Source: an optimization exercise on an open RTL-to-GDS flow (aim: small area and a short achievable clock period). Production flows keep margins and buffers that such runs may drop.
Function was checked by simulation only, so behaviour that the tests miss may differ from the original.
The series may have gaps, and a smaller design here may also do less where the tests do not look.

==> design/flow/design.v <==
module UC (instruction,alucode,op1,op2,imControl,writecode,pcControl,flag,flag1,stackSelect);
  input [31:0] instruction;
  output [2:0] op1;
  output [20:0] op2;
  output flag;
  output flag1;
  output reg [3:0] alucode;
  output reg imControl;
  output reg writecode;
  output reg [4:0] pcControl;
  output reg [1:0] stackSelect;
  localparam [5:0] ADD = 6'd0,SUB=6'd1,MUL=6'd2,DIV=6'd3,
  ADDI=6'd4,SUBI=6'd5,MULI=6'd6,DIVI=6'd7,NOT=6'd8,AND=6'd9,
  OR=6'd10,XOR=6'd11,MOD=6'd12,SL=6'd13,SR=6'd14,JMP=6'd15,
  JE=6'd16,JB=6'd17,JA=6'd18,JNE=6'd19,JBE=6'd20,JAE=6'd21,
  JZ=6'd22,JNZ=6'd23,MOV=6'd24,NOP=6'd25,HLT=6'd26,PUSH=6'd27,
  POP=6'd28,MOVI=6'd29;
  assign op1 = instruction[24:22];
  assign flag = instruction[25];
  assign flag1 = instruction[21];
  assign op2 = instruction[20:0];
  always @(*) begin
    case(instruction[31:26])
      ADD:  begin alucode=4'd1;  imControl=1'd0; writecode=1'd0; pcControl=5'd0;  stackSelect=2'd0; end
      ADDI: begin alucode=4'd1;  imControl=1'd1; writecode=1'd0; pcControl=5'd0;  stackSelect=2'd0; end
      SUB:  begin alucode=4'd2;  imControl=1'd0; writecode=1'd0; pcControl=5'd0;  stackSelect=2'd0; end
      SUBI: begin alucode=4'd2;  imControl=1'd1; writecode=1'd0; pcControl=5'd0;  stackSelect=2'd0; end
      MUL:  begin alucode=4'd3;  imControl=1'd0; writecode=1'd0; pcControl=5'd0;  stackSelect=2'd0; end
      MULI: begin alucode=4'd3;  imControl=1'd1; writecode=1'd0; pcControl=5'd0;  stackSelect=2'd0; end
      DIV:  begin alucode=4'd4;  imControl=1'd0; writecode=1'd0; pcControl=5'd0;  stackSelect=2'd0; end
      DIVI: begin alucode=4'd4;  imControl=1'd1; writecode=1'd0; pcControl=5'd0;  stackSelect=2'd0; end
      NOT:  begin alucode=4'd9;  imControl=1'd0; writecode=1'd0; pcControl=5'd0;  stackSelect=2'd0; end
      AND:  begin alucode=4'd7;  imControl=1'd0; writecode=1'd0; pcControl=5'd0;  stackSelect=2'd0; end
      OR:   begin alucode=4'd6;  imControl=1'd0; writecode=1'd0; pcControl=5'd0;  stackSelect=2'd0; end
      XOR:  begin alucode=4'd11; imControl=1'd0; writecode=1'd0; pcControl=5'd0;  stackSelect=2'd0; end
      MOD:  begin alucode=4'd5;  imControl=1'd0; writecode=1'd0; pcControl=5'd0;  stackSelect=2'd0; end
      SL:   begin alucode=4'd11; imControl=1'd0; writecode=1'd0; pcControl=5'd0;  stackSelect=2'd0; end
      SR:   begin alucode=4'd10; imControl=1'd0; writecode=1'd0; pcControl=5'd0;  stackSelect=2'd0; end
      JMP:  begin alucode=4'd14; imControl=1'd0; writecode=1'd0; pcControl=5'd9;  stackSelect=2'd0; end
      JE:   begin alucode=4'd14; imControl=1'd0; writecode=1'd0; pcControl=5'd1;  stackSelect=2'd0; end
      JB:   begin alucode=4'd14; imControl=1'd0; writecode=1'd0; pcControl=5'd2;  stackSelect=2'd0; end
      JA:   begin alucode=4'd14; imControl=1'd0; writecode=1'd0; pcControl=5'd3;  stackSelect=2'd0; end
      JNE:  begin alucode=4'd14; imControl=1'd0; writecode=1'd0; pcControl=5'd4;  stackSelect=2'd0; end
      JBE:  begin alucode=4'd14; imControl=1'd0; writecode=1'd0; pcControl=5'd5;  stackSelect=2'd0; end
      JAE:  begin alucode=4'd14; imControl=1'd0; writecode=1'd0; pcControl=5'd6;  stackSelect=2'd0; end
      JNZ:  begin alucode=4'd14; imControl=1'd0; writecode=1'd0; pcControl=5'd7;  stackSelect=2'd0; end
      JZ:   begin alucode=4'd14; imControl=1'd0; writecode=1'd0; pcControl=5'd8;  stackSelect=2'd0; end
      NOP:  begin alucode=4'd0;  imControl=1'd0; writecode=1'd0; pcControl=5'd0;  stackSelect=2'd0; end
      HLT:  begin alucode=4'd0;  imControl=1'd0; writecode=1'd0; pcControl=5'd10; stackSelect=2'd0; end
      MOV:  begin alucode=4'd14; imControl=1'd0; writecode=1'd1; pcControl=5'd0;  stackSelect=2'd0; end
      MOVI: begin alucode=4'd14; imControl=1'd1; writecode=1'd1; pcControl=5'd0;  stackSelect=2'd0; end
      PUSH: begin alucode=4'd0;  imControl=1'd1; writecode=1'd0; pcControl=5'd0;  stackSelect=2'd1; end
      POP:  begin alucode=4'd0;  imControl=1'd1; writecode=1'd0; pcControl=5'd0;  stackSelect=2'd2; end
      default: begin alucode=4'd0; imControl=1'd0; writecode=1'd0; pcControl=5'd10; stackSelect=2'd0; end
    endcase
  end
endmodule
module DP (clock,rst,in,butin,alucode,flag,flag1,op1,op2,imControl,pcControl,writecode,stackSelect,PC,result,display1,display2,display3);
  input [17:0] in;
  input butin;
  input clock;
  input rst;
  input imControl;
  input [4:0] pcControl;
  input [3:0] alucode;
  input [2:0] op1;
  input flag;
  input flag1;
  input writecode;
  input [20:0] op2;
  input [1:0] stackSelect;
  output reg [31:0] PC;
  output reg [31:0] result;
  output [6:0] display1;
  output [6:0] display2;
  output [6:0] display3;
  reg [255:0] regs;   
  reg [31:0] stackPointer;
  reg [351:0] RAM;    
  reg lastbut;
  reg [31:0] num1;
  reg [31:0] num2;
  wire [31:0] num3;
  assign num3 = regs[op2[17:15]*32 +: 32];
  reg [31:0] towrite;
  reg [31:0] pcjump;
  reg [31:0] alu;
  reg [31:0] spNext;
  reg [31:0] butword;
  reg        wrRam;
  reg [9:0]  wrAddr;
  reg [31:0] wrData;
  reg        wrReg;
  assign display1 = RAM[6:0];
  assign display2 = RAM[38:32];
  assign display3 = RAM[70:64];
  function [31:0] ramRead;
    input [9:0] a;
    begin
      if (a == 10'd3)
        ramRead = {14'b0, in};
      else if (a == 10'd4)
        ramRead = butword;
      else if (a < 10'd11)
        ramRead = RAM[a[3:0]*32 +: 32];
      else
        ramRead = 32'd0;
    end
  endfunction
  always @(*) begin
    if (lastbut == 1'b0 && butin == 1'b0)
      butword = 32'd1;
    else
      butword = {31'd0, butin};
    if (flag)
      num1 = ramRead(regs[op1*32 +: 10]);
    else
      num1 = regs[op1*32 +: 32];
    if (imControl) begin
      if (op2[20] == 1'b1)
        num2 = {11'b11111111111, op2};
      else
        num2 = {11'b00000000000, op2};
    end
    else begin
      if (flag1)
        num2 = ramRead(regs[op2[20:18]*32 +: 10]);
      else
        num2 = regs[op2[20:18]*32 +: 32];
    end
    case (alucode)
      4'd0: alu = num1;
      4'd1: alu = num1 + num2;
      4'd2: alu = num1 - num2;
      4'd3: alu = num1 * num2;
      4'd4: alu = (num2 == 32'd0) ? 32'hffffffff : num1 / num2;
      4'd5: alu = (num2 == 32'd0) ? num1 : num1 % num2;
      4'd6: alu = num1 | num2;
      4'd7: alu = num1 & num2;
      4'd8: alu = num1 ^ num2;
      4'd9: alu = ~num1;
      4'd10: alu = num1 >> 1;
      4'd11: alu = num1 << 1;
      default: alu = 32'hffffffff;
    endcase
    if (writecode)
      towrite = num2;
    else
      towrite = alu;
    spNext = stackPointer;
    if (stackSelect == 2'd2) begin  
      spNext = stackPointer + 1;
      towrite = ramRead(spNext[9:0]);
    end
    wrRam = 1'b0;
    wrReg = 1'b0;
    wrAddr = regs[op1*32 +: 10];
    wrData = towrite;
    if (pcControl == 5'd0) begin
      if (stackSelect == 2'd1) begin  
        wrRam = 1'b1;
        wrAddr = stackPointer[9:0];
        wrData = num1;
        spNext = stackPointer - 1;
      end
      else if (flag)
        wrRam = 1'b1;
      else
        wrReg = 1'b1;
    end
    case (pcControl)
      5'd0: pcjump = 32'd1;
      5'd1: pcjump = (num1 == num2) ? num3 : 32'd1;
      5'd2: pcjump = (num1 < num2) ? num3 : 32'd1;
      5'd3: pcjump = (num1 > num2) ? num3 : 32'd1;
      5'd4: pcjump = (num1 != num2) ? num3 : 32'd1;
      5'd5: pcjump = (num1 <= num2) ? num3 : 32'd1;
      5'd6: pcjump = (num1 >= num2) ? num3 : 32'd1;
      5'd7: pcjump = (num1 != 32'd0) ? num2 : 32'd1;
      5'd8: pcjump = (num1 == 32'd0) ? num2 : 32'd1;
      5'd9: pcjump = num1;
      default: pcjump = 32'd0;
    endcase
  end
  always @(posedge clock) begin
    if (rst) begin
      PC <= 32'd0;
      result <= 32'd0;
      stackPointer <= 32'd10;
      lastbut <= 1'b0;
      regs <= 256'd0;
      RAM <= 352'd0;
    end
    else begin
      PC <= PC + pcjump;
      result <= alu;
      stackPointer <= spNext;
      lastbut <= butin;
      if (wrReg)
        regs[op1*32 +: 32] <= wrData;
      if (wrRam && wrAddr < 10'd11)
        RAM[wrAddr[3:0]*32 +: 32] <= wrData;
    end
  end
endmodule
module j17_core (
  input         clk,
  input         rst,
  input  [31:0] instr,
  input  [17:0] sw,
  input         btn,
  output [31:0] pc,
  output [31:0] result,
  output [6:0]  display1,
  output [6:0]  display2,
  output [6:0]  display3
);
  wire [3:0]  alucode;
  wire [2:0]  op1;
  wire [20:0] op2;
  wire [4:0]  pcControl;
  wire        flag;
  wire        flag1;
  wire        imControl;
  wire        writecode;
  wire [1:0]  stackSelect;
  UC ControlUnit (
    .instruction(instr),
    .alucode(alucode),
    .op1(op1),
    .op2(op2),
    .imControl(imControl),
    .writecode(writecode),
    .pcControl(pcControl),
    .flag(flag),
    .flag1(flag1),
    .stackSelect(stackSelect)
  );
  DP DataPath (
    .clock(clk),
    .rst(rst),
    .alucode(alucode),
    .in(sw),
    .butin(btn),
    .flag(flag),
    .flag1(flag1),
    .op1(op1),
    .op2(op2),
    .imControl(imControl),
    .pcControl(pcControl),
    .writecode(writecode),
    .stackSelect(stackSelect),
    .PC(pc),
    .result(result),
    .display1(display1),
    .display2(display2),
    .display3(display3)
  );
endmodule
==> design/flow/run.sh <==
#!/bin/bash
# synth_recipe.tcl (not shown) runs the flow's synth.tcl, then flattens the netlist and writes it again
# the make line also repeats each setting of config.mk as NAME=value (left out here)
make -C /OpenROAD-flow-scripts/flow DESIGN_CONFIG=/design/flow/config.mk WORK_HOME=/design/flow/orfs CLKGATE_MAP_FILE= SYNTH_SCRIPT=/design/flow/synth_recipe.tcl finish
==> design/flow/config.mk <==
export PLATFORM = sky130hd
export DESIGN_NAME = j17_core
export DESIGN_NICKNAME = j17_core
export VERILOG_FILES = /design/flow/design.v
export SDC_FILE = /design/flow/constraint.sdc
export NUM_CORES = 4
export LEC_CHECK = 0
export CAP_MARGIN = 20
export CORE_MARGIN = 2
export CORE_UTILIZATION = 40
export PLACE_DENSITY = 0.6
export SLEW_MARGIN = 20
==> design/flow/constraint.sdc <==
create_clock -name core_clock -period 120.0 [get_ports {clk}]
set_input_delay 24.0000 -clock core_clock [delete_from_list [all_inputs] [get_ports {clk}]]
set_output_delay 24.0000 -clock core_clock [all_outputs]
set_load 0.01 [all_outputs]
==> results by group, run 1 <==
Run status
  • Status: complete, no violations

Yosys
  • Post-synth ARST share: 0%
  • Top-count cell post-synth: nand2_1
  • Area share of the largest cell type after synthesis: 14.7%
  • Share of the yosys chip area belonging to registers: 14.7%
  • Post-synth top area cell: dfxtp_1
  • Cell variety after synth: 120
  • Seq cells post-synth: 683
  • Synth Cell Area: 92700 um^2
  • XOR/XNOR share of the synthesized area: 4.49%
  • Simple-gate share of the synthesized area: 19.2%
  • Largest family of logic cells by synthesized area: compound AO/OA/AOI/OAI gates
  • Synth top area cells: dfxtp_1, ha_1, fa_1, nand2_1, mux4_2
  • Post-synthesis compound-gate area fraction: 23.8%
  • EDFF count, synth: 0
  • Ys flop type: dfxtp_1
  • Top cells by count, synth: nand2_1, nor2_1, a21oi_1
  • Post-Synthesis Cells: 11997
  • Mux cell area share after synthesis: 11.4%
  • Synth Net Count: 13258
  • Post-Synth Adder-Cell Area: 19.6%
  • Avg Inst Size Synth: 7.73 um^2
  • Yosys warns: 2

Floorplanning
  • Core ar.: 230000 um^2
  • Die area: 236000 um^2
  • Initial Util: 40.3%
  • Die height: 485 um
  • Die X: 485 um
  • Row count: 176

CTS
  • Worst-path clk slew: 0.07 ns
  • Worst-Skew Late Latency: 0.74 ns
  • H-Tree Depth: 3
  • CTS Root Cell: clkbuf_16
  • CTS Buffer Depth: 3
  • Resized Gates After CTS: 17
  • TritonCTS clock tree: yes
  • Clock Sinks: 683
  • CTS Hold Bufs: 0
  • # Post-CTS Setup Buffers: 3
  • TritonCTS buffer count: 74

Timing
  • Hold WS: 0.478 ns
  • Hold Vio Cnt, Final: 0
  • Crit share post-route: 95.8%
  • Slew Viols, Final: 0
  • Worst-Margin Slew: 1.34 ns
  • Worst slew margin: 10.1%
  • Worst clock skew: 0.0501 ns
  • Final worst setup slack: 4.99 ns
  • Final setup fails: 0
  • Max Freq: 8.69 MHz
  • Min Tclk post-route: 115.01 ns

Critical path
  • Buf/Inv on CP: 36
  • Critical path depth in cells: 396
  • Max incr delay on CP: 0.70 ns
  • CP delay by family, top: compound AO/OA/AOI/OAI gates
  • Required @ worst endpoint: 120.59 ns
  • Critical Path End Type: flop
  • Reg-to-Reg End: DataPath.regs[79]$_SDFFE_PP0P_
  • CP Launch Point: instr[19]
  • WS Path Type: primary input to flop
  • CP max-delay cell: or4b_2
  • CP endpoint: DataPath.regs[79]$_SDFFE_PP0P_
  • Worst path most repeated cell: ha_1
  • Critical Path AT: 115.61 ns
  • Crit path launch type: primary input
  • CP Max Fanout: 47
  • R2R Path Start: DataPath.regs[1]$_SDFFE_PP0P_
  • Reg2reg path depth: 397

Layout
  • Final #Nets: 13228
  • Most flop-heavy register: DataPath.RAM
  • Share of cells above drive strength 1: 12.4%
  • Most frequent cells in the layout: nand2_1, nor2_1, a21oi_1
  • Largest register FFs: 352
  • Largest registers: DataPath.RAM: 352 flops, DataPath.regs: 256 flops
  • Post-layout util: 44.9%
  • Area Overhead vs Synth: 11.4%
  • Commonest non-fill, non-tap cell in the layout: nand2_1

Global routing
  • First-pass GRT wire length: 727 mm
  • Vias in the first global route: 96817
  • Initial antenna violation count: 51
  • Remaining global-route overflow: 0
  • Largest net degree at the start of global routing: 93

Detailed routing
  • # DRC: 0
  • Starting DRT DRC Count: 13786
  • Routed Antenna Nets: 0
  • DR vias/cell: 6.76
  • Drt pass-1 iters: 7

Placement
  • GP Congestion: 1.08
  • Worst slack, placed: -2.30 ns
  • DP HPWL: 381 mm

Flow run
  • Max-cap violations: 0

Min path
  • Cell depth of the worst hold path: 2
  • Hold endpoint: DataPath.regs[11]$_SDFFE_PP0P_
  • Min-Delay Path Class: flop to flop
  • Min-delay src: DataPath.regs[11]$_SDFFE_PP0P_
run 1: layer usage:
metal / share of wire, % / track usage, % / wire length [um] / up-vias
li1: - / - / - / 43030
met1: 36 / 50.8 / 188000 / 49282
met2: 41 / 61.7 / 212000 / 7396
met3: 13 / 13.6 / 65800 / 2177
met4: 11 / 36.2 / 55400 / 38
met5: 0.053 / 0 / 274 / -
run 1: layout make-up:
| type | instances | area, um^2 |
|---|---|---|
| Fill cell | 23173 | 127000 |
| Tap cell | 3026 | 3790 |
| Antenna cell | 28 | 70.1 |
| Clock inverter | 27 | 437 |
| Timing Repair Buffer | 684 | 5650 |
| Inverter | 767 | 2890 |
| Clock buffer | 108 | 2200 |
| Multi-Input combinational cell | 9757 | 74600 |
| Sequential cell | 683 | 13700 |
run 1: through the flow:
stage	cell area, um^2	setup TNS [ns]	std cells
after floorplan	92700	0	11997
after global placement	99300	-14.90	14879
after detailed placement	99400	-701.85	14881
after CTS	102000	0	15021
after global routing	103000	-61.20	15059
final	103000	0	15080
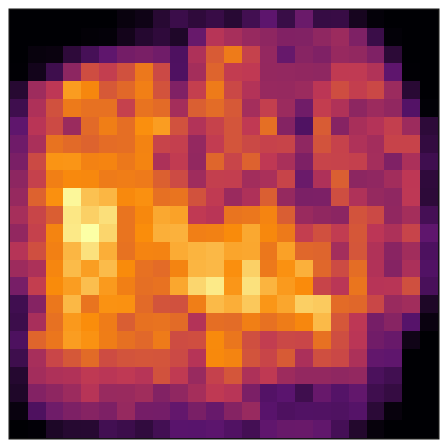
Figure 1: run 1, wire density map.
24 x 24 tiles, from black (low) to pale yellow (high), scaled to the fullest tile. Values are wire area over tile area, all layers added.
nearly empty tiles	7.3%
mean over tiles	0.41
tiles over half the peak	48%
fullest tile	0.88
routed via count: 101923
GRT Util Overall: 42.5%

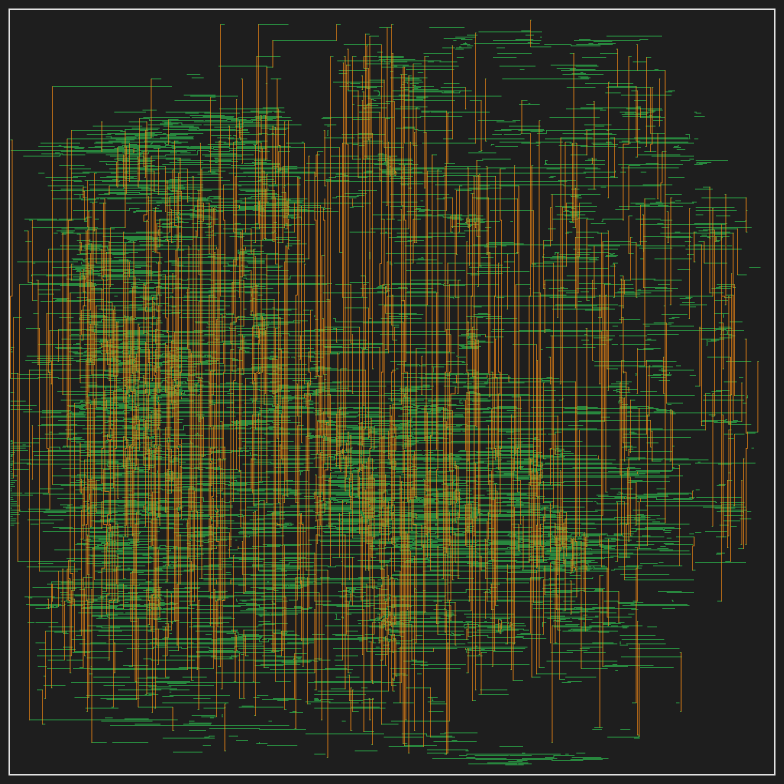
Figure 2: run 1, routed metal, one color a layer.
Only two layers are drawn.
color	layer	wire length
green	M3	65.8 mm
orange	M4	55.4 mm
Routed WL: 521 mm
wire per inst: 34.6 um

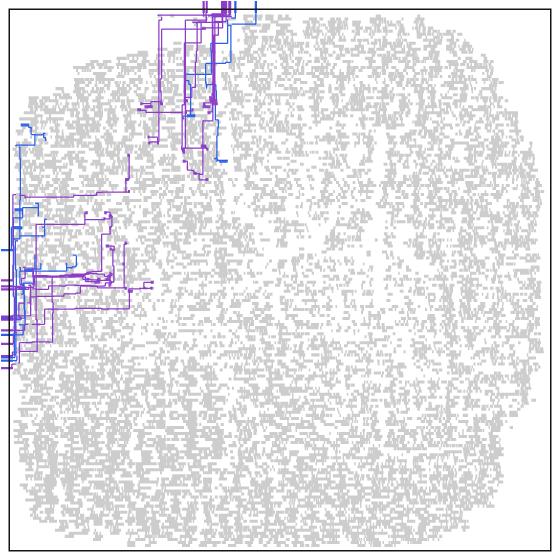
Figure 3: run 1, nets reached from selected ports.
color	port	bits	direction	edge	end cells	buffers	wire
blue	display1	7	output	5 west, 2 north	7	7	1140 um
purple	sw	18	input	9 west, 9 north	54	18	3010 um
Ports: 138
I/O Buffers: 137

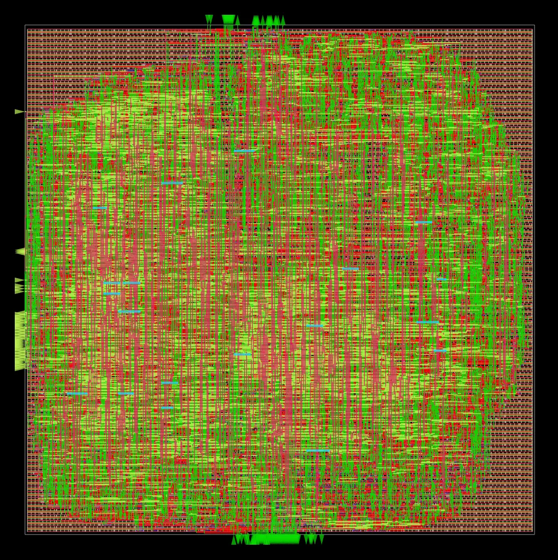
Figure 4: run 1, signal routing as the flow saved it.
uppermost layer routed: met5
met2 WL: 212 mm
Routed met3 length: 65.8 mm
Met1 Routed Length: 188 mm

--- run 2: outline of the changes from run 1 ---
design/flow/design.v: 259 -> 3904 lines; modules unchanged: 0
  UC: edited, 57 -> 49 lines
  MD: new, 3723 lines
  j17_core: edited, 54 -> 132 lines
  removed: DP
==> module UC as of run 2 <==
module UC (
  input  [31:0] instruction,
  output        is_imm,     
  output        c_add,      
  output        c_sub,      
  output        c_mul,      
  output        c_div,      
  output        c_mod,      
  output        c_not,      
  output        c_and,      
  output        c_or,       
  output        c_shl,      
  output        c_shr,      
  output        c_ones,     
  output        w_alu,      
  output        w_b,        
  output        push,
  output        pop,
  output        j_a,        
  output        j_cmp,      
  output        j_z,        
  output        j_nz,       
  output        halt,       
  output [2:0]  cmp_sel     
);
  wire [5:0] op = instruction[31:26];
  assign is_imm = (op[5:2] == 4'd1) || op == 6'd27 || op == 6'd28 || op == 6'd29;
  assign c_add  = op == 6'd0 || op == 6'd4;
  assign c_sub  = op == 6'd1 || op == 6'd5;
  assign c_mul  = op == 6'd2 || op == 6'd6;
  assign c_div  = op == 6'd3 || op == 6'd7;
  assign c_mod  = op == 6'd12;
  assign c_not  = op == 6'd8;
  assign c_and  = op == 6'd9;
  assign c_or   = op == 6'd10;
  assign c_shl  = op == 6'd11 || op == 6'd13;
  assign c_shr  = op == 6'd14;
  assign c_ones = (op >= 6'd15 && op <= 6'd24) || op == 6'd29;
  assign w_alu  = op <= 6'd14;
  assign w_b    = op == 6'd24 || op == 6'd29;
  assign push   = op == 6'd27;
  assign pop    = op == 6'd28;
  assign j_a    = op == 6'd15;
  assign j_cmp  = op >= 6'd16 && op <= 6'd21;
  assign j_z    = op == 6'd22;
  assign j_nz   = op == 6'd23;
  assign halt   = op == 6'd26 || op >= 6'd30;
  assign cmp_sel = op[2:0];
endmodule
==> module j17_core as of run 2 <==
module j17_core (
  input         clk,
  input         rst,
  input  [31:0] instr,
  input  [17:0] sw,
  input         btn,
  output [31:0] pc,
  output [31:0] result,
  output [6:0]  display1,
  output [6:0]  display2,
  output [6:0]  display3
);
  wire is_imm, c_add, c_sub, c_mul, c_div, c_mod, c_not, c_and, c_or, c_shl, c_shr, c_ones;
  wire w_alu, w_b, push, pop, j_a, j_cmp, j_z, j_nz, halt;
  wire [2:0] cmp_sel;
  UC uc (
    .instruction(instr), .is_imm(is_imm), .c_add(c_add), .c_sub(c_sub), .c_mul(c_mul),
    .c_div(c_div), .c_mod(c_mod), .c_not(c_not), .c_and(c_and), .c_or(c_or),
    .c_shl(c_shl), .c_shr(c_shr), .c_ones(c_ones), .w_alu(w_alu), .w_b(w_b),
    .push(push), .pop(pop), .j_a(j_a), .j_cmp(j_cmp), .j_z(j_z), .j_nz(j_nz),
    .halt(halt), .cmp_sel(cmp_sel)
  );
  wire       f   = instr[25];
  wire [2:0] ra  = instr[24:22];
  wire       f1  = instr[21];
  wire [2:0] rb  = instr[20:18];
  wire [2:0] rt  = instr[17:15];
  wire [20:0] imm = instr[20:0];
  reg [31:0] PC, RES;
  reg [31:0] R [0:7];
  reg [31:0] D0, D1, D2, D5, D6, D7, D8, D9, D10;    
  reg [9:0]  SP;                                      
  reg        LB;
  assign pc = PC;
  assign result = RES;
  assign display1 = D0[6:0];
  assign display2 = D1[6:0];
  assign display3 = D2[6:0];
  wire [31:0] bw = (!LB && !btn) ? 32'd1 : {31'd0, btn};
  function [31:0] mrd;
    input [9:0] ad;
    input [31:0] d0, d1, d2, d5, d6, d7, d8, d9, d10, p3, p4;
    begin
      case (ad)
        10'd0: mrd = d0;
        10'd1: mrd = d1;
        10'd2: mrd = d2;
        10'd3: mrd = p3;
        10'd4: mrd = p4;
        10'd5: mrd = d5;
        10'd6: mrd = d6;
        10'd7: mrd = d7;
        10'd8: mrd = d8;
        10'd9: mrd = d9;
        10'd10: mrd = d10;
        default: mrd = 32'd0;
      endcase
    end
  endfunction
  wire [31:0] sw_word = {14'd0, sw};
  wire [31:0] rA = R[ra];
  wire [31:0] rB = R[rb];
  wire [31:0] rT = R[rt];
  wire [9:0]  sp1 = SP + 10'd1;
  wire [9:0]  adB = pop ? sp1 : rB[9:0];
  wire [31:0] mA = mrd(rA[9:0], D0, D1, D2, D5, D6, D7, D8, D9, D10, sw_word, bw);
  wire [31:0] mB = mrd(adB,     D0, D1, D2, D5, D6, D7, D8, D9, D10, sw_word, bw);
  wire [31:0] A = f ? mA : rA;
  wire [31:0] B = is_imm ? {{11{imm[20]}}, imm} : (f1 ? mB : rB);
  wire        sub = !c_add;
  wire [32:0] as = {1'b0, A} + {1'b0, B ^ {32{sub}}} + {32'd0, sub};
  wire        eq = (A == B);
  wire        lt = !as[32];
  reg         cond;
  always @(*) begin
    case (cmp_sel)
      3'd0: cond = eq;
      3'd1: cond = lt;
      3'd2: cond = !lt && !eq;
      3'd3: cond = !eq;
      3'd4: cond = lt || eq;
      default: cond = !lt;
    endcase
  end
  wire az = (A == 32'd0);
  wire [31:0] md_acc, md_q;
  MD md (.div(!c_mul), .a(A), .b(B), .acc(md_acc), .q(md_q));
  wire [31:0] F_lo =
      ({32{c_add | c_sub}} & as[31:0]) |
      ({32{c_not}} & ~A) |
      ({32{c_and}} & (A & B)) |
      ({32{c_or}}  & (A | B)) |
      ({32{c_shl}} & {A[30:0], 1'b0}) |
      ({32{c_shr}} & {1'b0, A[31:1]}) |
      ({32{c_ones}}) |
      ({32{!w_alu && !c_ones}} & A);
  wire [31:0] F = c_div ? md_q : ((c_mul | c_mod) ? md_acc : F_lo);
  wire [31:0] W = pop ? mB : (w_b ? B : F);
  wire do_wr  = w_alu | w_b | pop;
  wire wr_reg = do_wr && !f;
  wire wr_ram = (do_wr && f) || push;
  wire [9:0] wad = push ? SP : rA[9:0];
  reg [31:0] J;
  always @(*) begin
    if (halt) J = 32'd0;
    else if (j_a) J = A;
    else if (j_cmp && cond) J = rT;
    else if ((j_z && az) || (j_nz && !az)) J = B;
    else J = 32'd1;
  end
  wire [31:0] wd = rst ? 32'd0 : W;
  integer k;
  always @(posedge clk) begin
    PC  <= rst ? 32'd0 : PC + J;
    RES <= rst ? 32'd0 : F;
    LB  <= rst ? 1'b0 : btn;
    if (rst) SP <= 10'd10;
    else if (push) SP <= SP - 10'd1;
    else if (pop) SP <= sp1;
    for (k = 0; k < 8; k = k + 1)
      if (rst || (wr_reg && ra == k)) R[k] <= wd;
    if (rst || (wr_ram && wad == 10'd0)) D0 <= wd;
    if (rst || (wr_ram && wad == 10'd1)) D1 <= wd;
    if (rst || (wr_ram && wad == 10'd2)) D2 <= wd;
    if (rst || (wr_ram && wad == 10'd5)) D5 <= wd;
    if (rst || (wr_ram && wad == 10'd6)) D6 <= wd;
    if (rst || (wr_ram && wad == 10'd7)) D7 <= wd;
    if (rst || (wr_ram && wad == 10'd8)) D8 <= wd;
    if (rst || (wr_ram && wad == 10'd9)) D9 <= wd;
    if (rst || (wr_ram && wad == 10'd10)) D10 <= wd;
  end
endmodule
--- a/design/flow/config.mk
+++ b/design/flow/config.mk
@@ -6,4 +6,5 @@
 export NUM_CORES = 4
 export LEC_CHECK = 0
+export ABC_AREA = 1
 export CAP_MARGIN = 20
 export CORE_MARGIN = 2
==> run 2 against run 1 <==
Compared with the run above:
- largest cell class unchanged
- critical endpoint is now D5[18]$_DFFE_PP_
- maximum frequency grew 18%
- register-to-register slack better by 19 ns
- critical path depth shrank 53
- count of clock-buffer cells in the layout fell by 36
- still clean
==> results by group, run 2 <==
CTS
  • Clock Sinks: 619 (-9.4%)
  • H-Tree Depth: 2 (-1)
  • CTS Hold Bufs: 0 (unchanged)
  • TritonCTS clock tree: yes
  • TritonCTS buffer count: 61 (-18%)
  • Worst-path clk slew: 0.06 ns (about the same)
  • Worst-Skew Late Latency: 0.72 ns (-0.02 ns)

Timing
  • Slew Viols, Final: 0 (unchanged)
  • Max Freq: 10.3 MHz (+18%)
  • Worst slew margin: 15.4% (+5.3 points)
  • Total negative slack: 0 ns (unchanged)
  • Min Tclk post-route: 97.24 ns (-17.77 ns)
  • Crit share post-route: 81.0% (-15 points)
  • Final setup fails: 0 (unchanged)
  • Worst-Margin Slew: 1.25 ns (-0.0878 ns)

Placement
  • I/O Buffers: 137 (unchanged)
  • GP Congestion: 1.11 (+3.1%)
  • Placed insts: 12515 (-16%)
  • DP HPWL: 296 mm (-22%)

Layout
  • Comb_multi_in: 7466 (-23%)
  • Fraction of area in registers: 20.1% (+6.8 points)
  • Most flop-heavy register: R
  • Commonest non-fill, non-tap cell in the layout: nand2_1
  • Final #Nets: 11515 (-13%)
  • Most frequent cells in the layout: nand2_1, inv_1, ha_1
  • Fin cells: 12641 (-16%)
  • Filler instances: 19582 (-15%)
  • Layout inverter count without the clock tree: 1327 (+73%)
  • Area Overhead vs Synth: 10.7%
  • Reg area: 17800 um^2 (+30%)
  • Non-clock buffers: 449 (-34%)
  • Top class by area: multi-input gates

Critical path
  • Reg-to-Reg End: D5[18]$_DFFE_PP_
  • Critical path depth in cells: 343 (-13%)
  • Max incr delay on CP: 0.88 ns (+0.18 ns)
  • Critical Path End Type: flop
  • WS Path Type: primary input to flop
  • Reg2reg path depth: 343 (-14%)
  • Required @ worst endpoint: 120.49 ns (-0.10 ns)
  • CP Max Fanout: 34 (-28%)
  • CP delay by family, top: compound AO/OA/AOI/OAI gates
  • CP endpoint: D5[18]$_DFFE_PP_

Yosys
  • Post-synth ARST share: 0% (unchanged)
  • Post-Synth Adder-Cell Area: 29.1% (+9.5 points)
  • Largest family of logic cells by synthesized area: adder cells
  • Synth Cell Area: 80300 um^2 (-13%)
  • Cell variety after synth: 84 (-30%)
  • Yosys warns: 2 (unchanged)
  • XOR/XNOR share of the synthesized area: 3.65% (-0.84 points)
  • Simple-gate share of the synthesized area: 16.4% (-2.8 points)
  • Share of the yosys chip area belonging to registers: 22.2% (+7.5 points)
  • Post-synth top area cell: edfxtp_1
  • Top-count cell post-synth: nand2_1
  • Ys flop type: edfxtp_1
  • Post-synthesis compound-gate area fraction: 20.6% (-3.2 points)
  • EDFF count, synth: 544 (+544)
  • Synth Net Count: 11335 (-15%)
  • Avg Inst Size Synth: 8.24 um^2 (+6.5%)
  • Area share of the largest cell type after synthesis: 20.4% (+5.6 points)

Global routing
  • Gr busiest metal: met2
  • Largest net degree at the start of global routing: 67 (-28%)
  • Remaining global-route overflow: 0 (unchanged)
  • Met2 usage: 58.7% (-2.9 points)
  • M3 GR Usage: 11.3% (-2.3 points)
  • First-pass GRT wire length: 573 mm (-21%)
  • Vias in the first global route: 79656 (-18%)

Floorplanning
  • Tapcells: 2656 (-12%)
  • Initial Util: 40.2% (-0.065 points)
  • Row count: 164 (-6.8%)
  • Core ar.: 200000 um^2 (-13%)

Detailed routing
  • Uppermost layer routed: met5
  • Met1 Routed Length: 142 mm (-24%)
  • Met2 WL: 171 mm (-19%)
  • DR vias/cell: 6.48 (-4.1%)
  • Drt pass-1 iters: 7 (unchanged)

Min path
  • Hold endpoint: SP[7]$_SDFFE_PP0P_
  • Min-Delay Path Class: flop to flop
  • Min-delay src: SP[7]$_SDFFE_PP0P_

Run status
  • Status: complete, no violations
[run 2: cell count changes after synthesis, sizes merged, moves of 207 or more]
cell / before / now
dfxtp: 683 / 75
edfxtp: 0 / 544
inv: 756 / 1292
nor2: 993 / 656
clkbuf: 541 / 228
mux2i: 309 / 0
mux4: 277 / 0
nand2: 1671 / 1421
a221oi: 72 / 290
nor3: 294 / 87
[run 2: kinds of logic after synthesis]
| logic type | Yosys count |
|---|---|
| AO/OA/AOI/OAI | 2641 |
| buffers and inverters | 1659 |
| AND/OR/NAND/NOR | 2953 |
| adder cells (fa/ha/maj) | 1538 |
| flip-flops | 619 |
| XOR/XNOR | 334 |
[run 2: per-stage QoR]
step	hold WS [ns]	util [%]	worst slack (ns)	area, um^2
CTS	0.585	44.5	24.50	88800
global placement	0.567	43.3	24.57	86500
floorplan	0.528	-	43.54	80300
finish	0.581	44.5	22.76	88800
global route	0.627	44.5	17.08	88800
detailed placement	0.567	43.4	24.01	86600
[run 2: tightest hold or removal path, stage by stage, from the launching register on]
cell      delay, ns
dfxtp_1        0.36
o31ai_1        0.09
a221oi_1       0.07
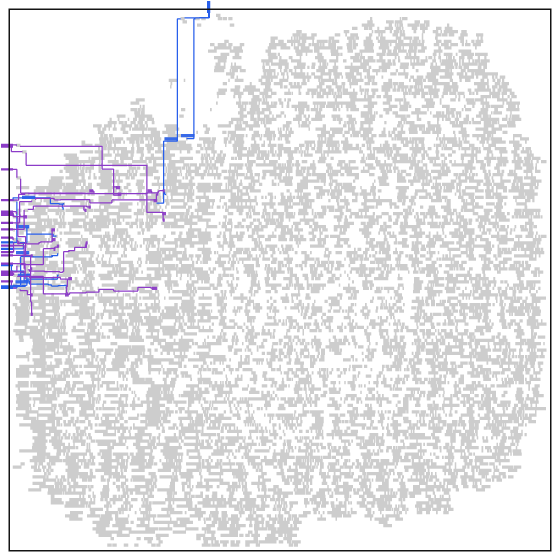
Figure 5: run 2, nets reached from selected ports.
color	port	bits	direction	edge	end cells	buffers	wire
blue	display1	7	output	5 west, 2 north	7	7	694 um

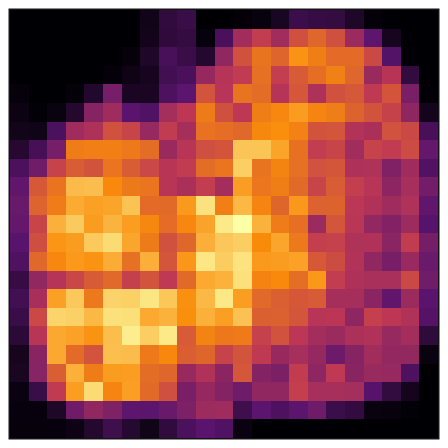
Figure 6: run 2, wire density map.
23 x 23 tiles, from black (low) to pale yellow (high), scaled to the fullest tile. Values are wire area over tile area, all layers added.
fullest tile	0.80
nearly empty tiles	12%
mean over tiles	0.36
emptiest ninth of the die	north-west
wire per inst: 32.2 um
GRT Util Overall: 38.8%
routed via count: 81927
Routed WL: 407 mm

==> run 2 -> run 3 <==
--- a/design/flow/design.v
+++ b/design/flow/design.v
@@ -126,5 +126,5 @@
   assign hz2[30] = hz2[29] & ~b[1];
   assign hz2[31] = hz2[30] & ~b[0];
-  wire [33:0] b3 = {2'b00, b} + {1'b0, b, 1'b0};
+  wire [33:0] b3 = m3;   
   assign hz3[0] = ~b3[33] & ~b3[32];
   assign hz3[1] = hz3[0] & ~b3[31];
@@ -3842,5 +3842,5 @@
   wire        sub = !c_add;
   wire [32:0] as = {1'b0, A} + {1'b0, B ^ {32{sub}}} + {32'd0, sub};
-  wire        eq = (A == B);
+  wire        eq = (as[31:0] == 32'd0);    
   wire        lt = !as[32];
   reg         cond;
--- a/design/flow/config.mk
+++ b/design/flow/config.mk
@@ -9,5 +9,5 @@
 export CAP_MARGIN = 20
 export CORE_MARGIN = 2
-export CORE_UTILIZATION = 40
-export PLACE_DENSITY = 0.6
+export CORE_UTILIZATION = 60
+export PLACE_DENSITY = 0.72
 export SLEW_MARGIN = 20
==> run 3 against run 2 <==
Compared with the run above:
- core utilization is 22 points higher
- count of clock-buffer cells in the layout up 3
- sequential share of layout area up 1.0 points
- critical path depth decreased by 32
- clock skew decreased by 0.037 ns
- die area fell by 35%
- area after synthesis fell by 3.4%
- critical path type unchanged
==> results by group, run 3 <==
Run status
  • Status: complete, no violations

Global routing
  • First-pass GRT wire length: 529 mm (-7.7%)
  • GRT Util Overall: 55.4% (+17 points)

Timing
  • Crit share post-route: 82.9% (+1.9 points)
  • Min Tclk post-route: 99.50 ns (+2.26 ns)
  • Total negative slack: 0 ns (unchanged)
  • Worst slew margin: 11.6% (-3.8 points)
  • Final setup fails: 0 (unchanged)

Yosys
  • Top-count cell post-synth: nand2_1
  • EDFF count, synth: 544 (unchanged)
  • XOR/XNOR share of the synthesized area: 3.80% (+0.15 points)
  • Post-synth ARST share: 0% (unchanged)
  • Yosys warns: 2 (unchanged)
  • Cell variety after synth: 85 (+1.2%)
  • Post-synth top area cell: edfxtp_1
  • Synth Cell Area: 77500 um^2 (-3.4%)
  • Share of the yosys chip area belonging to registers: 23.0% (+0.79 points)

CTS
  • CTS Hold Bufs: 0 (unchanged)
  • Worst-path clk slew: 0.06 ns (about the same)
  • TritonCTS buffer count: 66 (+8.2%)

Layout
  • Post-layout util: 66.1% (+22 points)
  • Most flop-heavy register: R
  • Comb_multi_in: 7092 (-5.0%)
  • Fraction of area in registers: 21.1% (+1.0 points)
  • Most frequent cells in the layout: nand2_1, inv_1, ha_1
  • Final #Nets: 10936 (-5.0%)
  • Top class by area: multi-input gates

Detailed routing
  • Drt pass-1 iters: 14 (+7)

Placement
  • Placed insts: 11060 (-12%)
  • Worst slack, placed: 23.20 ns (-0.806 ns)
  • I/O Buffers: 137 (unchanged)
  • DP HPWL: 264 mm (-11%)

Critical path
  • Required @ worst endpoint: 120.34 ns (-0.15 ns)
  • Max incr delay on CP: 1.07 ns (+0.19 ns)
  • Critical Path End Type: flop
  • WS Path Type: primary input to flop
==> run 3: cell count changes after synthesis, sizes merged, moves of 21 or more <==
| cell | previous run | this run |
|---|---|---|
| a21oi | 813 | 787 |
| inv | 1292 | 1259 |
| nor2 | 656 | 539 |
| ha | 992 | 869 |
| o22ai | 228 | 207 |
| or2 | 111 | 89 |
| a31oi | 65 | 18 |
| o21ai | 738 | 772 |
| nand2 | 1421 | 1315 |
| nand3 | 412 | 441 |
==> run 3: cells by family after synthesis <==
logic type                 Yosys count
muxes                                1
AOI/OAI and AO/OA                 2595
buffers and inverters             1619
adders and majority gates         1415
DFF                                619
xor gates and xnor gates           336
and+or+nand+nor                   2745
==> run 3: routing by layer <==
metal / global-route usage, % / vias up
met5: 1.74 / -
met4: 54.2 / 22
met3: 26.2 / 2722
met2: 77.4 / 7806
met1: 60.9 / 37670
li1: - / 33463
==> run 3: final timing paths <==
check | end | slack, ns | cells after the start
min reg2reg | SP[9]$_SDFFE_PP0P_ | 0.55 | 2
max | R[7][6]$_DFFE_PP_ | 20.50 | 311
min | SP[9]$_SDFFE_PP0P_ | 0.55 | 2
max reg2reg | R[7][6]$_DFFE_PP_ | 45.34 | 311
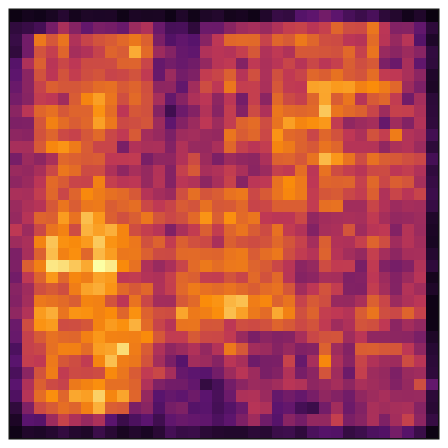
Figure 7: run 3, wire density map.
36 x 36 tiles, from black (low) to pale yellow (high), scaled to the fullest tile. Values are wire area over tile area, all layers added.
densest ninth of the die	west
mean over tiles	0.55
fullest tile	1.1
tiles over half the peak	51%
routed via count: 81683
wire per inst: 33.3 um
Routed WL: 373 mm

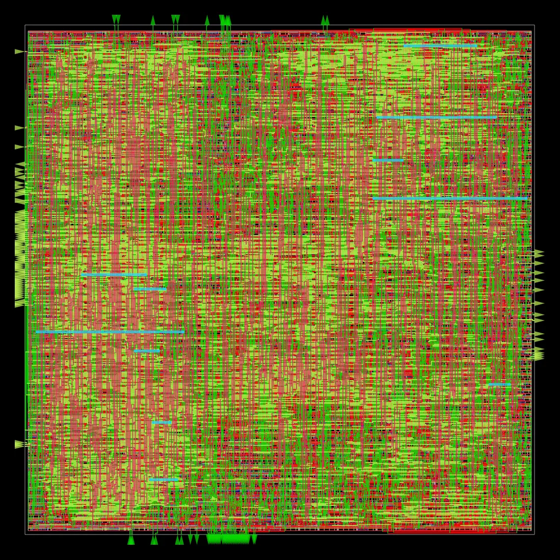
Figure 8: run 3, signal routing as the flow saved it.
Met1 Routed Length: 117 mm
met2 WL: 147 mm
Routed met3 length: 62.8 mm

==> run 3 -> run 4 <==
--- a/design/flow/design.v
+++ b/design/flow/design.v
@@ -126,38 +126,38 @@
   assign hz2[30] = hz2[29] & ~b[1];
   assign hz2[31] = hz2[30] & ~b[0];
-  wire [33:0] b3 = m3;   
-  assign hz3[0] = ~b3[33] & ~b3[32];
-  assign hz3[1] = hz3[0] & ~b3[31];
-  assign hz3[2] = hz3[1] & ~b3[30];
-  assign hz3[3] = hz3[2] & ~b3[29];
-  assign hz3[4] = hz3[3] & ~b3[28];
-  assign hz3[5] = hz3[4] & ~b3[27];
-  assign hz3[6] = hz3[5] & ~b3[26];
-  assign hz3[7] = hz3[6] & ~b3[25];
-  assign hz3[8] = hz3[7] & ~b3[24];
-  assign hz3[9] = hz3[8] & ~b3[23];
-  assign hz3[10] = hz3[9] & ~b3[22];
-  assign hz3[11] = hz3[10] & ~b3[21];
-  assign hz3[12] = hz3[11] & ~b3[20];
-  assign hz3[13] = hz3[12] & ~b3[19];
-  assign hz3[14] = hz3[13] & ~b3[18];
-  assign hz3[15] = hz3[14] & ~b3[17];
-  assign hz3[16] = hz3[15] & ~b3[16];
-  assign hz3[17] = hz3[16] & ~b3[15];
-  assign hz3[18] = hz3[17] & ~b3[14];
-  assign hz3[19] = hz3[18] & ~b3[13];
-  assign hz3[20] = hz3[19] & ~b3[12];
-  assign hz3[21] = hz3[20] & ~b3[11];
-  assign hz3[22] = hz3[21] & ~b3[10];
-  assign hz3[23] = hz3[22] & ~b3[9];
-  assign hz3[24] = hz3[23] & ~b3[8];
-  assign hz3[25] = hz3[24] & ~b3[7];
-  assign hz3[26] = hz3[25] & ~b3[6];
-  assign hz3[27] = hz3[26] & ~b3[5];
-  assign hz3[28] = hz3[27] & ~b3[4];
-  assign hz3[29] = hz3[28] & ~b3[3];
-  assign hz3[30] = hz3[29] & ~b3[2];
-  assign hz3[31] = hz3[30] & ~b3[1];
-  assign hz3[32] = hz3[31] & ~b3[0];
+  wire [32:0] t3;
+  assign t3[0] = 1'b1;
+  assign t3[2] = ~b[1] & (~b[0] | t3[0]);
+  assign t3[4] = ~b[3] & (~b[2] | t3[2]);
+  assign t3[6] = ~b[5] & (~b[4] | t3[4]);
+  assign t3[8] = ~b[7] & (~b[6] | t3[6]);
+  assign t3[10] = ~b[9] & (~b[8] | t3[8]);
+  assign t3[12] = ~b[11] & (~b[10] | t3[10]);
+  assign t3[14] = ~b[13] & (~b[12] | t3[12]);
+  assign t3[16] = ~b[15] & (~b[14] | t3[14]);
+  assign t3[18] = ~b[17] & (~b[16] | t3[16]);
+  assign t3[20] = ~b[19] & (~b[18] | t3[18]);
+  assign t3[22] = ~b[21] & (~b[20] | t3[20]);
+  assign t3[24] = ~b[23] & (~b[22] | t3[22]);
+  assign t3[26] = ~b[25] & (~b[24] | t3[24]);
+  assign t3[28] = ~b[27] & (~b[26] | t3[26]);
+  assign t3[30] = ~b[29] & (~b[28] | t3[28]);
+  assign t3[32] = ~b[31] & (~b[30] | t3[30]);
+  assign hz3[0] = hz1[0] & t3[32];
+  assign hz3[2] = hz1[2] & t3[30];
+  assign hz3[4] = hz1[4] & t3[28];
+  assign hz3[6] = hz1[6] & t3[26];
+  assign hz3[8] = hz1[8] & t3[24];
+  assign hz3[10] = hz1[10] & t3[22];
+  assign hz3[12] = hz1[12] & t3[20];
+  assign hz3[14] = hz1[14] & t3[18];
+  assign hz3[16] = hz1[16] & t3[16];
+  assign hz3[18] = hz1[18] & t3[14];
+  assign hz3[20] = hz1[20] & t3[12];
+  assign hz3[22] = hz1[22] & t3[10];
+  assign hz3[24] = hz1[24] & t3[8];
+  assign hz3[26] = hz1[26] & t3[6];
+  assign hz3[28] = hz1[28] & t3[4];
+  assign hz3[30] = hz1[30] & t3[2];
   wire [31:0] r32 = div ? a : 32'd0;
   wire [2:0] g30_1_0, p30_1_0;
==> design/flow/flow/run.sh (new file) <==
#!/bin/bash
set -uo pipefail
bash standard.sh SETUP_SLACK_MARGIN=40 finish > flow_make.log 2>&1
status=$?
tail -n 40 flow_make.log
exit $status
==> design/flow/standard.sh (new file) <==
#!/bin/bash
# synth_recipe.tcl (not shown) runs the flow's synth.tcl, then flattens the netlist and writes it again
# the make line also repeats each setting of config.mk as NAME=value (left out here)
make -C /OpenROAD-flow-scripts/flow DESIGN_CONFIG=/design/flow/config.mk WORK_HOME=/design/flow/orfs CLKGATE_MAP_FILE= SYNTH_SCRIPT=/design/flow/synth_recipe.tcl "${@:-finish}"
--- a/design/flow/config.mk
+++ b/design/flow/config.mk
@@ -9,5 +9,5 @@
 export CAP_MARGIN = 20
 export CORE_MARGIN = 2
-export CORE_UTILIZATION = 60
-export PLACE_DENSITY = 0.72
+export CORE_UTILIZATION = 40
+export PLACE_DENSITY = 0.6
 export SLEW_MARGIN = 20
removed: design/flow/run.sh
==> run 4 against run 3 <==
Compared with the run above:
- worst setup slack improved by 22 ns
- sequential cell count did not move
- register-to-register slack gained 20 ns
- maximum frequency up 28%
- sequential share of layout area down 1.2 points
- core utilization down 20 points
- synthesized cell count fell by 0.65%
- non-clock buffer count increased by 240
- count of clock-buffer cells in the layout up 7
- global-route usage fell by 16 points
==> results by group, run 4 <==
Critical path
  • Critical path depth in cells: 293 (-5.8%)
  • Max incr delay on CP: 0.49 ns (-0.58 ns)
  • CP endpoint: D7[27]$_DFFE_PP_
  • CP Launch Point: instr[19]
  • Critical Path End Type: flop
  • Crit path launch type: primary input
  • Reg2reg path depth: 293 (-5.8%)
  • WS Path Type: primary input to flop
  • Reg-to-Reg End: D7[27]$_DFFE_PP_
  • R2R Path Start: SP[0]$_SDFFE_PP0P_
  • Buf/Inv on CP: 48
  • Required @ worst endpoint: 120.48 ns (+0.14 ns)

CTS
  • H-Tree Depth: 3
  • Worst-Skew Late Latency: 0.72 ns
  • TritonCTS buffer count: 71 (+7.6%)
  • Worst-path clk slew: 0.07 ns (about the same)
  • TritonCTS clock tree: yes
  • Clock Sinks: 619
  • CTS Buffer Depth: 3

Layout
  • Final #Nets: 11116 (+1.6%)
  • Comb_multi_in: 7040 (-0.73%)
  • Most flop-heavy register: R
  • Commonest non-fill, non-tap cell in the layout: nand2_1
  • Share of cells above drive strength 1: 13.9%
  • Non-clock buffers: 643
  • Area Overhead vs Synth: 16.0%
  • Fin cells: 12251
  • Largest register FFs: 256
  • Ant. Diodes: 13
  • Fraction of area in registers: 19.9% (-1.2 points)
  • Filler instances: 18697
  • Most frequent cells in the layout: nand2_1, inv_1, ha_1
  • Post-layout util: 46.6% (-20 points)
  • Fraction of area in multi-input gates: 61.8%
  • Top class by area: multi-input gates
  • Reg area: 17800 um^2
  • Non-clk buf share: 6.22%
  • FFs & Latches: 619
  • Multi-input logic area: 55300 um^2

Floorplanning
  • Die X: 443 um
  • Tapcells: 2526
  • Core ar.: 192000 um^2
  • Die area: 196000 um^2
  • Initial Util: 40.2%
  • Row count: 161

Global routing
  • Vias in the first global route: 77008
  • Largest net degree at the start of global routing: 109
  • First-pass GRT wire length: 560 mm (+5.9%)
  • Remaining global-route overflow: 0

Yosys
  • Top cells by count, synth: nand2_1, inv_1, ha_1
  • Ys flop type: edfxtp_1
  • Post-Synthesis Cells: 9269
  • Synth top area cells: edfxtp_1, fa_1, ha_1, nand2_1, inv_1
  • Area share of the largest cell type after synthesis: 21.2%
  • Post-synth ARST share: 0% (unchanged)
  • Synth Cell Area: 77100 um^2 (-0.48%)
  • EDFF count, synth: 544 (unchanged)
  • Share of the yosys chip area belonging to registers: 23.1% (+0.11 points)
  • Synth Net Count: 10732
  • Yosys warns: 2 (unchanged)
  • Post-synth top area cell: edfxtp_1
  • Cell variety after synth: 88 (+3.5%)
  • Top-count cell post-synth: nand2_1

Timing
  • Worst clock skew: 0.0706 ns
  • Min Tclk post-route: 77.61 ns (-21.90 ns)
  • Total negative slack: 0 ns (unchanged)
  • Worst slew margin: 10.5% (-1.1 points)
  • Hold Vio Cnt, Final: 0
  • Max Freq: 12.9 MHz
  • Final setup fails: 0 (unchanged)
  • Crit share post-route: 64.7% (-18 points)

Detailed routing
  • Routed via count: 79828 (-2.3%)
  • # DRC: 0
  • Drt pass-1 iters: 9 (-5)
  • Starting DRT DRC Count: 10422
  • Met2 WL: 172 mm (+17%)
  • Uppermost layer routed: met5
  • Routed Antenna Nets: 0

Placement
  • DP HPWL: 285 mm (+8.2%)
  • Worst slack, placed: 25.96 ns (+2.76 ns)
  • I/O Buffers: 137 (unchanged)
  • Placed inst area: 82900 um^2
  • GP Congestion: 1.06
  • Placed insts: 11879 (+7.4%)

Min path
  • Cell depth of the worst hold path: 1 (-1)
  • Min-delay src: SP[0]$_SDFFE_PP0P_
  • Hold endpoint: SP[0]$_SDFFE_PP0P_

Flow run
  • Max-cap violations: 0

Run status
  • Status: complete, no violations
## run 4: cell families (layout without fill, tap and decap cells)
group                      after synthesis  in the layout  share of synthesized area [%]
DFF                                    619            619                           23.1
buffers and inverters                 1612           2053                           8.22
xor gates and xnor gates               336            336                           3.82
other                                    0             13                              0
AOI/OAI and AO/OA                     2682           2682                           21.5
adders and majority gates             1410           1410                           28.2
muxes                                    3              3                         0.0389
and+or+nand+nor                       2607           2609                           15.1
## run 4: timing repair
action,in CTS,in global routing
pin swaps,16,94
setup endpoints to repair,576,576
gates resized for setup,266,305
gates cloned,7,8
hold buffers,0,0
setup buffers,44,167
## run 4: metal layers
metal | track usage (%) | up-vias
met1 | 46.4 | 38607
met3 | 10.6 | 1694
met4 | 34.1 | 16
met5 | 0.342 | -
li1 | - | 33785
met2 | 59.6 | 5726
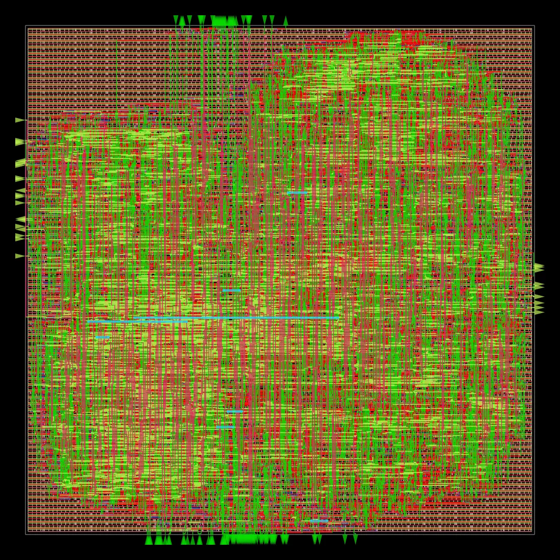
Figure 9: run 4, signal routing as the flow saved it.
Routed met3 length: 45.5 mm
wire per inst: 32.8 um
Routed WL: 402 mm
Met1 Routed Length: 142 mm
GRT Util Overall: 39.5%

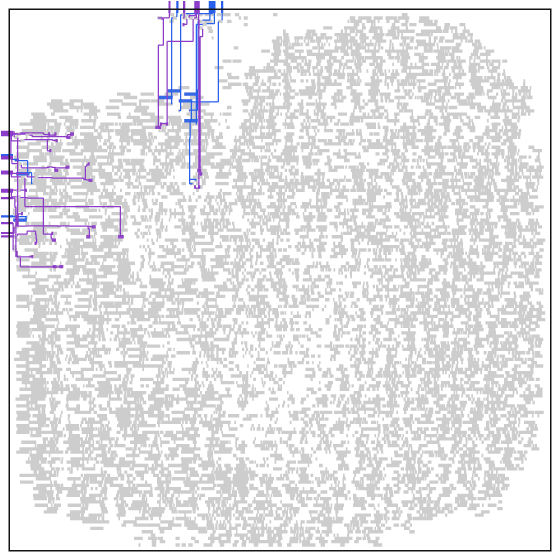
Figure 10: run 4, nets reached from selected ports.
color	port	bits	direction	edge	end cells	buffers	wire
blue	display1	7	output	5 north, 2 west	7	7	619 um

==> run 4 -> run 5 <==
==> design/flow/flow/run.sh (replaced) <==
#!/bin/bash
set -uo pipefail
bash standard.sh SETUP_SLACK_MARGIN=40 SETUP_MOVE_SEQUENCE=sizeup SKIP_PIN_SWAP=1 \
  SKIP_GATE_CLONING=1 finish > flow_make.log 2>&1
status=$?
tail -n 40 flow_make.log
exit $status
==> run 5 against run 4 <==
Compared with the run above:
- core utilization increased by 0.061 points
- clock skew fell by 0.0077 ns
- wire length down 0.63%
- critical endpoint is now D2[23]$_DFFE_PP_
- largest cell class unchanged
==> results by group, run 5 <==
Global routing
  • First-pass GRT wire length: 559 mm (-0.26%)
  • Gr busiest metal: met2
  • Vias in the first global route: 76550 (-0.59%)
  • M3 GR Usage: 10.2% (-0.47 points)
  • Remaining global-route overflow: 0 (unchanged)
  • Met2 usage: 59.5% (-0.17 points)
  • Met1 GRT Util: 46.7% (+0.30 points)
  • Largest net degree at the start of global routing: 109 (unchanged)

Flow run
  • Max-cap violations: 0 (unchanged)

Layout
  • Area Overhead vs Synth: 16.2%
  • Final #Nets: 10891 (-2.0%)
  • Commonest non-fill, non-tap cell in the layout: inv_1
  • Filler instances: 18624 (-0.39%)
  • Share of cells above drive strength 1: 14.6% (+0.71 points)
  • Fin cells: 12024 (-1.9%)
  • Post-layout util: 46.7% (+0.061 points)
  • Largest register FFs: 256 (unchanged)

Placement
  • DP HPWL: 285 mm (unchanged)
  • I/O Buffers: 137 (unchanged)
  • GP Congestion: 1.06 (unchanged)
  • Placed insts: 11879 (unchanged)
  • Worst slack, placed: 25.96 ns (unchanged)

Detailed routing
  • Drt pass-1 iters: 9 (unchanged)
  • # DRC: 0 (unchanged)
  • Routed Antenna Nets: 0 (unchanged)
  • Routed met3 length: 44.1 mm (-3.3%)
  • Starting DRT DRC Count: 10320 (-0.98%)
  • Uppermost layer routed: met5
  • Met2 WL: 170 mm (-1.2%)

CTS
  • TritonCTS buffer count: 71 (unchanged)
  • CTS Hold Bufs: 0 (unchanged)
  • TritonCTS clock tree: yes
  • H-Tree Depth: 3 (unchanged)
  • Clock Sinks: 619 (unchanged)

Yosys
  • Post-Synthesis Cells: 9269 (unchanged)
  • Cell variety after synth: 88 (unchanged)
  • Largest family of logic cells by synthesized area: adder cells
  • Simple-gate share of the synthesized area: 15.1% (unchanged)
  • Yosys warns: 2 (unchanged)
  • Synth Cell Area: 77100 um^2 (unchanged)
  • Post-synth ARST share: 0% (unchanged)
  • Top-count cell post-synth: nand2_1
  • Synth Net Count: 10732 (unchanged)
  • Post-synth top area cell: edfxtp_1
  • Top cells by count, synth: nand2_1, inv_1, ha_1
  • Post-Synth Adder-Cell Area: 28.2% (unchanged)
  • Ys flop type: edfxtp_1
  • EDFF count, synth: 544 (unchanged)
  • Mux cell area share after synthesis: 0.0389% (unchanged)

Critical path
  • R2R Path Start: SP[0]$_SDFFE_PP0P_
  • Max incr delay on CP: 0.60 ns (+0.11 ns)
  • Critical Path End Type: flop
  • CP Launch Point: instr[19]
  • Crit path launch type: primary input
  • Required @ worst endpoint: 120.38 ns (-0.10 ns)

Timing
  • Total negative slack: 0 ns (unchanged)
  • Hold Vio Cnt, Final: 0 (unchanged)
  • Worst slew margin: 12.0% (+1.5 points)
  • Crit share post-route: 64.6% (-0.084 points)
  • Min Tclk post-route: 77.51 ns (-0.101 ns)
  • Final setup fails: 0 (unchanged)
  • Worst clock skew: 0.0629 ns (-0.00770 ns)

Run status
  • Status: complete, no violations

Floorplanning
  • Core ar.: 192000 um^2 (unchanged)
  • Initial Util: 40.2% (unchanged)
  • Die area: 196000 um^2 (unchanged)
  • Row count: 161 (unchanged)
==> run 5: path summary, 6_finish.rpt <==
check / endpoint / depth (start not counted)
hold reg to reg: SP[4]$_SDFFE_PP0P_ / 2
setup reg to reg: D2[23]$_DFFE_PP_ / 303
hold / removal: SP[4]$_SDFFE_PP0P_ / 2
setup / recovery: D2[23]$_DFFE_PP_ / 307
==> run 5: repair_timing <==
action / in CTS / in global routing
gates resized for setup: 365 / 694
hold endpoints to repair: 0 / 0
setup buffers: 0 / 0
endpoints found under the setup margin: 576 / 576
==> run 5: layout make-up <==
cell class | count | area, um^2 | area share [%]
Antenna cell | 11 | 27.5 | 0.0307
Clock buffer | 82 | 1840 | 2.05
Clock inverter | 50 | 669 | 0.747
Inverter | 1270 | 5080 | 5.67
Multi-Input combinational cell | 7038 | 57200 | 63.8
Sequential cell | 619 | 17800 | 19.9
Tap cell | 2526 | 3160 | 3.53
Timing Repair Buffer | 428 | 3810 | 4.26
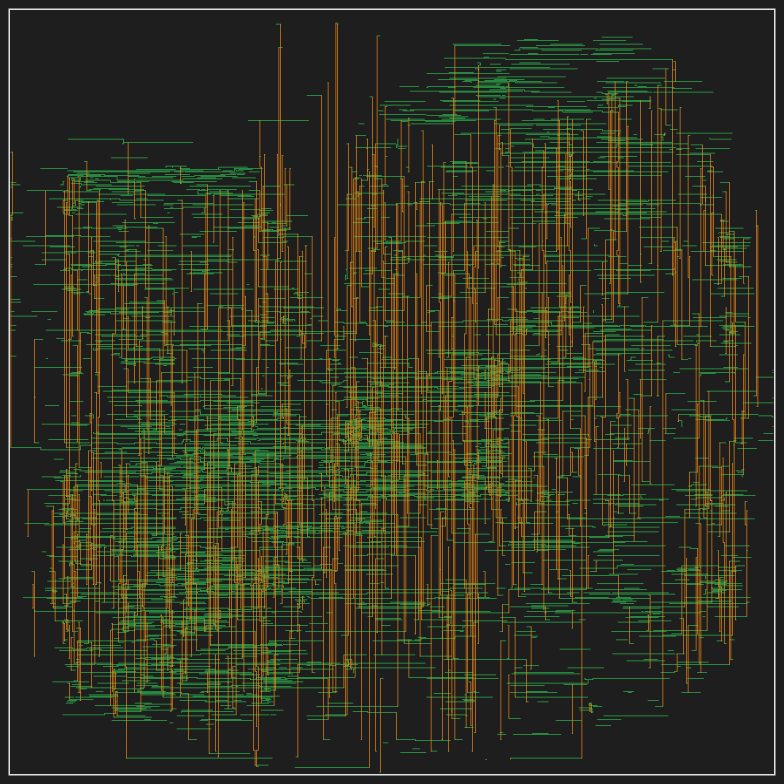
Figure 11: run 5, routed metal, one color a layer.
Only two layers are drawn.
color	layer	wire length
orange	M4	42.8 mm
green	M3	44.1 mm
routed via count: 78717
GRT Util Overall: 39.4%

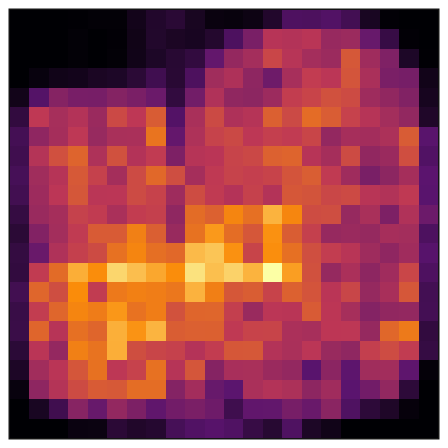
Figure 12: run 5, wire density map.
22 x 22 tiles, from black (low) to pale yellow (high), scaled to the fullest tile. Values are wire area over tile area, all layers added.
nearly empty tiles	7.9%
tiles over half the peak	37%
emptiest ninth of the die	north-west
densest ninth of the die	center
mean over tiles	0.37
wire per inst: 33.2 um
Routed WL: 399 mm

==> run 5 -> run 6 <==
==> design/flow/flow/run.sh (replaced) <==
#!/bin/bash
set -uo pipefail
bash standard.sh SETUP_SLACK_MARGIN=40 SETUP_MOVE_SEQUENCE=sizeup SKIP_PIN_SWAP=1 \
  SKIP_GATE_CLONING=1 BUFFER_PORTS_ARGS="-buffer_cell sky130_fd_sc_hd__buf_2" finish > flow_make.log 2>&1
status=$?
tail -n 40 flow_make.log
exit $status
--- a/design/flow/config.mk
+++ b/design/flow/config.mk
@@ -10,4 +10,5 @@
 export CORE_MARGIN = 2
 export CORE_UTILIZATION = 40
+export CTS_BUF_LIST = sky130_fd_sc_hd__clkbuf_8
 export PLACE_DENSITY = 0.6
 export SLEW_MARGIN = 20
==> run 6 against run 5 <==
Compared with the run above:
- critical endpoint is now D1[21]$_DFFE_PP_
- worst setup slack worse by 0.0031 ns
- clock skew rose by 0.026 ns
- critical path depth shrank 15
- wire length shrank 0.88%
- still clean
- final cell count up 0.62%
- area after synthesis unchanged
- maximum frequency is essentially flat
- sequential share of layout area increased by 0.42 points
==> results by group, run 6 <==
CTS
  • # Post-CTS Setup Buffers: 0 (unchanged)
  • TritonCTS buffer count: 105 (+48%)
  • CTS Hold Bufs: 0 (unchanged)
  • TritonCTS clock tree: yes
  • H-Tree Depth: 3 (unchanged)
  • Clock Sinks: 619 (unchanged)

Yosys
  • Largest family of logic cells by synthesized area: adder cells
  • Mux cell area share after synthesis: 0.0389% (unchanged)
  • EDFF count, synth: 544 (unchanged)
  • Synth Net Count: 10732 (unchanged)
  • Post-Synth Adder-Cell Area: 28.2% (unchanged)
  • Cell variety after synth: 88 (unchanged)
  • Simple-gate share of the synthesized area: 15.1% (unchanged)
  • Yosys warns: 2 (unchanged)
  • Top-count cell post-synth: nand2_1
  • Synth Cell Area: 77100 um^2 (unchanged)
  • Post-synth top area cell: edfxtp_1
  • Post-Synthesis Cells: 9269 (unchanged)
  • Ys flop type: edfxtp_1

Layout
  • Multi-input logic area: 56300 um^2 (-1.5%)
  • Ant. Diodes: 14 (+3)
  • Share of cells above drive strength 1: 15.0% (+0.40 points)
  • Final #Nets: 10931 (+0.37%)
  • Fraction of area in registers: 20.3% (+0.42 points)
  • Top class by area: multi-input gates
  • Post-layout util: 45.7% (-0.95 points)
  • Comb_multi_in: 7038 (unchanged)
  • Clkbuf count: 108 (+32%)
  • Non-clk buf share: 3.65% (-0.61 points)
  • Clock-cell share: 2.55% (-0.25 points)
  • FFs & Latches: 619 (unchanged)
  • Filler instances: 18840 (+1.2%)
  • Fraction of area in multi-input gates: 64.2% (+0.35 points)
  • Largest register FFs: 256 (unchanged)
  • Fin cells: 12099 (+0.62%)
  • Non-clock buffers: 434 (+1.4%)
  • Commonest non-fill, non-tap cell in the layout: inv_1

Timing
  • Min Tclk post-route: 77.51 ns (+0.00310 ns)
  • Crit share post-route: 64.6% (about the same)
  • Total negative slack: 0 ns (unchanged)
  • Worst clock skew: 0.0893 ns (+0.0264 ns)

Global routing
  • Largest net degree at the start of global routing: 82 (-25%)
  • Met2 usage: 59.3% (-0.18 points)
  • Vias in the first global route: 77444 (+1.2%)
  • M3 GR Usage: 9.31% (-0.85 points)
  • First-pass GRT wire length: 558 mm (-0.19%)
  • Gr busiest metal: met2

Placement
  • I/O Buffers: 137 (unchanged)
  • Placed insts: 11886 (+0.059%)
  • Worst slack, placed: 26.19 ns (+0.227 ns)
  • GP Congestion: 1.07 (+0.41%)
  • DP HPWL: 285 mm (about the same)

Detailed routing
  • # DRC: 0 (unchanged)
  • Met2 WL: 169 mm (-0.32%)
  • Uppermost layer routed: met5
  • Wire per inst: 32.7 um (-1.5%)
  • Routed Antenna Nets: 0 (unchanged)
  • Drt pass-1 iters: 7 (-2)
  • Routed WL: 396 mm (-0.88%)

Flow run
  • Max-cap violations: 0 (unchanged)

Critical path
  • Required @ worst endpoint: 120.64 ns (+0.26 ns)
  • CP endpoint: D1[21]$_DFFE_PP_
  • Crit path launch type: primary input
  • Critical Path End Type: flop
  • Max incr delay on CP: 0.54 ns (-0.06 ns)
  • CP Launch Point: instr[28]
  • R2R Path Start: SP[0]$_SDFFE_PP0P_
  • Reg-to-Reg End: D1[21]$_DFFE_PP_

Floorplanning
  • Die X: 443 um
  • Row count: 161 (unchanged)
  • Initial Util: 40.2% (unchanged)
  • Tapcells: 2526 (unchanged)
  • Die area: 196000 um^2 (unchanged)

Min path
  • Cell depth of the worst hold path: 2 (unchanged)
  • Min-delay src: SP[4]$_SDFFE_PP0P_
  • Hold endpoint: SP[4]$_SDFFE_PP0P_

Run status
  • Status: complete, no violations
## run 6: cell counts after synthesis
Identical to the previous run, type by type.
## run 6: worst max-delay path, delay by kind of cell
kind                     cells  cell delay, ns
AO/OA/AOI/OAI              114           23.80
AND/OR/NAND/NOR            111           15.11
buffers and inverters       47            8.38
XOR/XNOR                     1            0.14
adder cells (fa/ha/maj)     19            6.34
## run 6: repair_timing
| action | CTS | global route |
|---|---|---|
| gates resized for setup | 271 | 535 |
| hold endpoints to repair | 0 | 0 |
| setup endpoints to repair | 576 | 576 |
| pin swaps | 0 | 0 |
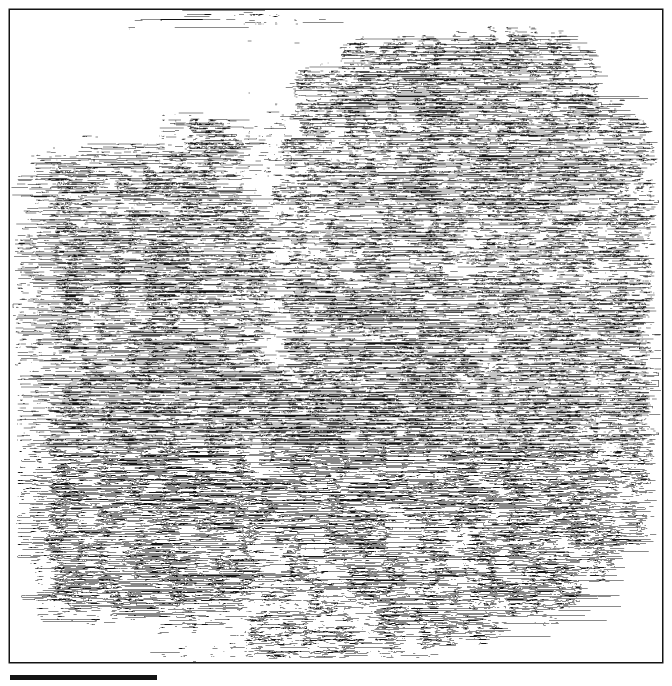
Figure 13: run 6, metal 1.
Bar = 100 um.
nets with wire on the layer	10415
main direction	horizontal
share of all routed wire	35%
wire length on this layer	139 mm
longest straight run	95.9 um
routed via count: 79127
met1 GRT Util: 46.0%

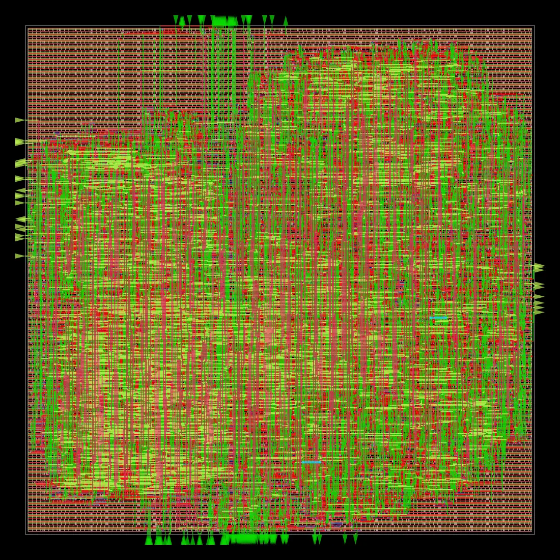
Figure 14: run 6, signal routing as the flow saved it.
Routed met3 length: 43.7 mm
GRT Util Overall: 39.1%

==> run 6 -> run 7 <==
--- a/design/flow/design.v
+++ b/design/flow/design.v
@@ -201,5 +201,8 @@
   wire u30_1 = div ? (c30_1 & ~c30_2) : (~b[31] & b[30]);
   assign q[31] = c30_2; assign q[30] = c30_3 | (c30_1 & ~c30_2);
-  wire [31:0] r30 = {(u30_3 ? s30_3 : u30_2 ? s30_2 : u30_1 ? s30_1 : r32[31:30]), r32[29:0]};
+  wire h30 = div ? c30_2 : b[31];
+  wire l30_3 = div ? c30_3 : b[30];
+  wire l30_1 = div ? c30_1 : b[30];
+  wire [31:0] r30 = {(h30 ? (l30_3 ? s30_3 : s30_2) : (l30_1 ? s30_1 : r32[31:30])), r32[29:0]};
   wire [4:0] g28_1_0, p28_1_0;
   assign g28_1_0[0] = div; assign p28_1_0[0] = 1'b0;
@@ -260,5 +263,8 @@
   wire u28_1 = div ? (c28_1 & ~c28_2) : (~b[29] & b[28]);
   assign q[29] = c28_2; assign q[28] = c28_3 | (c28_1 & ~c28_2);
-  wire [31:0] r28 = {(u28_3 ? s28_3 : u28_2 ? s28_2 : u28_1 ? s28_1 : r30[31:28]), r30[27:0]};
+  wire h28 = div ? c28_2 : b[29];
+  wire l28_3 = div ? c28_3 : b[28];
+  wire l28_1 = div ? c28_1 : b[28];
+  wire [31:0] r28 = {(h28 ? (l28_3 ? s28_3 : s28_2) : (l28_1 ? s28_1 : r30[31:28])), r30[27:0]};
   wire [6:0] g26_1_0, p26_1_0;
   assign g26_1_0[0] = div; assign p26_1_0[0] = 1'b0;
@@ -349,5 +355,8 @@
   wire u26_1 = div ? (c26_1 & ~c26_2) : (~b[27] & b[26]);
   assign q[27] = c26_2; assign q[26] = c26_3 | (c26_1 & ~c26_2);
-  wire [31:0] r26 = {(u26_3 ? s26_3 : u26_2 ? s26_2 : u26_1 ? s26_1 : r28[31:26]), r28[25:0]};
+  wire h26 = div ? c26_2 : b[27];
+  wire l26_3 = div ? c26_3 : b[26];
+  wire l26_1 = div ? c26_1 : b[26];
+  wire [31:0] r26 = {(h26 ? (l26_3 ? s26_3 : s26_2) : (l26_1 ? s26_1 : r28[31:26])), r28[25:0]};
   wire [8:0] g24_1_0, p24_1_0;
   assign g24_1_0[0] = div; assign p24_1_0[0] = 1'b0;
@@ -462,5 +471,8 @@
   wire u24_1 = div ? (c24_1 & ~c24_2) : (~b[25] & b[24]);
   assign q[25] = c24_2; assign q[24] = c24_3 | (c24_1 & ~c24_2);
-  wire [31:0] r24 = {(u24_3 ? s24_3 : u24_2 ? s24_2 : u24_1 ? s24_1 : r26[31:24]), r26[23:0]};
+  wire h24 = div ? c24_2 : b[25];
+  wire l24_3 = div ? c24_3 : b[24];
+  wire l24_1 = div ? c24_1 : b[24];
+  wire [31:0] r24 = {(h24 ? (l24_3 ? s24_3 : s24_2) : (l24_1 ? s24_1 : r26[31:24])), r26[23:0]};
   wire [10:0] g22_1_0, p22_1_0;
   assign g22_1_0[0] = div; assign p22_1_0[0] = 1'b0;
@@ -602,5 +614,8 @@
   wire u22_1 = div ? (c22_1 & ~c22_2) : (~b[23] & b[22]);
   assign q[23] = c22_2; assign q[22] = c22_3 | (c22_1 & ~c22_2);
-  wire [31:0] r22 = {(u22_3 ? s22_3 : u22_2 ? s22_2 : u22_1 ? s22_1 : r24[31:22]), r24[21:0]};
+  wire h22 = div ? c22_2 : b[23];
+  wire l22_3 = div ? c22_3 : b[22];
+  wire l22_1 = div ? c22_1 : b[22];
+  wire [31:0] r22 = {(h22 ? (l22_3 ? s22_3 : s22_2) : (l22_1 ? s22_1 : r24[31:22])), r24[21:0]};
   wire [12:0] g20_1_0, p20_1_0;
   assign g20_1_0[0] = div; assign p20_1_0[0] = 1'b0;
@@ -766,5 +781,8 @@
   wire u20_1 = div ? (c20_1 & ~c20_2) : (~b[21] & b[20]);
   assign q[21] = c20_2; assign q[20] = c20_3 | (c20_1 & ~c20_2);
-  wire [31:0] r20 = {(u20_3 ? s20_3 : u20_2 ? s20_2 : u20_1 ? s20_1 : r22[31:20]), r22[19:0]};
+  wire h20 = div ? c20_2 : b[21];
+  wire l20_3 = div ? c20_3 : b[20];
+  wire l20_1 = div ? c20_1 : b[20];
+  wire [31:0] r20 = {(h20 ? (l20_3 ? s20_3 : s20_2) : (l20_1 ? s20_1 : r22[31:20])), r22[19:0]};
   wire [14:0] g18_1_0, p18_1_0;
   assign g18_1_0[0] = div; assign p18_1_0[0] = 1'b0;
@@ -951,5 +969,8 @@
   wire u18_1 = div ? (c18_1 & ~c18_2) : (~b[19] & b[18]);
   assign q[19] = c18_2; assign q[18] = c18_3 | (c18_1 & ~c18_2);
-  wire [31:0] r18 = {(u18_3 ? s18_3 : u18_2 ? s18_2 : u18_1 ? s18_1 : r20[31:18]), r20[17:0]};
+  wire h18 = div ? c18_2 : b[19];
+  wire l18_3 = div ? c18_3 : b[18];
+  wire l18_1 = div ? c18_1 : b[18];
+  wire [31:0] r18 = {(h18 ? (l18_3 ? s18_3 : s18_2) : (l18_1 ? s18_1 : r20[31:18])), r20[17:0]};
   wire [16:0] g16_1_0, p16_1_0;
   assign g16_1_0[0] = div; assign p16_1_0[0] = 1'b0;
@@ -1160,5 +1181,8 @@
   wire u16_1 = div ? (c16_1 & ~c16_2) : (~b[17] & b[16]);
   assign q[17] = c16_2; assign q[16] = c16_3 | (c16_1 & ~c16_2);
-  wire [31:0] r16 = {(u16_3 ? s16_3 : u16_2 ? s16_2 : u16_1 ? s16_1 : r18[31:16]), r18[15:0]};
+  wire h16 = div ? c16_2 : b[17];
+  wire l16_3 = div ? c16_3 : b[16];
+  wire l16_1 = div ? c16_1 : b[16];
+  wire [31:0] r16 = {(h16 ? (l16_3 ? s16_3 : s16_2) : (l16_1 ? s16_1 : r18[31:16])), r18[15:0]};
   wire [18:0] g14_1_0, p14_1_0;
   assign g14_1_0[0] = div; assign p14_1_0[0] = 1'b0;
@@ -1396,5 +1420,8 @@
   wire u14_1 = div ? (c14_1 & ~c14_2) : (~b[15] & b[14]);
   assign q[15] = c14_2; assign q[14] = c14_3 | (c14_1 & ~c14_2);
-  wire [31:0] r14 = {(u14_3 ? s14_3 : u14_2 ? s14_2 : u14_1 ? s14_1 : r16[31:14]), r16[13:0]};
+  wire h14 = div ? c14_2 : b[15];
+  wire l14_3 = div ? c14_3 : b[14];
+  wire l14_1 = div ? c14_1 : b[14];
+  wire [31:0] r14 = {(h14 ? (l14_3 ? s14_3 : s14_2) : (l14_1 ? s14_1 : r16[31:14])), r16[13:0]};
   wire [20:0] g12_1_0, p12_1_0;
   assign g12_1_0[0] = div; assign p12_1_0[0] = 1'b0;
@@ -1656,5 +1683,8 @@
   wire u12_1 = div ? (c12_1 & ~c12_2) : (~b[13] & b[12]);
   assign q[13] = c12_2; assign q[12] = c12_3 | (c12_1 & ~c12_2);
-  wire [31:0] r12 = {(u12_3 ? s12_3 : u12_2 ? s12_2 : u12_1 ? s12_1 : r14[31:12]), r14[11:0]};
+  wire h12 = div ? c12_2 : b[13];
+  wire l12_3 = div ? c12_3 : b[12];
+  wire l12_1 = div ? c12_1 : b[12];
+  wire [31:0] r12 = {(h12 ? (l12_3 ? s12_3 : s12_2) : (l12_1 ? s12_1 : r14[31:12])), r14[11:0]};
   wire [22:0] g10_1_0, p10_1_0;
   assign g10_1_0[0] = div; assign p10_1_0[0] = 1'b0;
@@ -1943,5 +1973,8 @@
   wire u10_1 = div ? (c10_1 & ~c10_2) : (~b[11] & b[10]);
   assign q[11] = c10_2; assign q[10] = c10_3 | (c10_1 & ~c10_2);
-  wire [31:0] r10 = {(u10_3 ? s10_3 : u10_2 ? s10_2 : u10_1 ? s10_1 : r12[31:10]), r12[9:0]};
+  wire h10 = div ? c10_2 : b[11];
+  wire l10_3 = div ? c10_3 : b[10];
+  wire l10_1 = div ? c10_1 : b[10];
+  wire [31:0] r10 = {(h10 ? (l10_3 ? s10_3 : s10_2) : (l10_1 ? s10_1 : r12[31:10])), r12[9:0]};
   wire [24:0] g8_1_0, p8_1_0;
   assign g8_1_0[0] = div; assign p8_1_0[0] = 1'b0;
@@ -2254,5 +2287,8 @@
   wire u8_1 = div ? (c8_1 & ~c8_2) : (~b[9] & b[8]);
   assign q[9] = c8_2; assign q[8] = c8_3 | (c8_1 & ~c8_2);
-  wire [31:0] r8 = {(u8_3 ? s8_3 : u8_2 ? s8_2 : u8_1 ? s8_1 : r10[31:8]), r10[7:0]};
+  wire h8 = div ? c8_2 : b[9];
+  wire l8_3 = div ? c8_3 : b[8];
+  wire l8_1 = div ? c8_1 : b[8];
+  wire [31:0] r8 = {(h8 ? (l8_3 ? s8_3 : s8_2) : (l8_1 ? s8_1 : r10[31:8])), r10[7:0]};
   wire [26:0] g6_1_0, p6_1_0;
   assign g6_1_0[0] = div; assign p6_1_0[0] = 1'b0;
@@ -2598,5 +2634,8 @@
   wire u6_1 = div ? (c6_1 & ~c6_2) : (~b[7] & b[6]);
   assign q[7] = c6_2; assign q[6] = c6_3 | (c6_1 & ~c6_2);
-  wire [31:0] r6 = {(u6_3 ? s6_3 : u6_2 ? s6_2 : u6_1 ? s6_1 : r8[31:6]), r8[5:0]};
+  wire h6 = div ? c6_2 : b[7];
+  wire l6_3 = div ? c6_3 : b[6];
+  wire l6_1 = div ? c6_1 : b[6];
+  wire [31:0] r6 = {(h6 ? (l6_3 ? s6_3 : s6_2) : (l6_1 ? s6_1 : r8[31:6])), r8[5:0]};
   wire [28:0] g4_1_0, p4_1_0;
   assign g4_1_0[0] = div; assign p4_1_0[0] = 1'b0;
@@ -2966,5 +3005,8 @@
   wire u4_1 = div ? (c4_1 & ~c4_2) : (~b[5] & b[4]);
   assign q[5] = c4_2; assign q[4] = c4_3 | (c4_1 & ~c4_2);
-  wire [31:0] r4 = {(u4_3 ? s4_3 : u4_2 ? s4_2 : u4_1 ? s4_1 : r6[31:4]), r6[3:0]};
+  wire h4 = div ? c4_2 : b[5];
+  wire l4_3 = div ? c4_3 : b[4];
+  wire l4_1 = div ? c4_1 : b[4];
+  wire [31:0] r4 = {(h4 ? (l4_3 ? s4_3 : s4_2) : (l4_1 ? s4_1 : r6[31:4])), r6[3:0]};
   wire [30:0] g2_1_0, p2_1_0;
   assign g2_1_0[0] = div; assign p2_1_0[0] = 1'b0;
@@ -3355,5 +3397,8 @@
   wire u2_1 = div ? (c2_1 & ~c2_2) : (~b[3] & b[2]);
   assign q[3] = c2_2; assign q[2] = c2_3 | (c2_1 & ~c2_2);
-  wire [31:0] r2 = {(u2_3 ? s2_3 : u2_2 ? s2_2 : u2_1 ? s2_1 : r4[31:2]), r4[1:0]};
+  wire h2 = div ? c2_2 : b[3];
+  wire l2_3 = div ? c2_3 : b[2];
+  wire l2_1 = div ? c2_1 : b[2];
+  wire [31:0] r2 = {(h2 ? (l2_3 ? s2_3 : s2_2) : (l2_1 ? s2_1 : r4[31:2])), r4[1:0]};
   wire [32:0] g0_1_0, p0_1_0;
   assign g0_1_0[0] = div; assign p0_1_0[0] = 1'b0;
@@ -3768,5 +3813,8 @@
   wire u0_1 = div ? (c0_1 & ~c0_2) : (~b[1] & b[0]);
   assign q[1] = c0_2; assign q[0] = c0_3 | (c0_1 & ~c0_2);
-  wire [31:0] r0 = (u0_3 ? s0_3 : u0_2 ? s0_2 : u0_1 ? s0_1 : r2[31:0]);
+  wire h0 = div ? c0_2 : b[1];
+  wire l0_3 = div ? c0_3 : b[0];
+  wire l0_1 = div ? c0_1 : b[0];
+  wire [31:0] r0 = (h0 ? (l0_3 ? s0_3 : s0_2) : (l0_1 ? s0_1 : r2[31:0]));
   assign acc = r0;
 endmodule
==> design/flow/flow/run.sh (replaced) <==
#!/bin/bash
set -uo pipefail
bash standard.sh SETUP_SLACK_MARGIN=40 finish > flow_make.log 2>&1
status=$?
tail -n 40 flow_make.log
exit $status
--- a/design/flow/config.mk
+++ b/design/flow/config.mk
@@ -10,5 +10,4 @@
 export CORE_MARGIN = 2
 export CORE_UTILIZATION = 40
-export CTS_BUF_LIST = sky130_fd_sc_hd__clkbuf_8
 export PLACE_DENSITY = 0.6
 export SLEW_MARGIN = 20
==> run 7 against run 6 <==
Compared with the run above:
- area after synthesis is 3.4% higher
- register-to-register slack better by 0.91 ns
- worst hold slack worse by 0.031 ns
- core utilization is 0.67 points lower
- final cell count is 3.7% higher
- critical path depth is 10 lower
- worst setup slack better by 0.50 ns
- synthesized cell count is 3.5% higher
- critical path type unchanged
==> results by group, run 7 <==
Global routing
  • Vias in the first global route: 77421 (-0.030%)
  • Met1 GRT Util: 44.0% (-1.9 points)
  • Initial antenna violation count: 13
  • First-pass GRT wire length: 546 mm (-2.0%)
  • Largest net degree at the start of global routing: 59 (-28%)
  • M3 GR Usage: 8.81% (-0.50 points)
  • GRT Util Overall: 36.8% (-2.3 points)
  • Met2 usage: 55.2% (-4.1 points)
  • Gr busiest metal: met2
  • Remaining global-route overflow: 0

Timing
  • Worst clock skew: 0.0404 ns (-0.0489 ns)
  • Total negative slack: 0 ns (unchanged)
  • RSZ-0062 raised after global routing: no
  • Worst-Margin Slew: 1.23 ns
  • Worst slew margin: 18.2%
  • Hold WS: 0.532 ns
  • Crit share post-route: 64.2% (-0.42 points)
  • Min Tclk post-route: 77.01 ns (-0.504 ns)
  • Slew Viols, Final: 0

Detailed routing
  • Drt pass-1 iters: 12 (+5)
  • DR vias/cell: 6.38
  • Met2 WL: 164 mm (-3.4%)
  • Routed WL: 388 mm (-2.0%)
  • Met1 Routed Length: 139 mm
  • Uppermost layer routed: met5
  • Routed met3 length: 43.9 mm (+0.55%)
  • # DRC: 0 (unchanged)
  • Routed Antenna Nets: 0 (unchanged)

Critical path
  • Required @ worst endpoint: 120.40 ns (-0.24 ns)
  • Reg2reg path depth: 294
  • R2R Path Start: SP[0]$_SDFFE_PP0P_
  • WS Path Type: primary input to flop
  • CP Max Fanout: 44
  • Buf/Inv on CP: 57 (+21%)
  • Critical Path End Type: flop
  • Reg-to-Reg End: D7[16]$_DFFE_PP_
  • CP endpoint: D7[16]$_DFFE_PP_
  • Max incr delay on CP: 0.56 ns (+0.02 ns)
  • CP Launch Point: instr[23]
  • Crit path launch type: primary input
  • Critical Path AT: 77.41 ns
  • Critical path depth in cells: 282 (-3.4%)
  • CP delay by family, top: compound AO/OA/AOI/OAI gates

Floorplanning
  • Row count: 163 (+1.2%)
  • Die area: 203000 um^2 (+3.3%)
  • Initial Util: 40.3% (+0.16 points)
  • Die X: 450 um (+1.7%)

CTS
  • H-Tree Depth: 2 (-1)
  • Clock Sinks: 619 (unchanged)
  • TritonCTS buffer count: 61 (-42%)
  • Worst-path clk slew: 0.07 ns
  • TritonCTS clock tree: yes
  • CTS Hold Bufs: 0 (unchanged)

Yosys
  • Synth top area cells: edfxtp_1, fa_1, ha_1, nand2_1, inv_1
  • Synth Cell Area: 79700 um^2 (+3.4%)
  • Largest family of logic cells by synthesized area: adder cells
  • Ys flop type: edfxtp_1
  • Top-count cell post-synth: nand2_1
  • EDFF count, synth: 544 (unchanged)
  • Cell variety after synth: 101 (+15%)
  • Mux cell area share after synthesis: 0.0126% (-0.026 points)
  • Yosys warns: 2 (unchanged)
  • Post-synth ARST share: 0%
  • Simple-gate share of the synthesized area: 16.6% (+1.5 points)
  • Post-Synth Adder-Cell Area: 27.3% (-0.92 points)
  • Post-Synthesis Cells: 9589 (+3.5%)
  • Top cells by count, synth: nand2_1, inv_1, ha_1
  • Synth Net Count: 11052 (+3.0%)
  • Post-synth top area cell: edfxtp_1
  • Share of the yosys chip area belonging to registers: 22.4%

Layout
  • Reg area: 17800 um^2
  • Filler instances: 19374 (+2.8%)
  • Area Overhead vs Synth: 11.7%
  • Multi-input logic area: 56300 um^2 (unchanged)
  • Final #Nets: 11305 (+3.4%)
  • Largest register FFs: 256 (unchanged)
  • Commonest non-fill, non-tap cell in the layout: nand2_1
  • Share of cells above drive strength 1: 11.4% (-3.5 points)

Min path
  • Hold endpoint: SP[4]$_SDFFE_PP0P_
  • Min-delay src: SP[4]$_SDFFE_PP0P_
  • Cell depth of the worst hold path: 2 (unchanged)

Flow run
  • Max-cap violations: 0 (unchanged)

Placement
  • DP HPWL: 281 mm (-1.5%)
  • I/O Buffers: 137 (unchanged)
  • GP Congestion: 1.08 (+0.91%)
  • Worst slack, placed: 30.70 ns (+4.51 ns)

Run status
  • Status: complete, no violations
==> run 7: layout make-up <==
cell class / count / share of cell area (%)
sequential: 619 / 20.0
clock inverter: 42 / 0.513
clock buffer: 71 / 1.76
tap: 2640 / 3.71
timing repair inverter: 7 / 0.0450
timing repair buffer: 552 / 5.19
antenna: 14 / 0.0394
multi-input combinational: 7354 / 63.2
inverter: 1247 / 5.46
==> run 7: what timing repair did <==
| action | in CTS | in global routing |
|---|---|---|
| endpoints found under the hold margin | 0 | 0 |
| gates resized for setup | 142 | 173 |
| endpoints found under the setup margin | 576 | 576 |
| pin swaps | 8 | 27 |
| buffers inserted | 26 | 79 |
| cloned | 5 | 3 |
==> run 7: metrics by stage <==
stage	util, %	cells	cell area [um^2]
final	45.0	12546	89000
after global routing	45.0	12537	89000
after CTS	44.4	12450	87700
after detailed placement	43.0	12306	84900
after global placement	43.0	12303	84900
after floorplan	-	9589	79700
==> run 7: worst min-delay path, cell delays in order, from the launching register on <==
cell and delay (ns):
dfxtp_1 0.34, nand2_1 0.07, a31oi_1 0.06
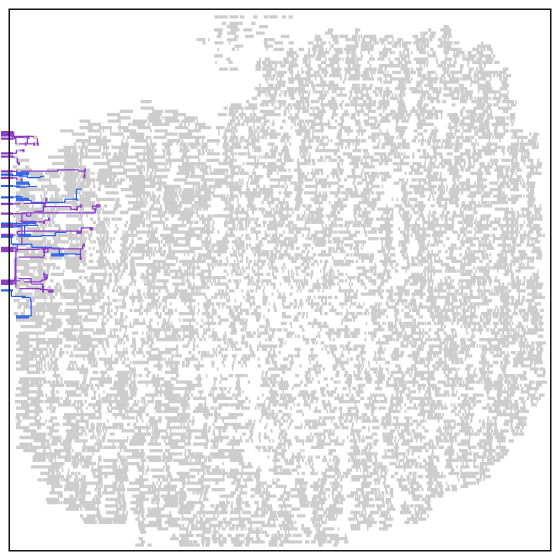
Figure 15: run 7, nets reached from selected ports.
color	port	bits	direction	edge	end cells	buffers	wire
blue	display1	7	output	west	7	7	360 um

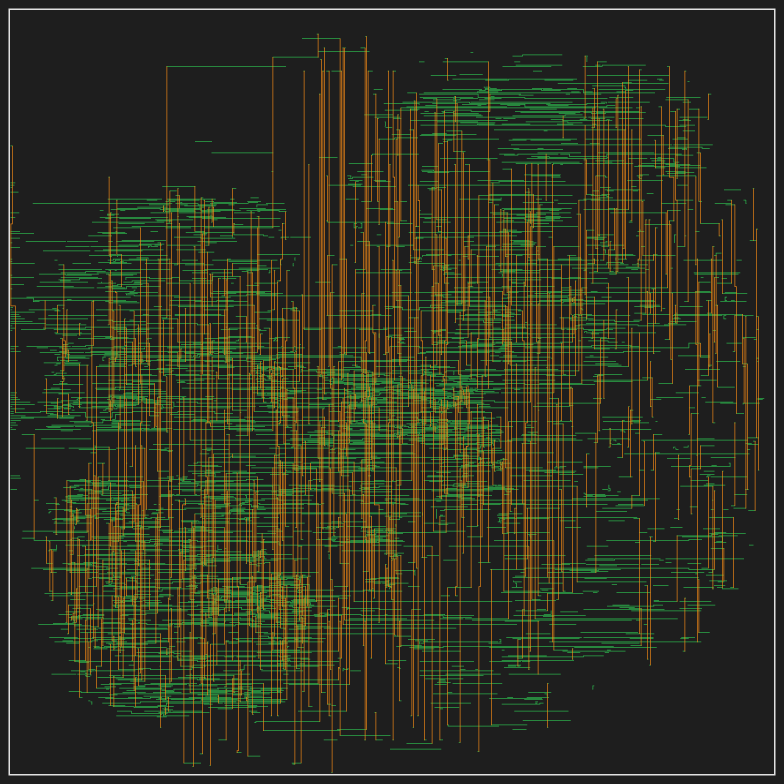
Figure 16: run 7, routed metal, one color a layer.
Only two layers are drawn.
color	layer	wire length
orange	M4	41.3 mm
green	M3	43.9 mm
wire per inst: 30.9 um
routed via count: 80043

==> run 7 -> run 8 <==
--- a/design/flow/design.v
+++ b/design/flow/design.v
@@ -61,69 +61,149 @@
   wire [31:0] x3 = div ? ~m3[31:0] : m3[31:0];
   wire [33:0] hz1, hz2, hz3;   
+  wire ob0_1 = b[30] | b[31];
+  wire ob0_3 = b[28] | b[29];
+  wire ob0_5 = b[26] | b[27];
+  wire ob0_7 = b[24] | b[25];
+  wire ob0_9 = b[22] | b[23];
+  wire ob0_11 = b[20] | b[21];
+  wire ob0_13 = b[18] | b[19];
+  wire ob0_15 = b[16] | b[17];
+  wire ob0_17 = b[14] | b[15];
+  wire ob0_19 = b[12] | b[13];
+  wire ob0_21 = b[10] | b[11];
+  wire ob0_23 = b[8] | b[9];
+  wire ob0_25 = b[6] | b[7];
+  wire ob0_27 = b[4] | b[5];
+  wire ob0_29 = b[2] | b[3];
+  wire ob0_31 = b[0] | b[1];
+  wire ob1_2 = b[29] | ob0_1;
+  wire ob1_3 = ob0_3 | ob0_1;
+  wire ob1_6 = b[25] | ob0_5;
+  wire ob1_7 = ob0_7 | ob0_5;
+  wire ob1_10 = b[21] | ob0_9;
+  wire ob1_11 = ob0_11 | ob0_9;
+  wire ob1_14 = b[17] | ob0_13;
+  wire ob1_15 = ob0_15 | ob0_13;
+  wire ob1_18 = b[13] | ob0_17;
+  wire ob1_19 = ob0_19 | ob0_17;
+  wire ob1_22 = b[9] | ob0_21;
+  wire ob1_23 = ob0_23 | ob0_21;
+  wire ob1_26 = b[5] | ob0_25;
+  wire ob1_27 = ob0_27 | ob0_25;
+  wire ob1_30 = b[1] | ob0_29;
+  wire ob1_31 = ob0_31 | ob0_29;
+  wire ob2_4 = b[27] | ob1_3;
+  wire ob2_5 = ob0_5 | ob1_3;
+  wire ob2_6 = ob1_6 | ob1_3;
+  wire ob2_7 = ob1_7 | ob1_3;
+  wire ob2_12 = b[19] | ob1_11;
+  wire ob2_13 = ob0_13 | ob1_11;
+  wire ob2_14 = ob1_14 | ob1_11;
+  wire ob2_15 = ob1_15 | ob1_11;
+  wire ob2_20 = b[11] | ob1_19;
+  wire ob2_21 = ob0_21 | ob1_19;
+  wire ob2_22 = ob1_22 | ob1_19;
+  wire ob2_23 = ob1_23 | ob1_19;
+  wire ob2_28 = b[3] | ob1_27;
+  wire ob2_29 = ob0_29 | ob1_27;
+  wire ob2_30 = ob1_30 | ob1_27;
+  wire ob2_31 = ob1_31 | ob1_27;
+  wire ob3_8 = b[23] | ob2_7;
+  wire ob3_9 = ob0_9 | ob2_7;
+  wire ob3_10 = ob1_10 | ob2_7;
+  wire ob3_11 = ob1_11 | ob2_7;
+  wire ob3_12 = ob2_12 | ob2_7;
+  wire ob3_13 = ob2_13 | ob2_7;
+  wire ob3_14 = ob2_14 | ob2_7;
+  wire ob3_15 = ob2_15 | ob2_7;
+  wire ob3_24 = b[7] | ob2_23;
+  wire ob3_25 = ob0_25 | ob2_23;
+  wire ob3_26 = ob1_26 | ob2_23;
+  wire ob3_27 = ob1_27 | ob2_23;
+  wire ob3_28 = ob2_28 | ob2_23;
+  wire ob3_29 = ob2_29 | ob2_23;
+  wire ob3_30 = ob2_30 | ob2_23;
+  wire ob3_31 = ob2_31 | ob2_23;
+  wire ob4_16 = b[15] | ob3_15;
+  wire ob4_17 = ob0_17 | ob3_15;
+  wire ob4_18 = ob1_18 | ob3_15;
+  wire ob4_19 = ob1_19 | ob3_15;
+  wire ob4_20 = ob2_20 | ob3_15;
+  wire ob4_21 = ob2_21 | ob3_15;
+  wire ob4_22 = ob2_22 | ob3_15;
+  wire ob4_23 = ob2_23 | ob3_15;
+  wire ob4_24 = ob3_24 | ob3_15;
+  wire ob4_25 = ob3_25 | ob3_15;
+  wire ob4_26 = ob3_26 | ob3_15;
+  wire ob4_27 = ob3_27 | ob3_15;
+  wire ob4_28 = ob3_28 | ob3_15;
+  wire ob4_29 = ob3_29 | ob3_15;
+  wire ob4_30 = ob3_30 | ob3_15;
+  wire ob4_31 = ob3_31 | ob3_15;
   assign hz1[0] = 1'b1;
-  assign hz1[1] = hz1[0] & ~b[31];
-  assign hz1[2] = hz1[1] & ~b[30];
-  assign hz1[3] = hz1[2] & ~b[29];
-  assign hz1[4] = hz1[3] & ~b[28];
-  assign hz1[5] = hz1[4] & ~b[27];
-  assign hz1[6] = hz1[5] & ~b[26];
-  assign hz1[7] = hz1[6] & ~b[25];
-  assign hz1[8] = hz1[7] & ~b[24];
-  assign hz1[9] = hz1[8] & ~b[23];
-  assign hz1[10] = hz1[9] & ~b[22];
-  assign hz1[11] = hz1[10] & ~b[21];
-  assign hz1[12] = hz1[11] & ~b[20];
-  assign hz1[13] = hz1[12] & ~b[19];
-  assign hz1[14] = hz1[13] & ~b[18];
-  assign hz1[15] = hz1[14] & ~b[17];
-  assign hz1[16] = hz1[15] & ~b[16];
-  assign hz1[17] = hz1[16] & ~b[15];
-  assign hz1[18] = hz1[17] & ~b[14];
-  assign hz1[19] = hz1[18] & ~b[13];
-  assign hz1[20] = hz1[19] & ~b[12];
-  assign hz1[21] = hz1[20] & ~b[11];
-  assign hz1[22] = hz1[21] & ~b[10];
-  assign hz1[23] = hz1[22] & ~b[9];
-  assign hz1[24] = hz1[23] & ~b[8];
-  assign hz1[25] = hz1[24] & ~b[7];
-  assign hz1[26] = hz1[25] & ~b[6];
-  assign hz1[27] = hz1[26] & ~b[5];
-  assign hz1[28] = hz1[27] & ~b[4];
-  assign hz1[29] = hz1[28] & ~b[3];
-  assign hz1[30] = hz1[29] & ~b[2];
-  assign hz1[31] = hz1[30] & ~b[1];
-  assign hz1[32] = hz1[31] & ~b[0];
+  assign hz1[1] = ~b[31];
+  assign hz1[2] = ~ob0_1;
+  assign hz1[3] = ~ob1_2;
+  assign hz1[4] = ~ob1_3;
+  assign hz1[5] = ~ob2_4;
+  assign hz1[6] = ~ob2_5;
+  assign hz1[7] = ~ob2_6;
+  assign hz1[8] = ~ob2_7;
+  assign hz1[9] = ~ob3_8;
+  assign hz1[10] = ~ob3_9;
+  assign hz1[11] = ~ob3_10;
+  assign hz1[12] = ~ob3_11;
+  assign hz1[13] = ~ob3_12;
+  assign hz1[14] = ~ob3_13;
+  assign hz1[15] = ~ob3_14;
+  assign hz1[16] = ~ob3_15;
+  assign hz1[17] = ~ob4_16;
+  assign hz1[18] = ~ob4_17;
+  assign hz1[19] = ~ob4_18;
+  assign hz1[20] = ~ob4_19;
+  assign hz1[21] = ~ob4_20;
+  assign hz1[22] = ~ob4_21;
+  assign hz1[23] = ~ob4_22;
+  assign hz1[24] = ~ob4_23;
+  assign hz1[25] = ~ob4_24;
+  assign hz1[26] = ~ob4_25;
+  assign hz1[27] = ~ob4_26;
+  assign hz1[28] = ~ob4_27;
+  assign hz1[29] = ~ob4_28;
+  assign hz1[30] = ~ob4_29;
+  assign hz1[31] = ~ob4_30;
+  assign hz1[32] = ~ob4_31;
   assign hz2[0] = ~b[31];
-  assign hz2[1] = hz2[0] & ~b[30];
-  assign hz2[2] = hz2[1] & ~b[29];
-  assign hz2[3] = hz2[2] & ~b[28];
-  assign hz2[4] = hz2[3] & ~b[27];
-  assign hz2[5] = hz2[4] & ~b[26];
-  assign hz2[6] = hz2[5] & ~b[25];
-  assign hz2[7] = hz2[6] & ~b[24];
-  assign hz2[8] = hz2[7] & ~b[23];
-  assign hz2[9] = hz2[8] & ~b[22];
-  assign hz2[10] = hz2[9] & ~b[21];
-  assign hz2[11] = hz2[10] & ~b[20];
-  assign hz2[12] = hz2[11] & ~b[19];
-  assign hz2[13] = hz2[12] & ~b[18];
-  assign hz2[14] = hz2[13] & ~b[17];
-  assign hz2[15] = hz2[14] & ~b[16];
-  assign hz2[16] = hz2[15] & ~b[15];
-  assign hz2[17] = hz2[16] & ~b[14];
-  assign hz2[18] = hz2[17] & ~b[13];
-  assign hz2[19] = hz2[18] & ~b[12];
-  assign hz2[20] = hz2[19] & ~b[11];
-  assign hz2[21] = hz2[20] & ~b[10];
-  assign hz2[22] = hz2[21] & ~b[9];
-  assign hz2[23] = hz2[22] & ~b[8];
-  assign hz2[24] = hz2[23] & ~b[7];
-  assign hz2[25] = hz2[24] & ~b[6];
-  assign hz2[26] = hz2[25] & ~b[5];
-  assign hz2[27] = hz2[26] & ~b[4];
-  assign hz2[28] = hz2[27] & ~b[3];
-  assign hz2[29] = hz2[28] & ~b[2];
-  assign hz2[30] = hz2[29] & ~b[1];
-  assign hz2[31] = hz2[30] & ~b[0];
+  assign hz2[1] = ~ob0_1;
+  assign hz2[2] = ~ob1_2;
+  assign hz2[3] = ~ob1_3;
+  assign hz2[4] = ~ob2_4;
+  assign hz2[5] = ~ob2_5;
+  assign hz2[6] = ~ob2_6;
+  assign hz2[7] = ~ob2_7;
+  assign hz2[8] = ~ob3_8;
+  assign hz2[9] = ~ob3_9;
+  assign hz2[10] = ~ob3_10;
+  assign hz2[11] = ~ob3_11;
+  assign hz2[12] = ~ob3_12;
+  assign hz2[13] = ~ob3_13;
+  assign hz2[14] = ~ob3_14;
+  assign hz2[15] = ~ob3_15;
+  assign hz2[16] = ~ob4_16;
+  assign hz2[17] = ~ob4_17;
+  assign hz2[18] = ~ob4_18;
+  assign hz2[19] = ~ob4_19;
+  assign hz2[20] = ~ob4_20;
+  assign hz2[21] = ~ob4_21;
+  assign hz2[22] = ~ob4_22;
+  assign hz2[23] = ~ob4_23;
+  assign hz2[24] = ~ob4_24;
+  assign hz2[25] = ~ob4_25;
+  assign hz2[26] = ~ob4_26;
+  assign hz2[27] = ~ob4_27;
+  assign hz2[28] = ~ob4_28;
+  assign hz2[29] = ~ob4_29;
+  assign hz2[30] = ~ob4_30;
+  assign hz2[31] = ~ob4_31;
   wire [32:0] t3;
   assign t3[0] = 1'b1;
==> design/flow/flow/run.sh (replaced) <==
#!/bin/bash
set -uo pipefail
bash standard.sh SETUP_SLACK_MARGIN=40 SETUP_MOVE_SEQUENCE=sizeup SKIP_PIN_SWAP=1 \
  SKIP_GATE_CLONING=1 BUFFER_PORTS_ARGS="-buffer_cell sky130_fd_sc_hd__buf_2" finish > flow_make.log 2>&1
status=$?
tail -n 40 flow_make.log
exit $status
--- a/design/flow/config.mk
+++ b/design/flow/config.mk
@@ -10,4 +10,5 @@
 export CORE_MARGIN = 2
 export CORE_UTILIZATION = 40
+export CTS_BUF_LIST = sky130_fd_sc_hd__clkbuf_8
 export PLACE_DENSITY = 0.6
 export SLEW_MARGIN = 20
==> run 8 against run 7 <==
Compared with the run above:
- sequential share of layout area up 0.077 points
- still clean
- cell area fell by 0.38%
- critical path type unchanged
- register-to-register slack got worse by 0.18 ns
==> results by group, run 8 <==
Flow run
  • Max-cap violations: 0 (unchanged)

Yosys
  • Post-synth top area cell: edfxtp_1
  • Synth top area cells: edfxtp_1, fa_1, ha_1, nand2_1, inv_1
  • Cell variety after synth: 82 (-19%)
  • Synth Net Count: 11534 (+4.4%)
  • Top cells by count, synth: nand2_1, inv_1, ha_1
  • Top-count cell post-synth: nand2_1
  • Avg Inst Size Synth: 7.99 um^2
  • Share of the yosys chip area belonging to registers: 22.2% (-0.20 points)
  • Ys flop type: edfxtp_1
  • Post-synth ARST share: 0% (unchanged)
  • Synth Cell Area: 80400 um^2 (+0.89%)
  • EDFF count, synth: 544 (unchanged)
  • Yosys warns: 2 (unchanged)
  • Post-Synthesis Cells: 10071 (+5.0%)

Critical path
  • Critical Path AT: 77.47 ns (+0.06 ns)
  • Buf/Inv on CP: 50 (-12%)
  • Max incr delay on CP: 0.61 ns (+0.05 ns)
  • CP Max Fanout: 42 (-4.5%)
  • Reg-to-Reg End: D8[16]$_DFFE_PP_
  • CP endpoint: D9[16]$_DFFE_PP_
  • Crit path launch type: primary input
  • Critical Path End Type: flop
  • R2R Path Start: SP[0]$_SDFFE_PP0P_
  • CP delay by family, top: compound AO/OA/AOI/OAI gates
  • Required @ worst endpoint: 120.64 ns (+0.24 ns)
  • WS Path Type: primary input to flop
  • Critical path depth in cells: 284 (+0.71%)
  • Reg2reg path depth: 283 (-3.7%)
  • CP Launch Point: instr[24]

Global routing
  • Met2 usage: 58.1% (+2.9 points)
  • Gr busiest metal: met2
  • Largest net degree at the start of global routing: 91 (+54%)
  • M3 GR Usage: 9.11% (+0.30 points)
  • Initial antenna violation count: 24 (+11)
  • Remaining global-route overflow: 0 (unchanged)
  • Vias in the first global route: 78934 (+2.0%)
  • First-pass GRT wire length: 564 mm (+3.3%)

Placement
  • DP HPWL: 290 mm (+3.1%)
  • GP Congestion: 1.04 (-3.5%)
  • Placed inst area: 85200 um^2 (+0.30%)
  • I/O Buffers: 137 (unchanged)
  • Worst slack, placed: 30.43 ns (-0.269 ns)
  • Placed insts: 12729 (+3.4%)

CTS
  • # Post-CTS Setup Buffers: 0 (-100%)
  • H-Tree Depth: 3 (+1)
  • TritonCTS clock tree: yes
  • Worst-path clk slew: 0.07 ns (about the same)
  • TritonCTS buffer count: 99 (+62%)
  • Clock Sinks: 619 (unchanged)

Floorplanning
  • Row count: 164 (+0.61%)
  • Die area: 205000 um^2 (+0.88%)
  • Initial Util: 40.2% (-0.097 points)
  • Die X: 452 um (+0.44%)

Layout
  • Area Overhead vs Synth: 10.3%
  • Commonest non-fill, non-tap cell in the layout: nand2_1
  • Largest register FFs: 256 (unchanged)
  • Fin cells: 12923 (+3.0%)
  • Fin area: 88700 um^2 (-0.38%)
  • Share of cells above drive strength 1: 11.8% (+0.41 points)
  • Final #Nets: 11638 (+2.9%)

Run status
  • Status: complete, no violations

Detailed routing
  • Drt pass-1 iters: 7 (-5)
  • Uppermost layer routed: met5
  • Met1 Routed Length: 144 mm (+3.7%)
  • DR vias/cell: 6.30 (-1.2%)
  • Routed Antenna Nets: 0 (unchanged)
  • # DRC: 0 (unchanged)
  • Met2 WL: 172 mm (+5.0%)
  • Routed met3 length: 43.5 mm (-0.81%)

Timing
  • Worst slew margin: 13.3% (-4.9 points)
  • Crit share post-route: 64.0% (-0.15 points)
  • Min Tclk post-route: 76.83 ns (-0.180 ns)
  • Hold WS: 0.556 ns (+0.0243 ns)
  • RSZ-0062 raised after global routing: no
  • Worst-Margin Slew: 1.30 ns (+0.0736 ns)
  • Slew Viols, Final: 0 (unchanged)
  • Total negative slack: 0 ns (unchanged)
  • Worst clock skew: 0.0755 ns (+0.0351 ns)

Min path
  • Cell depth of the worst hold path: 2 (unchanged)
  • Hold endpoint: SP[6]$_SDFFE_PP0P_
  • Min-Delay Path Class: flop to flop
  • Min-delay src: SP[6]$_SDFFE_PP0P_
## run 8: cell types whose count changed after synthesis, moves of 35 or more
cell	change
buf_2	+55
o211ai_1	-44
clkbuf_8	-60
nand2_1	+336
o22ai_1	-81
or2_2	+35
inv_1	+53
o21ai_0	+64
o21ai_1	+35
nand4_1	+80
nand3_1	+114
## run 8: cells by family (layout without fill, tap and decap cells)
group / after synthesis / count (layout) / share of synthesized area (%)
xor+xnor: 344 / 344 / 3.75
compound gates: 2537 / 2537 / 19.3
buf+inv: 1699 / 1884 / 8.47
flops: 619 / 619 / 22.2
other cells: 0 / 11 / 0
fa+ha+maj: 1410 / 1410 / 27.0
simple gates: 3462 / 3462 / 19.3
## run 8: timing repair
action | CTS | global route
hold buffers | 0 | 0
endpoints found under the hold margin | 0 | 0
setup endpoints to repair | 576 | 576
resized for setup | 127 | 237
## run 8: layout make-up
class	count	area (um^2)
Fill cell	20001	111000
Clock inverter	71	542
Multi-Input combinational cell	7753	57500
Antenna cell	11	27.5
Tap cell	2656	3320
Inverter	1296	4990
Timing Repair Buffer	406	2940
Clock buffer	111	1530
Sequential cell	619	17800
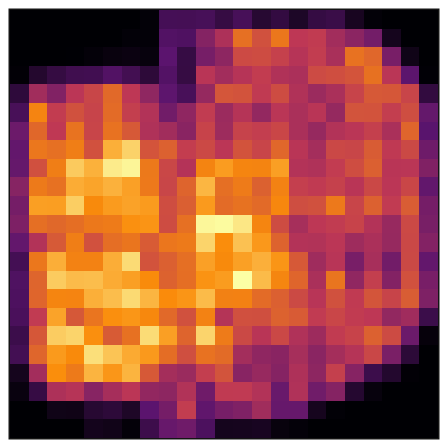
Figure 17: run 8, wire density map.
23 x 23 tiles, from black (low) to pale yellow (high), scaled to the fullest tile. Values are wire area over tile area, all layers added.
nearly empty tiles	11%
fullest tile	0.76
mean over tiles	0.35
tiles over half the peak	51%
wire per inst: 30.9 um
Routed WL: 399 mm
GRT Util Overall: 38.0%
routed via count: 81434

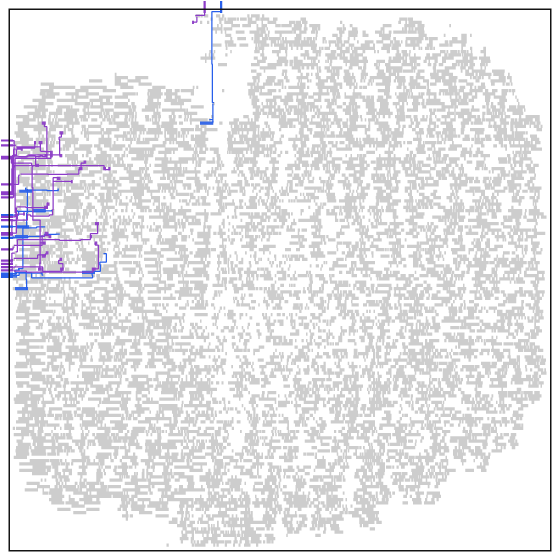
Figure 18: run 8, nets reached from selected ports.
color	port	bits	direction	edge	end cells	buffers	wire
blue	display1	7	output	6 west, 1 north	7	7	498 um

==> run 8 -> run 9 <==
--- a/design/flow/config.mk
+++ b/design/flow/config.mk
@@ -11,4 +11,4 @@
 export CORE_UTILIZATION = 40
 export CTS_BUF_LIST = sky130_fd_sc_hd__clkbuf_8
-export PLACE_DENSITY = 0.6
+export PLACE_DENSITY = 0.7
 export SLEW_MARGIN = 20
==> run 9 against run 8 <==
Compared with the run above:
- sequential cell count is the same
- first-iteration DRC count grew 13%
- non-clock buffer count grew 15
- cell area shrank 0.12%
- die area is the same
- wire length grew 0.67%
==> results by group, run 9 <==
Yosys
  • EDFF count, synth: 544 (unchanged)
  • Post-synth ARST share: 0% (unchanged)
  • Synth top area cells: edfxtp_1, fa_1, ha_1, nand2_1, inv_1
  • Top-count cell post-synth: nand2_1
  • Avg Inst Size Synth: 7.99 um^2 (unchanged)
  • Share of the yosys chip area belonging to registers: 22.2% (unchanged)

Layout
  • Filler instances: 19734 (-1.3%)
  • Area Overhead vs Synth: 10.1%
  • Commonest non-fill, non-tap cell in the layout: nand2_1
  • Fin area: 88600 um^2 (-0.12%)
  • Fin cells: 12925 (+0.015%)

Global routing
  • First-pass GRT wire length: 569 mm (+0.77%)
  • Remaining global-route overflow: 0 (unchanged)
  • Largest net degree at the start of global routing: 79 (-13%)
  • Gr busiest metal: met2

Critical path
  • CP Max Fanout: 42 (unchanged)
  • Required @ worst endpoint: 120.61 ns (-0.03 ns)
  • R2R Path Start: SP[0]$_SDFFE_PP0P_
  • CP Launch Point: instr[24]
  • Critical Path End Type: flop
  • Reg2reg path depth: 287 (+1.4%)
  • Critical Path AT: 77.43 ns (-0.04 ns)

Detailed routing
  • Uppermost layer routed: met5
  • Met1 Routed Length: 139 mm (-3.2%)
  • DR vias/cell: 6.44 (+2.2%)

Timing
  • Hold WS: 0.563 ns (+0.00625 ns)
  • Slew Viols, Final: 0 (unchanged)
  • Crit share post-route: 64.0% (about the same)
  • Total negative slack: 0 ns (unchanged)
  • Worst clock skew: 0.0782 ns (+0.00271 ns)

Min path
  • Min-Delay Path Class: flop to flop

CTS
  • Worst-path clk slew: 0.06 ns (about the same)
  • CTS Hold Bufs: 0 (unchanged)
  • TritonCTS buffer count: 92 (-7.1%)

Placement
  • Placed inst area: 85200 um^2 (about the same)

Run status
  • Status: complete, no violations

Flow run
  • Max-cap violations: 0 (unchanged)
[run 9: cell types whose count changed in the layout (fill, tap and decap cells not counted), sizes merged]
cell      change
clkinvlp      -1
buf          +14
diode         +7
clkbuf       -12
clkinv        -5
bufinv        -1
[run 9: cell families (layout without fill, tap and decap cells)]
group / after synthesis / count (layout) / synth area share (%)
xor gates and xnor gates: 344 / 344 / 3.75
AOI/OAI and AO/OA: 2537 / 2537 / 19.3
buffers and inverters: 1699 / 1879 / 8.47
and+or+nand+nor: 3462 / 3462 / 19.3
other: 0 / 18 / 0
adders and majority gates: 1410 / 1410 / 27.0
DFF: 619 / 619 / 22.2
[run 9: cell type report]
cell class / instances / area share, %
inverter: 1296 / 5.65
clock buffer: 98 / 1.52
multi-input combinational: 7753 / 64.8
antenna: 18 / 0.0509
sequential: 619 / 20.1
timing repair buffer: 421 / 3.47
tap: 2656 / 3.75
clock inverter: 64 / 0.592
[run 9: critical path, delay by kind of cell]
family          cells  cell delay (ns)
buf+inv            53            10.23
simple gates      111            15.02
fa+ha+maj          21             7.39
compound gates    104            20.15
xor+xnor            2             0.33
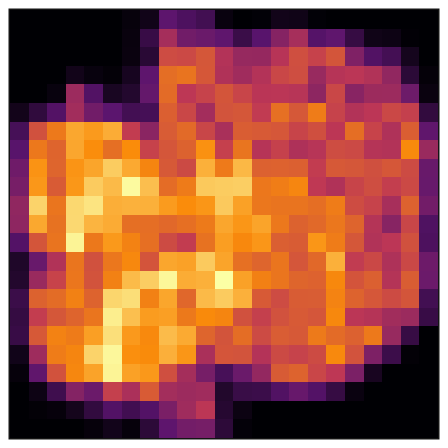
Figure 19: run 9, wire density map.
23 x 23 tiles, from black (low) to pale yellow (high), scaled to the fullest tile. Values are wire area over tile area, all layers added.
nearly empty tiles	15%
fullest tile	0.80
emptiest ninth of the die	north-west
GRT Util Overall: 38.2%
routed via count: 83261
Routed WL: 402 mm
wire per inst: 31.1 um

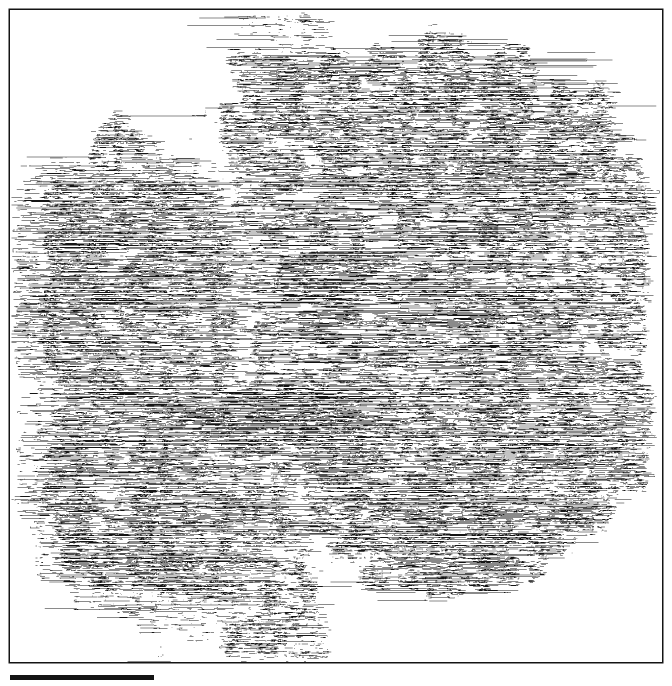
Figure 20: run 9, metal 1.
Bar = 100 um.
share of all routed wire	35%
longest straight run	141 um
main direction	horizontal
met1 GRT Util: 45.1%

==> run 9 -> run 10 <==
--- a/design/flow/config.mk
+++ b/design/flow/config.mk
@@ -7,8 +7,8 @@
 export LEC_CHECK = 0
 export ABC_AREA = 1
-export CAP_MARGIN = 20
+export CAP_MARGIN = 10
 export CORE_MARGIN = 2
 export CORE_UTILIZATION = 40
 export CTS_BUF_LIST = sky130_fd_sc_hd__clkbuf_8
-export PLACE_DENSITY = 0.7
-export SLEW_MARGIN = 20
+export PLACE_DENSITY = 0.6
+export SLEW_MARGIN = 10
==> run 10 against run 9 <==
Compared with the run above:
- first-iteration DRC count decreased by 11%
- non-clock buffer count decreased by 15
- sequential share of layout area about the same
- global-route usage decreased by 0.30 points
- synthesized cell count unchanged
- count of clock-buffer cells in the layout increased by 4
- die area unchanged
- highest routed layer unchanged
- maximum frequency about the same
- core utilization about the same
- cell area decreased by 0.10%
==> results by group, run 10 <==
Layout
  • Ant. Diodes: 12 (-6)
  • Filler instances: 19986 (+1.3%)
  • Multi-input logic area: 57500 um^2
  • Fraction of area in registers: 20.2% (+0.020 points)
  • Clock-cell share: 2.09% (-0.028 points)
  • Comb_multi_in: 7753 (unchanged)
  • Fin cells: 12908 (-0.13%)
  • Fin area: 88500 um^2 (-0.10%)
  • Fraction of area in multi-input gates: 65.0% (+0.14 points)
  • Layout inverter count without the clock tree: 1296 (unchanged)
  • Top class by area: multi-input gates
  • Clkbuf count: 102 (+4.1%)
  • Area Overhead vs Synth: 10.0%
  • Non-clk buf share: 3.36% (-0.12 points)
  • Commonest non-fill, non-tap cell in the layout: nand2_1
  • Non-clock buffers: 406 (-3.6%)

Yosys
  • Top-count cell post-synth: nand2_1
  • Mux cell area share after synthesis: 0% (unchanged)
  • Share of the yosys chip area belonging to registers: 22.2% (unchanged)
  • Area share of the largest cell type after synthesis: 20.3%
  • XOR/XNOR share of the synthesized area: 3.75% (unchanged)
  • Ys flop type: edfxtp_1
  • Post-synth ARST share: 0% (unchanged)
  • Avg Inst Size Synth: 7.99 um^2 (unchanged)
  • EDFF count, synth: 544 (unchanged)
  • Largest family of logic cells by synthesized area: adder cells
  • Synth Net Count: 11534
  • Synth top area cells: edfxtp_1, fa_1, ha_1, nand2_1, inv_1
  • Post-synthesis compound-gate area fraction: 19.3% (unchanged)
  • Simple-gate share of the synthesized area: 19.3% (unchanged)
  • Post-Synth Adder-Cell Area: 27.0% (unchanged)

Run status
  • Status: complete, no violations

Timing
  • Crit share post-route: 64.0% (about the same)
  • Total negative slack: 0 ns (unchanged)
  • Worst clock skew: 0.0920 ns (+0.0138 ns)
  • Slew Viols, Final: 0 (unchanged)

Critical path
  • Critical Path AT: 77.26 ns (-0.17 ns)
  • CP delay by family, top: compound AO/OA/AOI/OAI gates
  • Reg2reg path depth: 294 (+2.4%)
  • CP Max Fanout: 49 (+17%)
  • Critical path depth in cells: 291 (unchanged)
  • Buf/Inv on CP: 49 (-7.5%)
  • Required @ worst endpoint: 120.51 ns (-0.10 ns)
  • Critical Path End Type: flop

Detailed routing
  • Routed WL: 399 mm (-0.75%)
  • Wire per inst: 30.9 um (-0.62%)
  • Routed via count: 81549 (-2.1%)
  • DR vias/cell: 6.32 (-1.9%)

Flow run
  • Max-cap violations: 0 (unchanged)

Min path
  • Hold endpoint: SP[6]$_SDFFE_PP0P_
  • Min-Delay Path Class: flop to flop

Floorplanning
  • Tapcells: 2656 (unchanged)
  • Ports: 138

Placement
  • Placed inst area: 85200 um^2 (about the same)

Global routing
  • Remaining global-route overflow: 0 (unchanged)
  • First-pass GRT wire length: 563 mm (-0.93%)
  • Largest net degree at the start of global routing: 91 (+15%)

CTS
  • TritonCTS buffer count: 96 (+4.3%)
  • Worst-path clk slew: 0.07 ns (about the same)
  • CTS Hold Bufs: 0 (unchanged)
==> run 10: cell counts after synthesis <==
Identical to the previous run, type by type.
==> run 10: metrics by stage <==
stage               hold slack, ns
CTS                          0.561
global route                 0.596
floorplan                    0.482
finish                       0.559
global placement             0.533
detailed placement           0.541
==> run 10: routing by layer <==
| metal | up-vias | track usage [%] | wire, um |
|---|---|---|---|
| li1 | 35277 | - | - |
| met1 | 39100 | 45.4 | 143000 |
| met2 | 5563 | 57.8 | 172000 |
| met3 | 1603 | 8.86 | 44400 |
| met4 | 6 | 31.4 | 39900 |
| met5 | - | 0 | 42 |
==> run 10: cell families (layout without fill, tap and decap cells) <==
logic type | after synthesis | in the layout
other cells | 0 | 12
fa+ha+maj | 1410 | 1410
buf+inv | 1699 | 1868
flops | 619 | 619
simple gates | 3462 | 3462
xor+xnor | 344 | 344
compound gates | 2537 | 2537
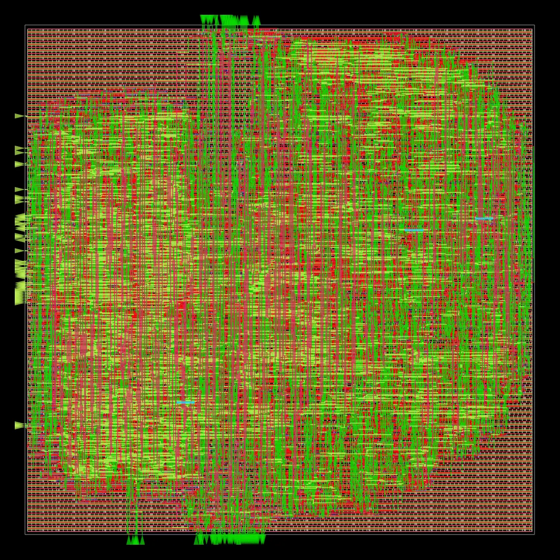
Figure 21: run 10, signal routing as the flow saved it.
Routed met3 length: 44.4 mm
met2 WL: 172 mm
GRT Util Overall: 37.9%

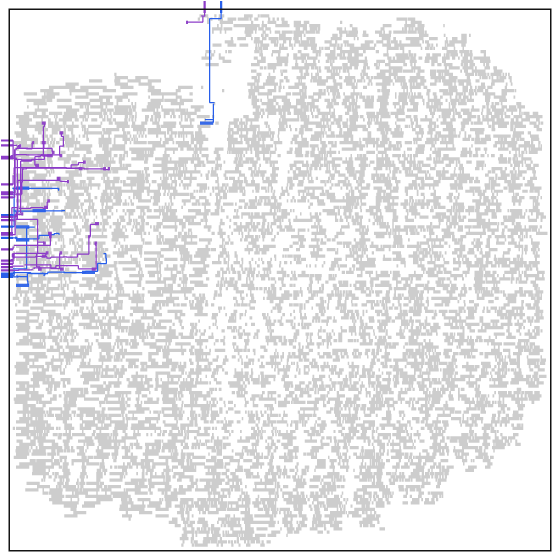
Figure 22: run 10, nets reached from selected ports.
color	port	bits	direction	edge	end cells	buffers	wire
blue	display1	7	output	6 west, 1 north	7	7	498 um

[port drivers added, routing unchanged]
No port has a modelled driver above. Below, the same layouts with a new extraction and two added sets of constraints. Step 1: set_driving_cell puts a clkbuf_16 on clk and a buf_2 on each other input, an assumption about the parent block. Step 2 also shifts input and output timing later by t, the mid clock arrival at the registers, as if the neighbouring blocks saw the same clock. a / b / c = no drivers / after step 1 / after step 2; a / b = the first two.
run | t, ns | setup WS [ns] | slew at the worst register clock pin (ns) | cell pins on the clock port's net
run 1 | 0.795 | 4.986 / 5.032 / 4.237 | 0.09 / 0.09 | 1
run 2 | 0.754 | 22.759 / 22.807 / 22.053 | 0.07 / 0.07 | 1
run 3 | 0.778 | 20.495 / 20.549 / 19.772 | 0.07 / 0.07 | 1
run 4 | 0.761 | 42.392 / 42.409 / 41.648 | 0.10 / 0.10 | 1
run 5 | 0.756 | 42.492 / 42.490 / 41.734 | 0.09 / 0.09 | 1
run 6 | 0.887 | 42.489 / 42.416 / 41.529 | 0.07 / 0.07 | 1
run 7 | 0.732 | 42.993 / 43.010 / 42.277 | 0.07 / 0.07 | 1
run 8 | 0.900 | 43.173 / 43.215 / 42.315 | 0.08 / 0.08 | 1
run 9 | 0.897 | 43.176 / 43.218 / 42.321 | 0.08 / 0.08 | 1
run 10 | 0.898 | 43.248 / 43.283 / 42.385 | 0.08 / 0.08 | 1
After both steps setup and hold are still met in every run listed. The setup slack of run 6, which loses most, moves by -0.073 ns with the drivers and by -0.960 ns with both steps.
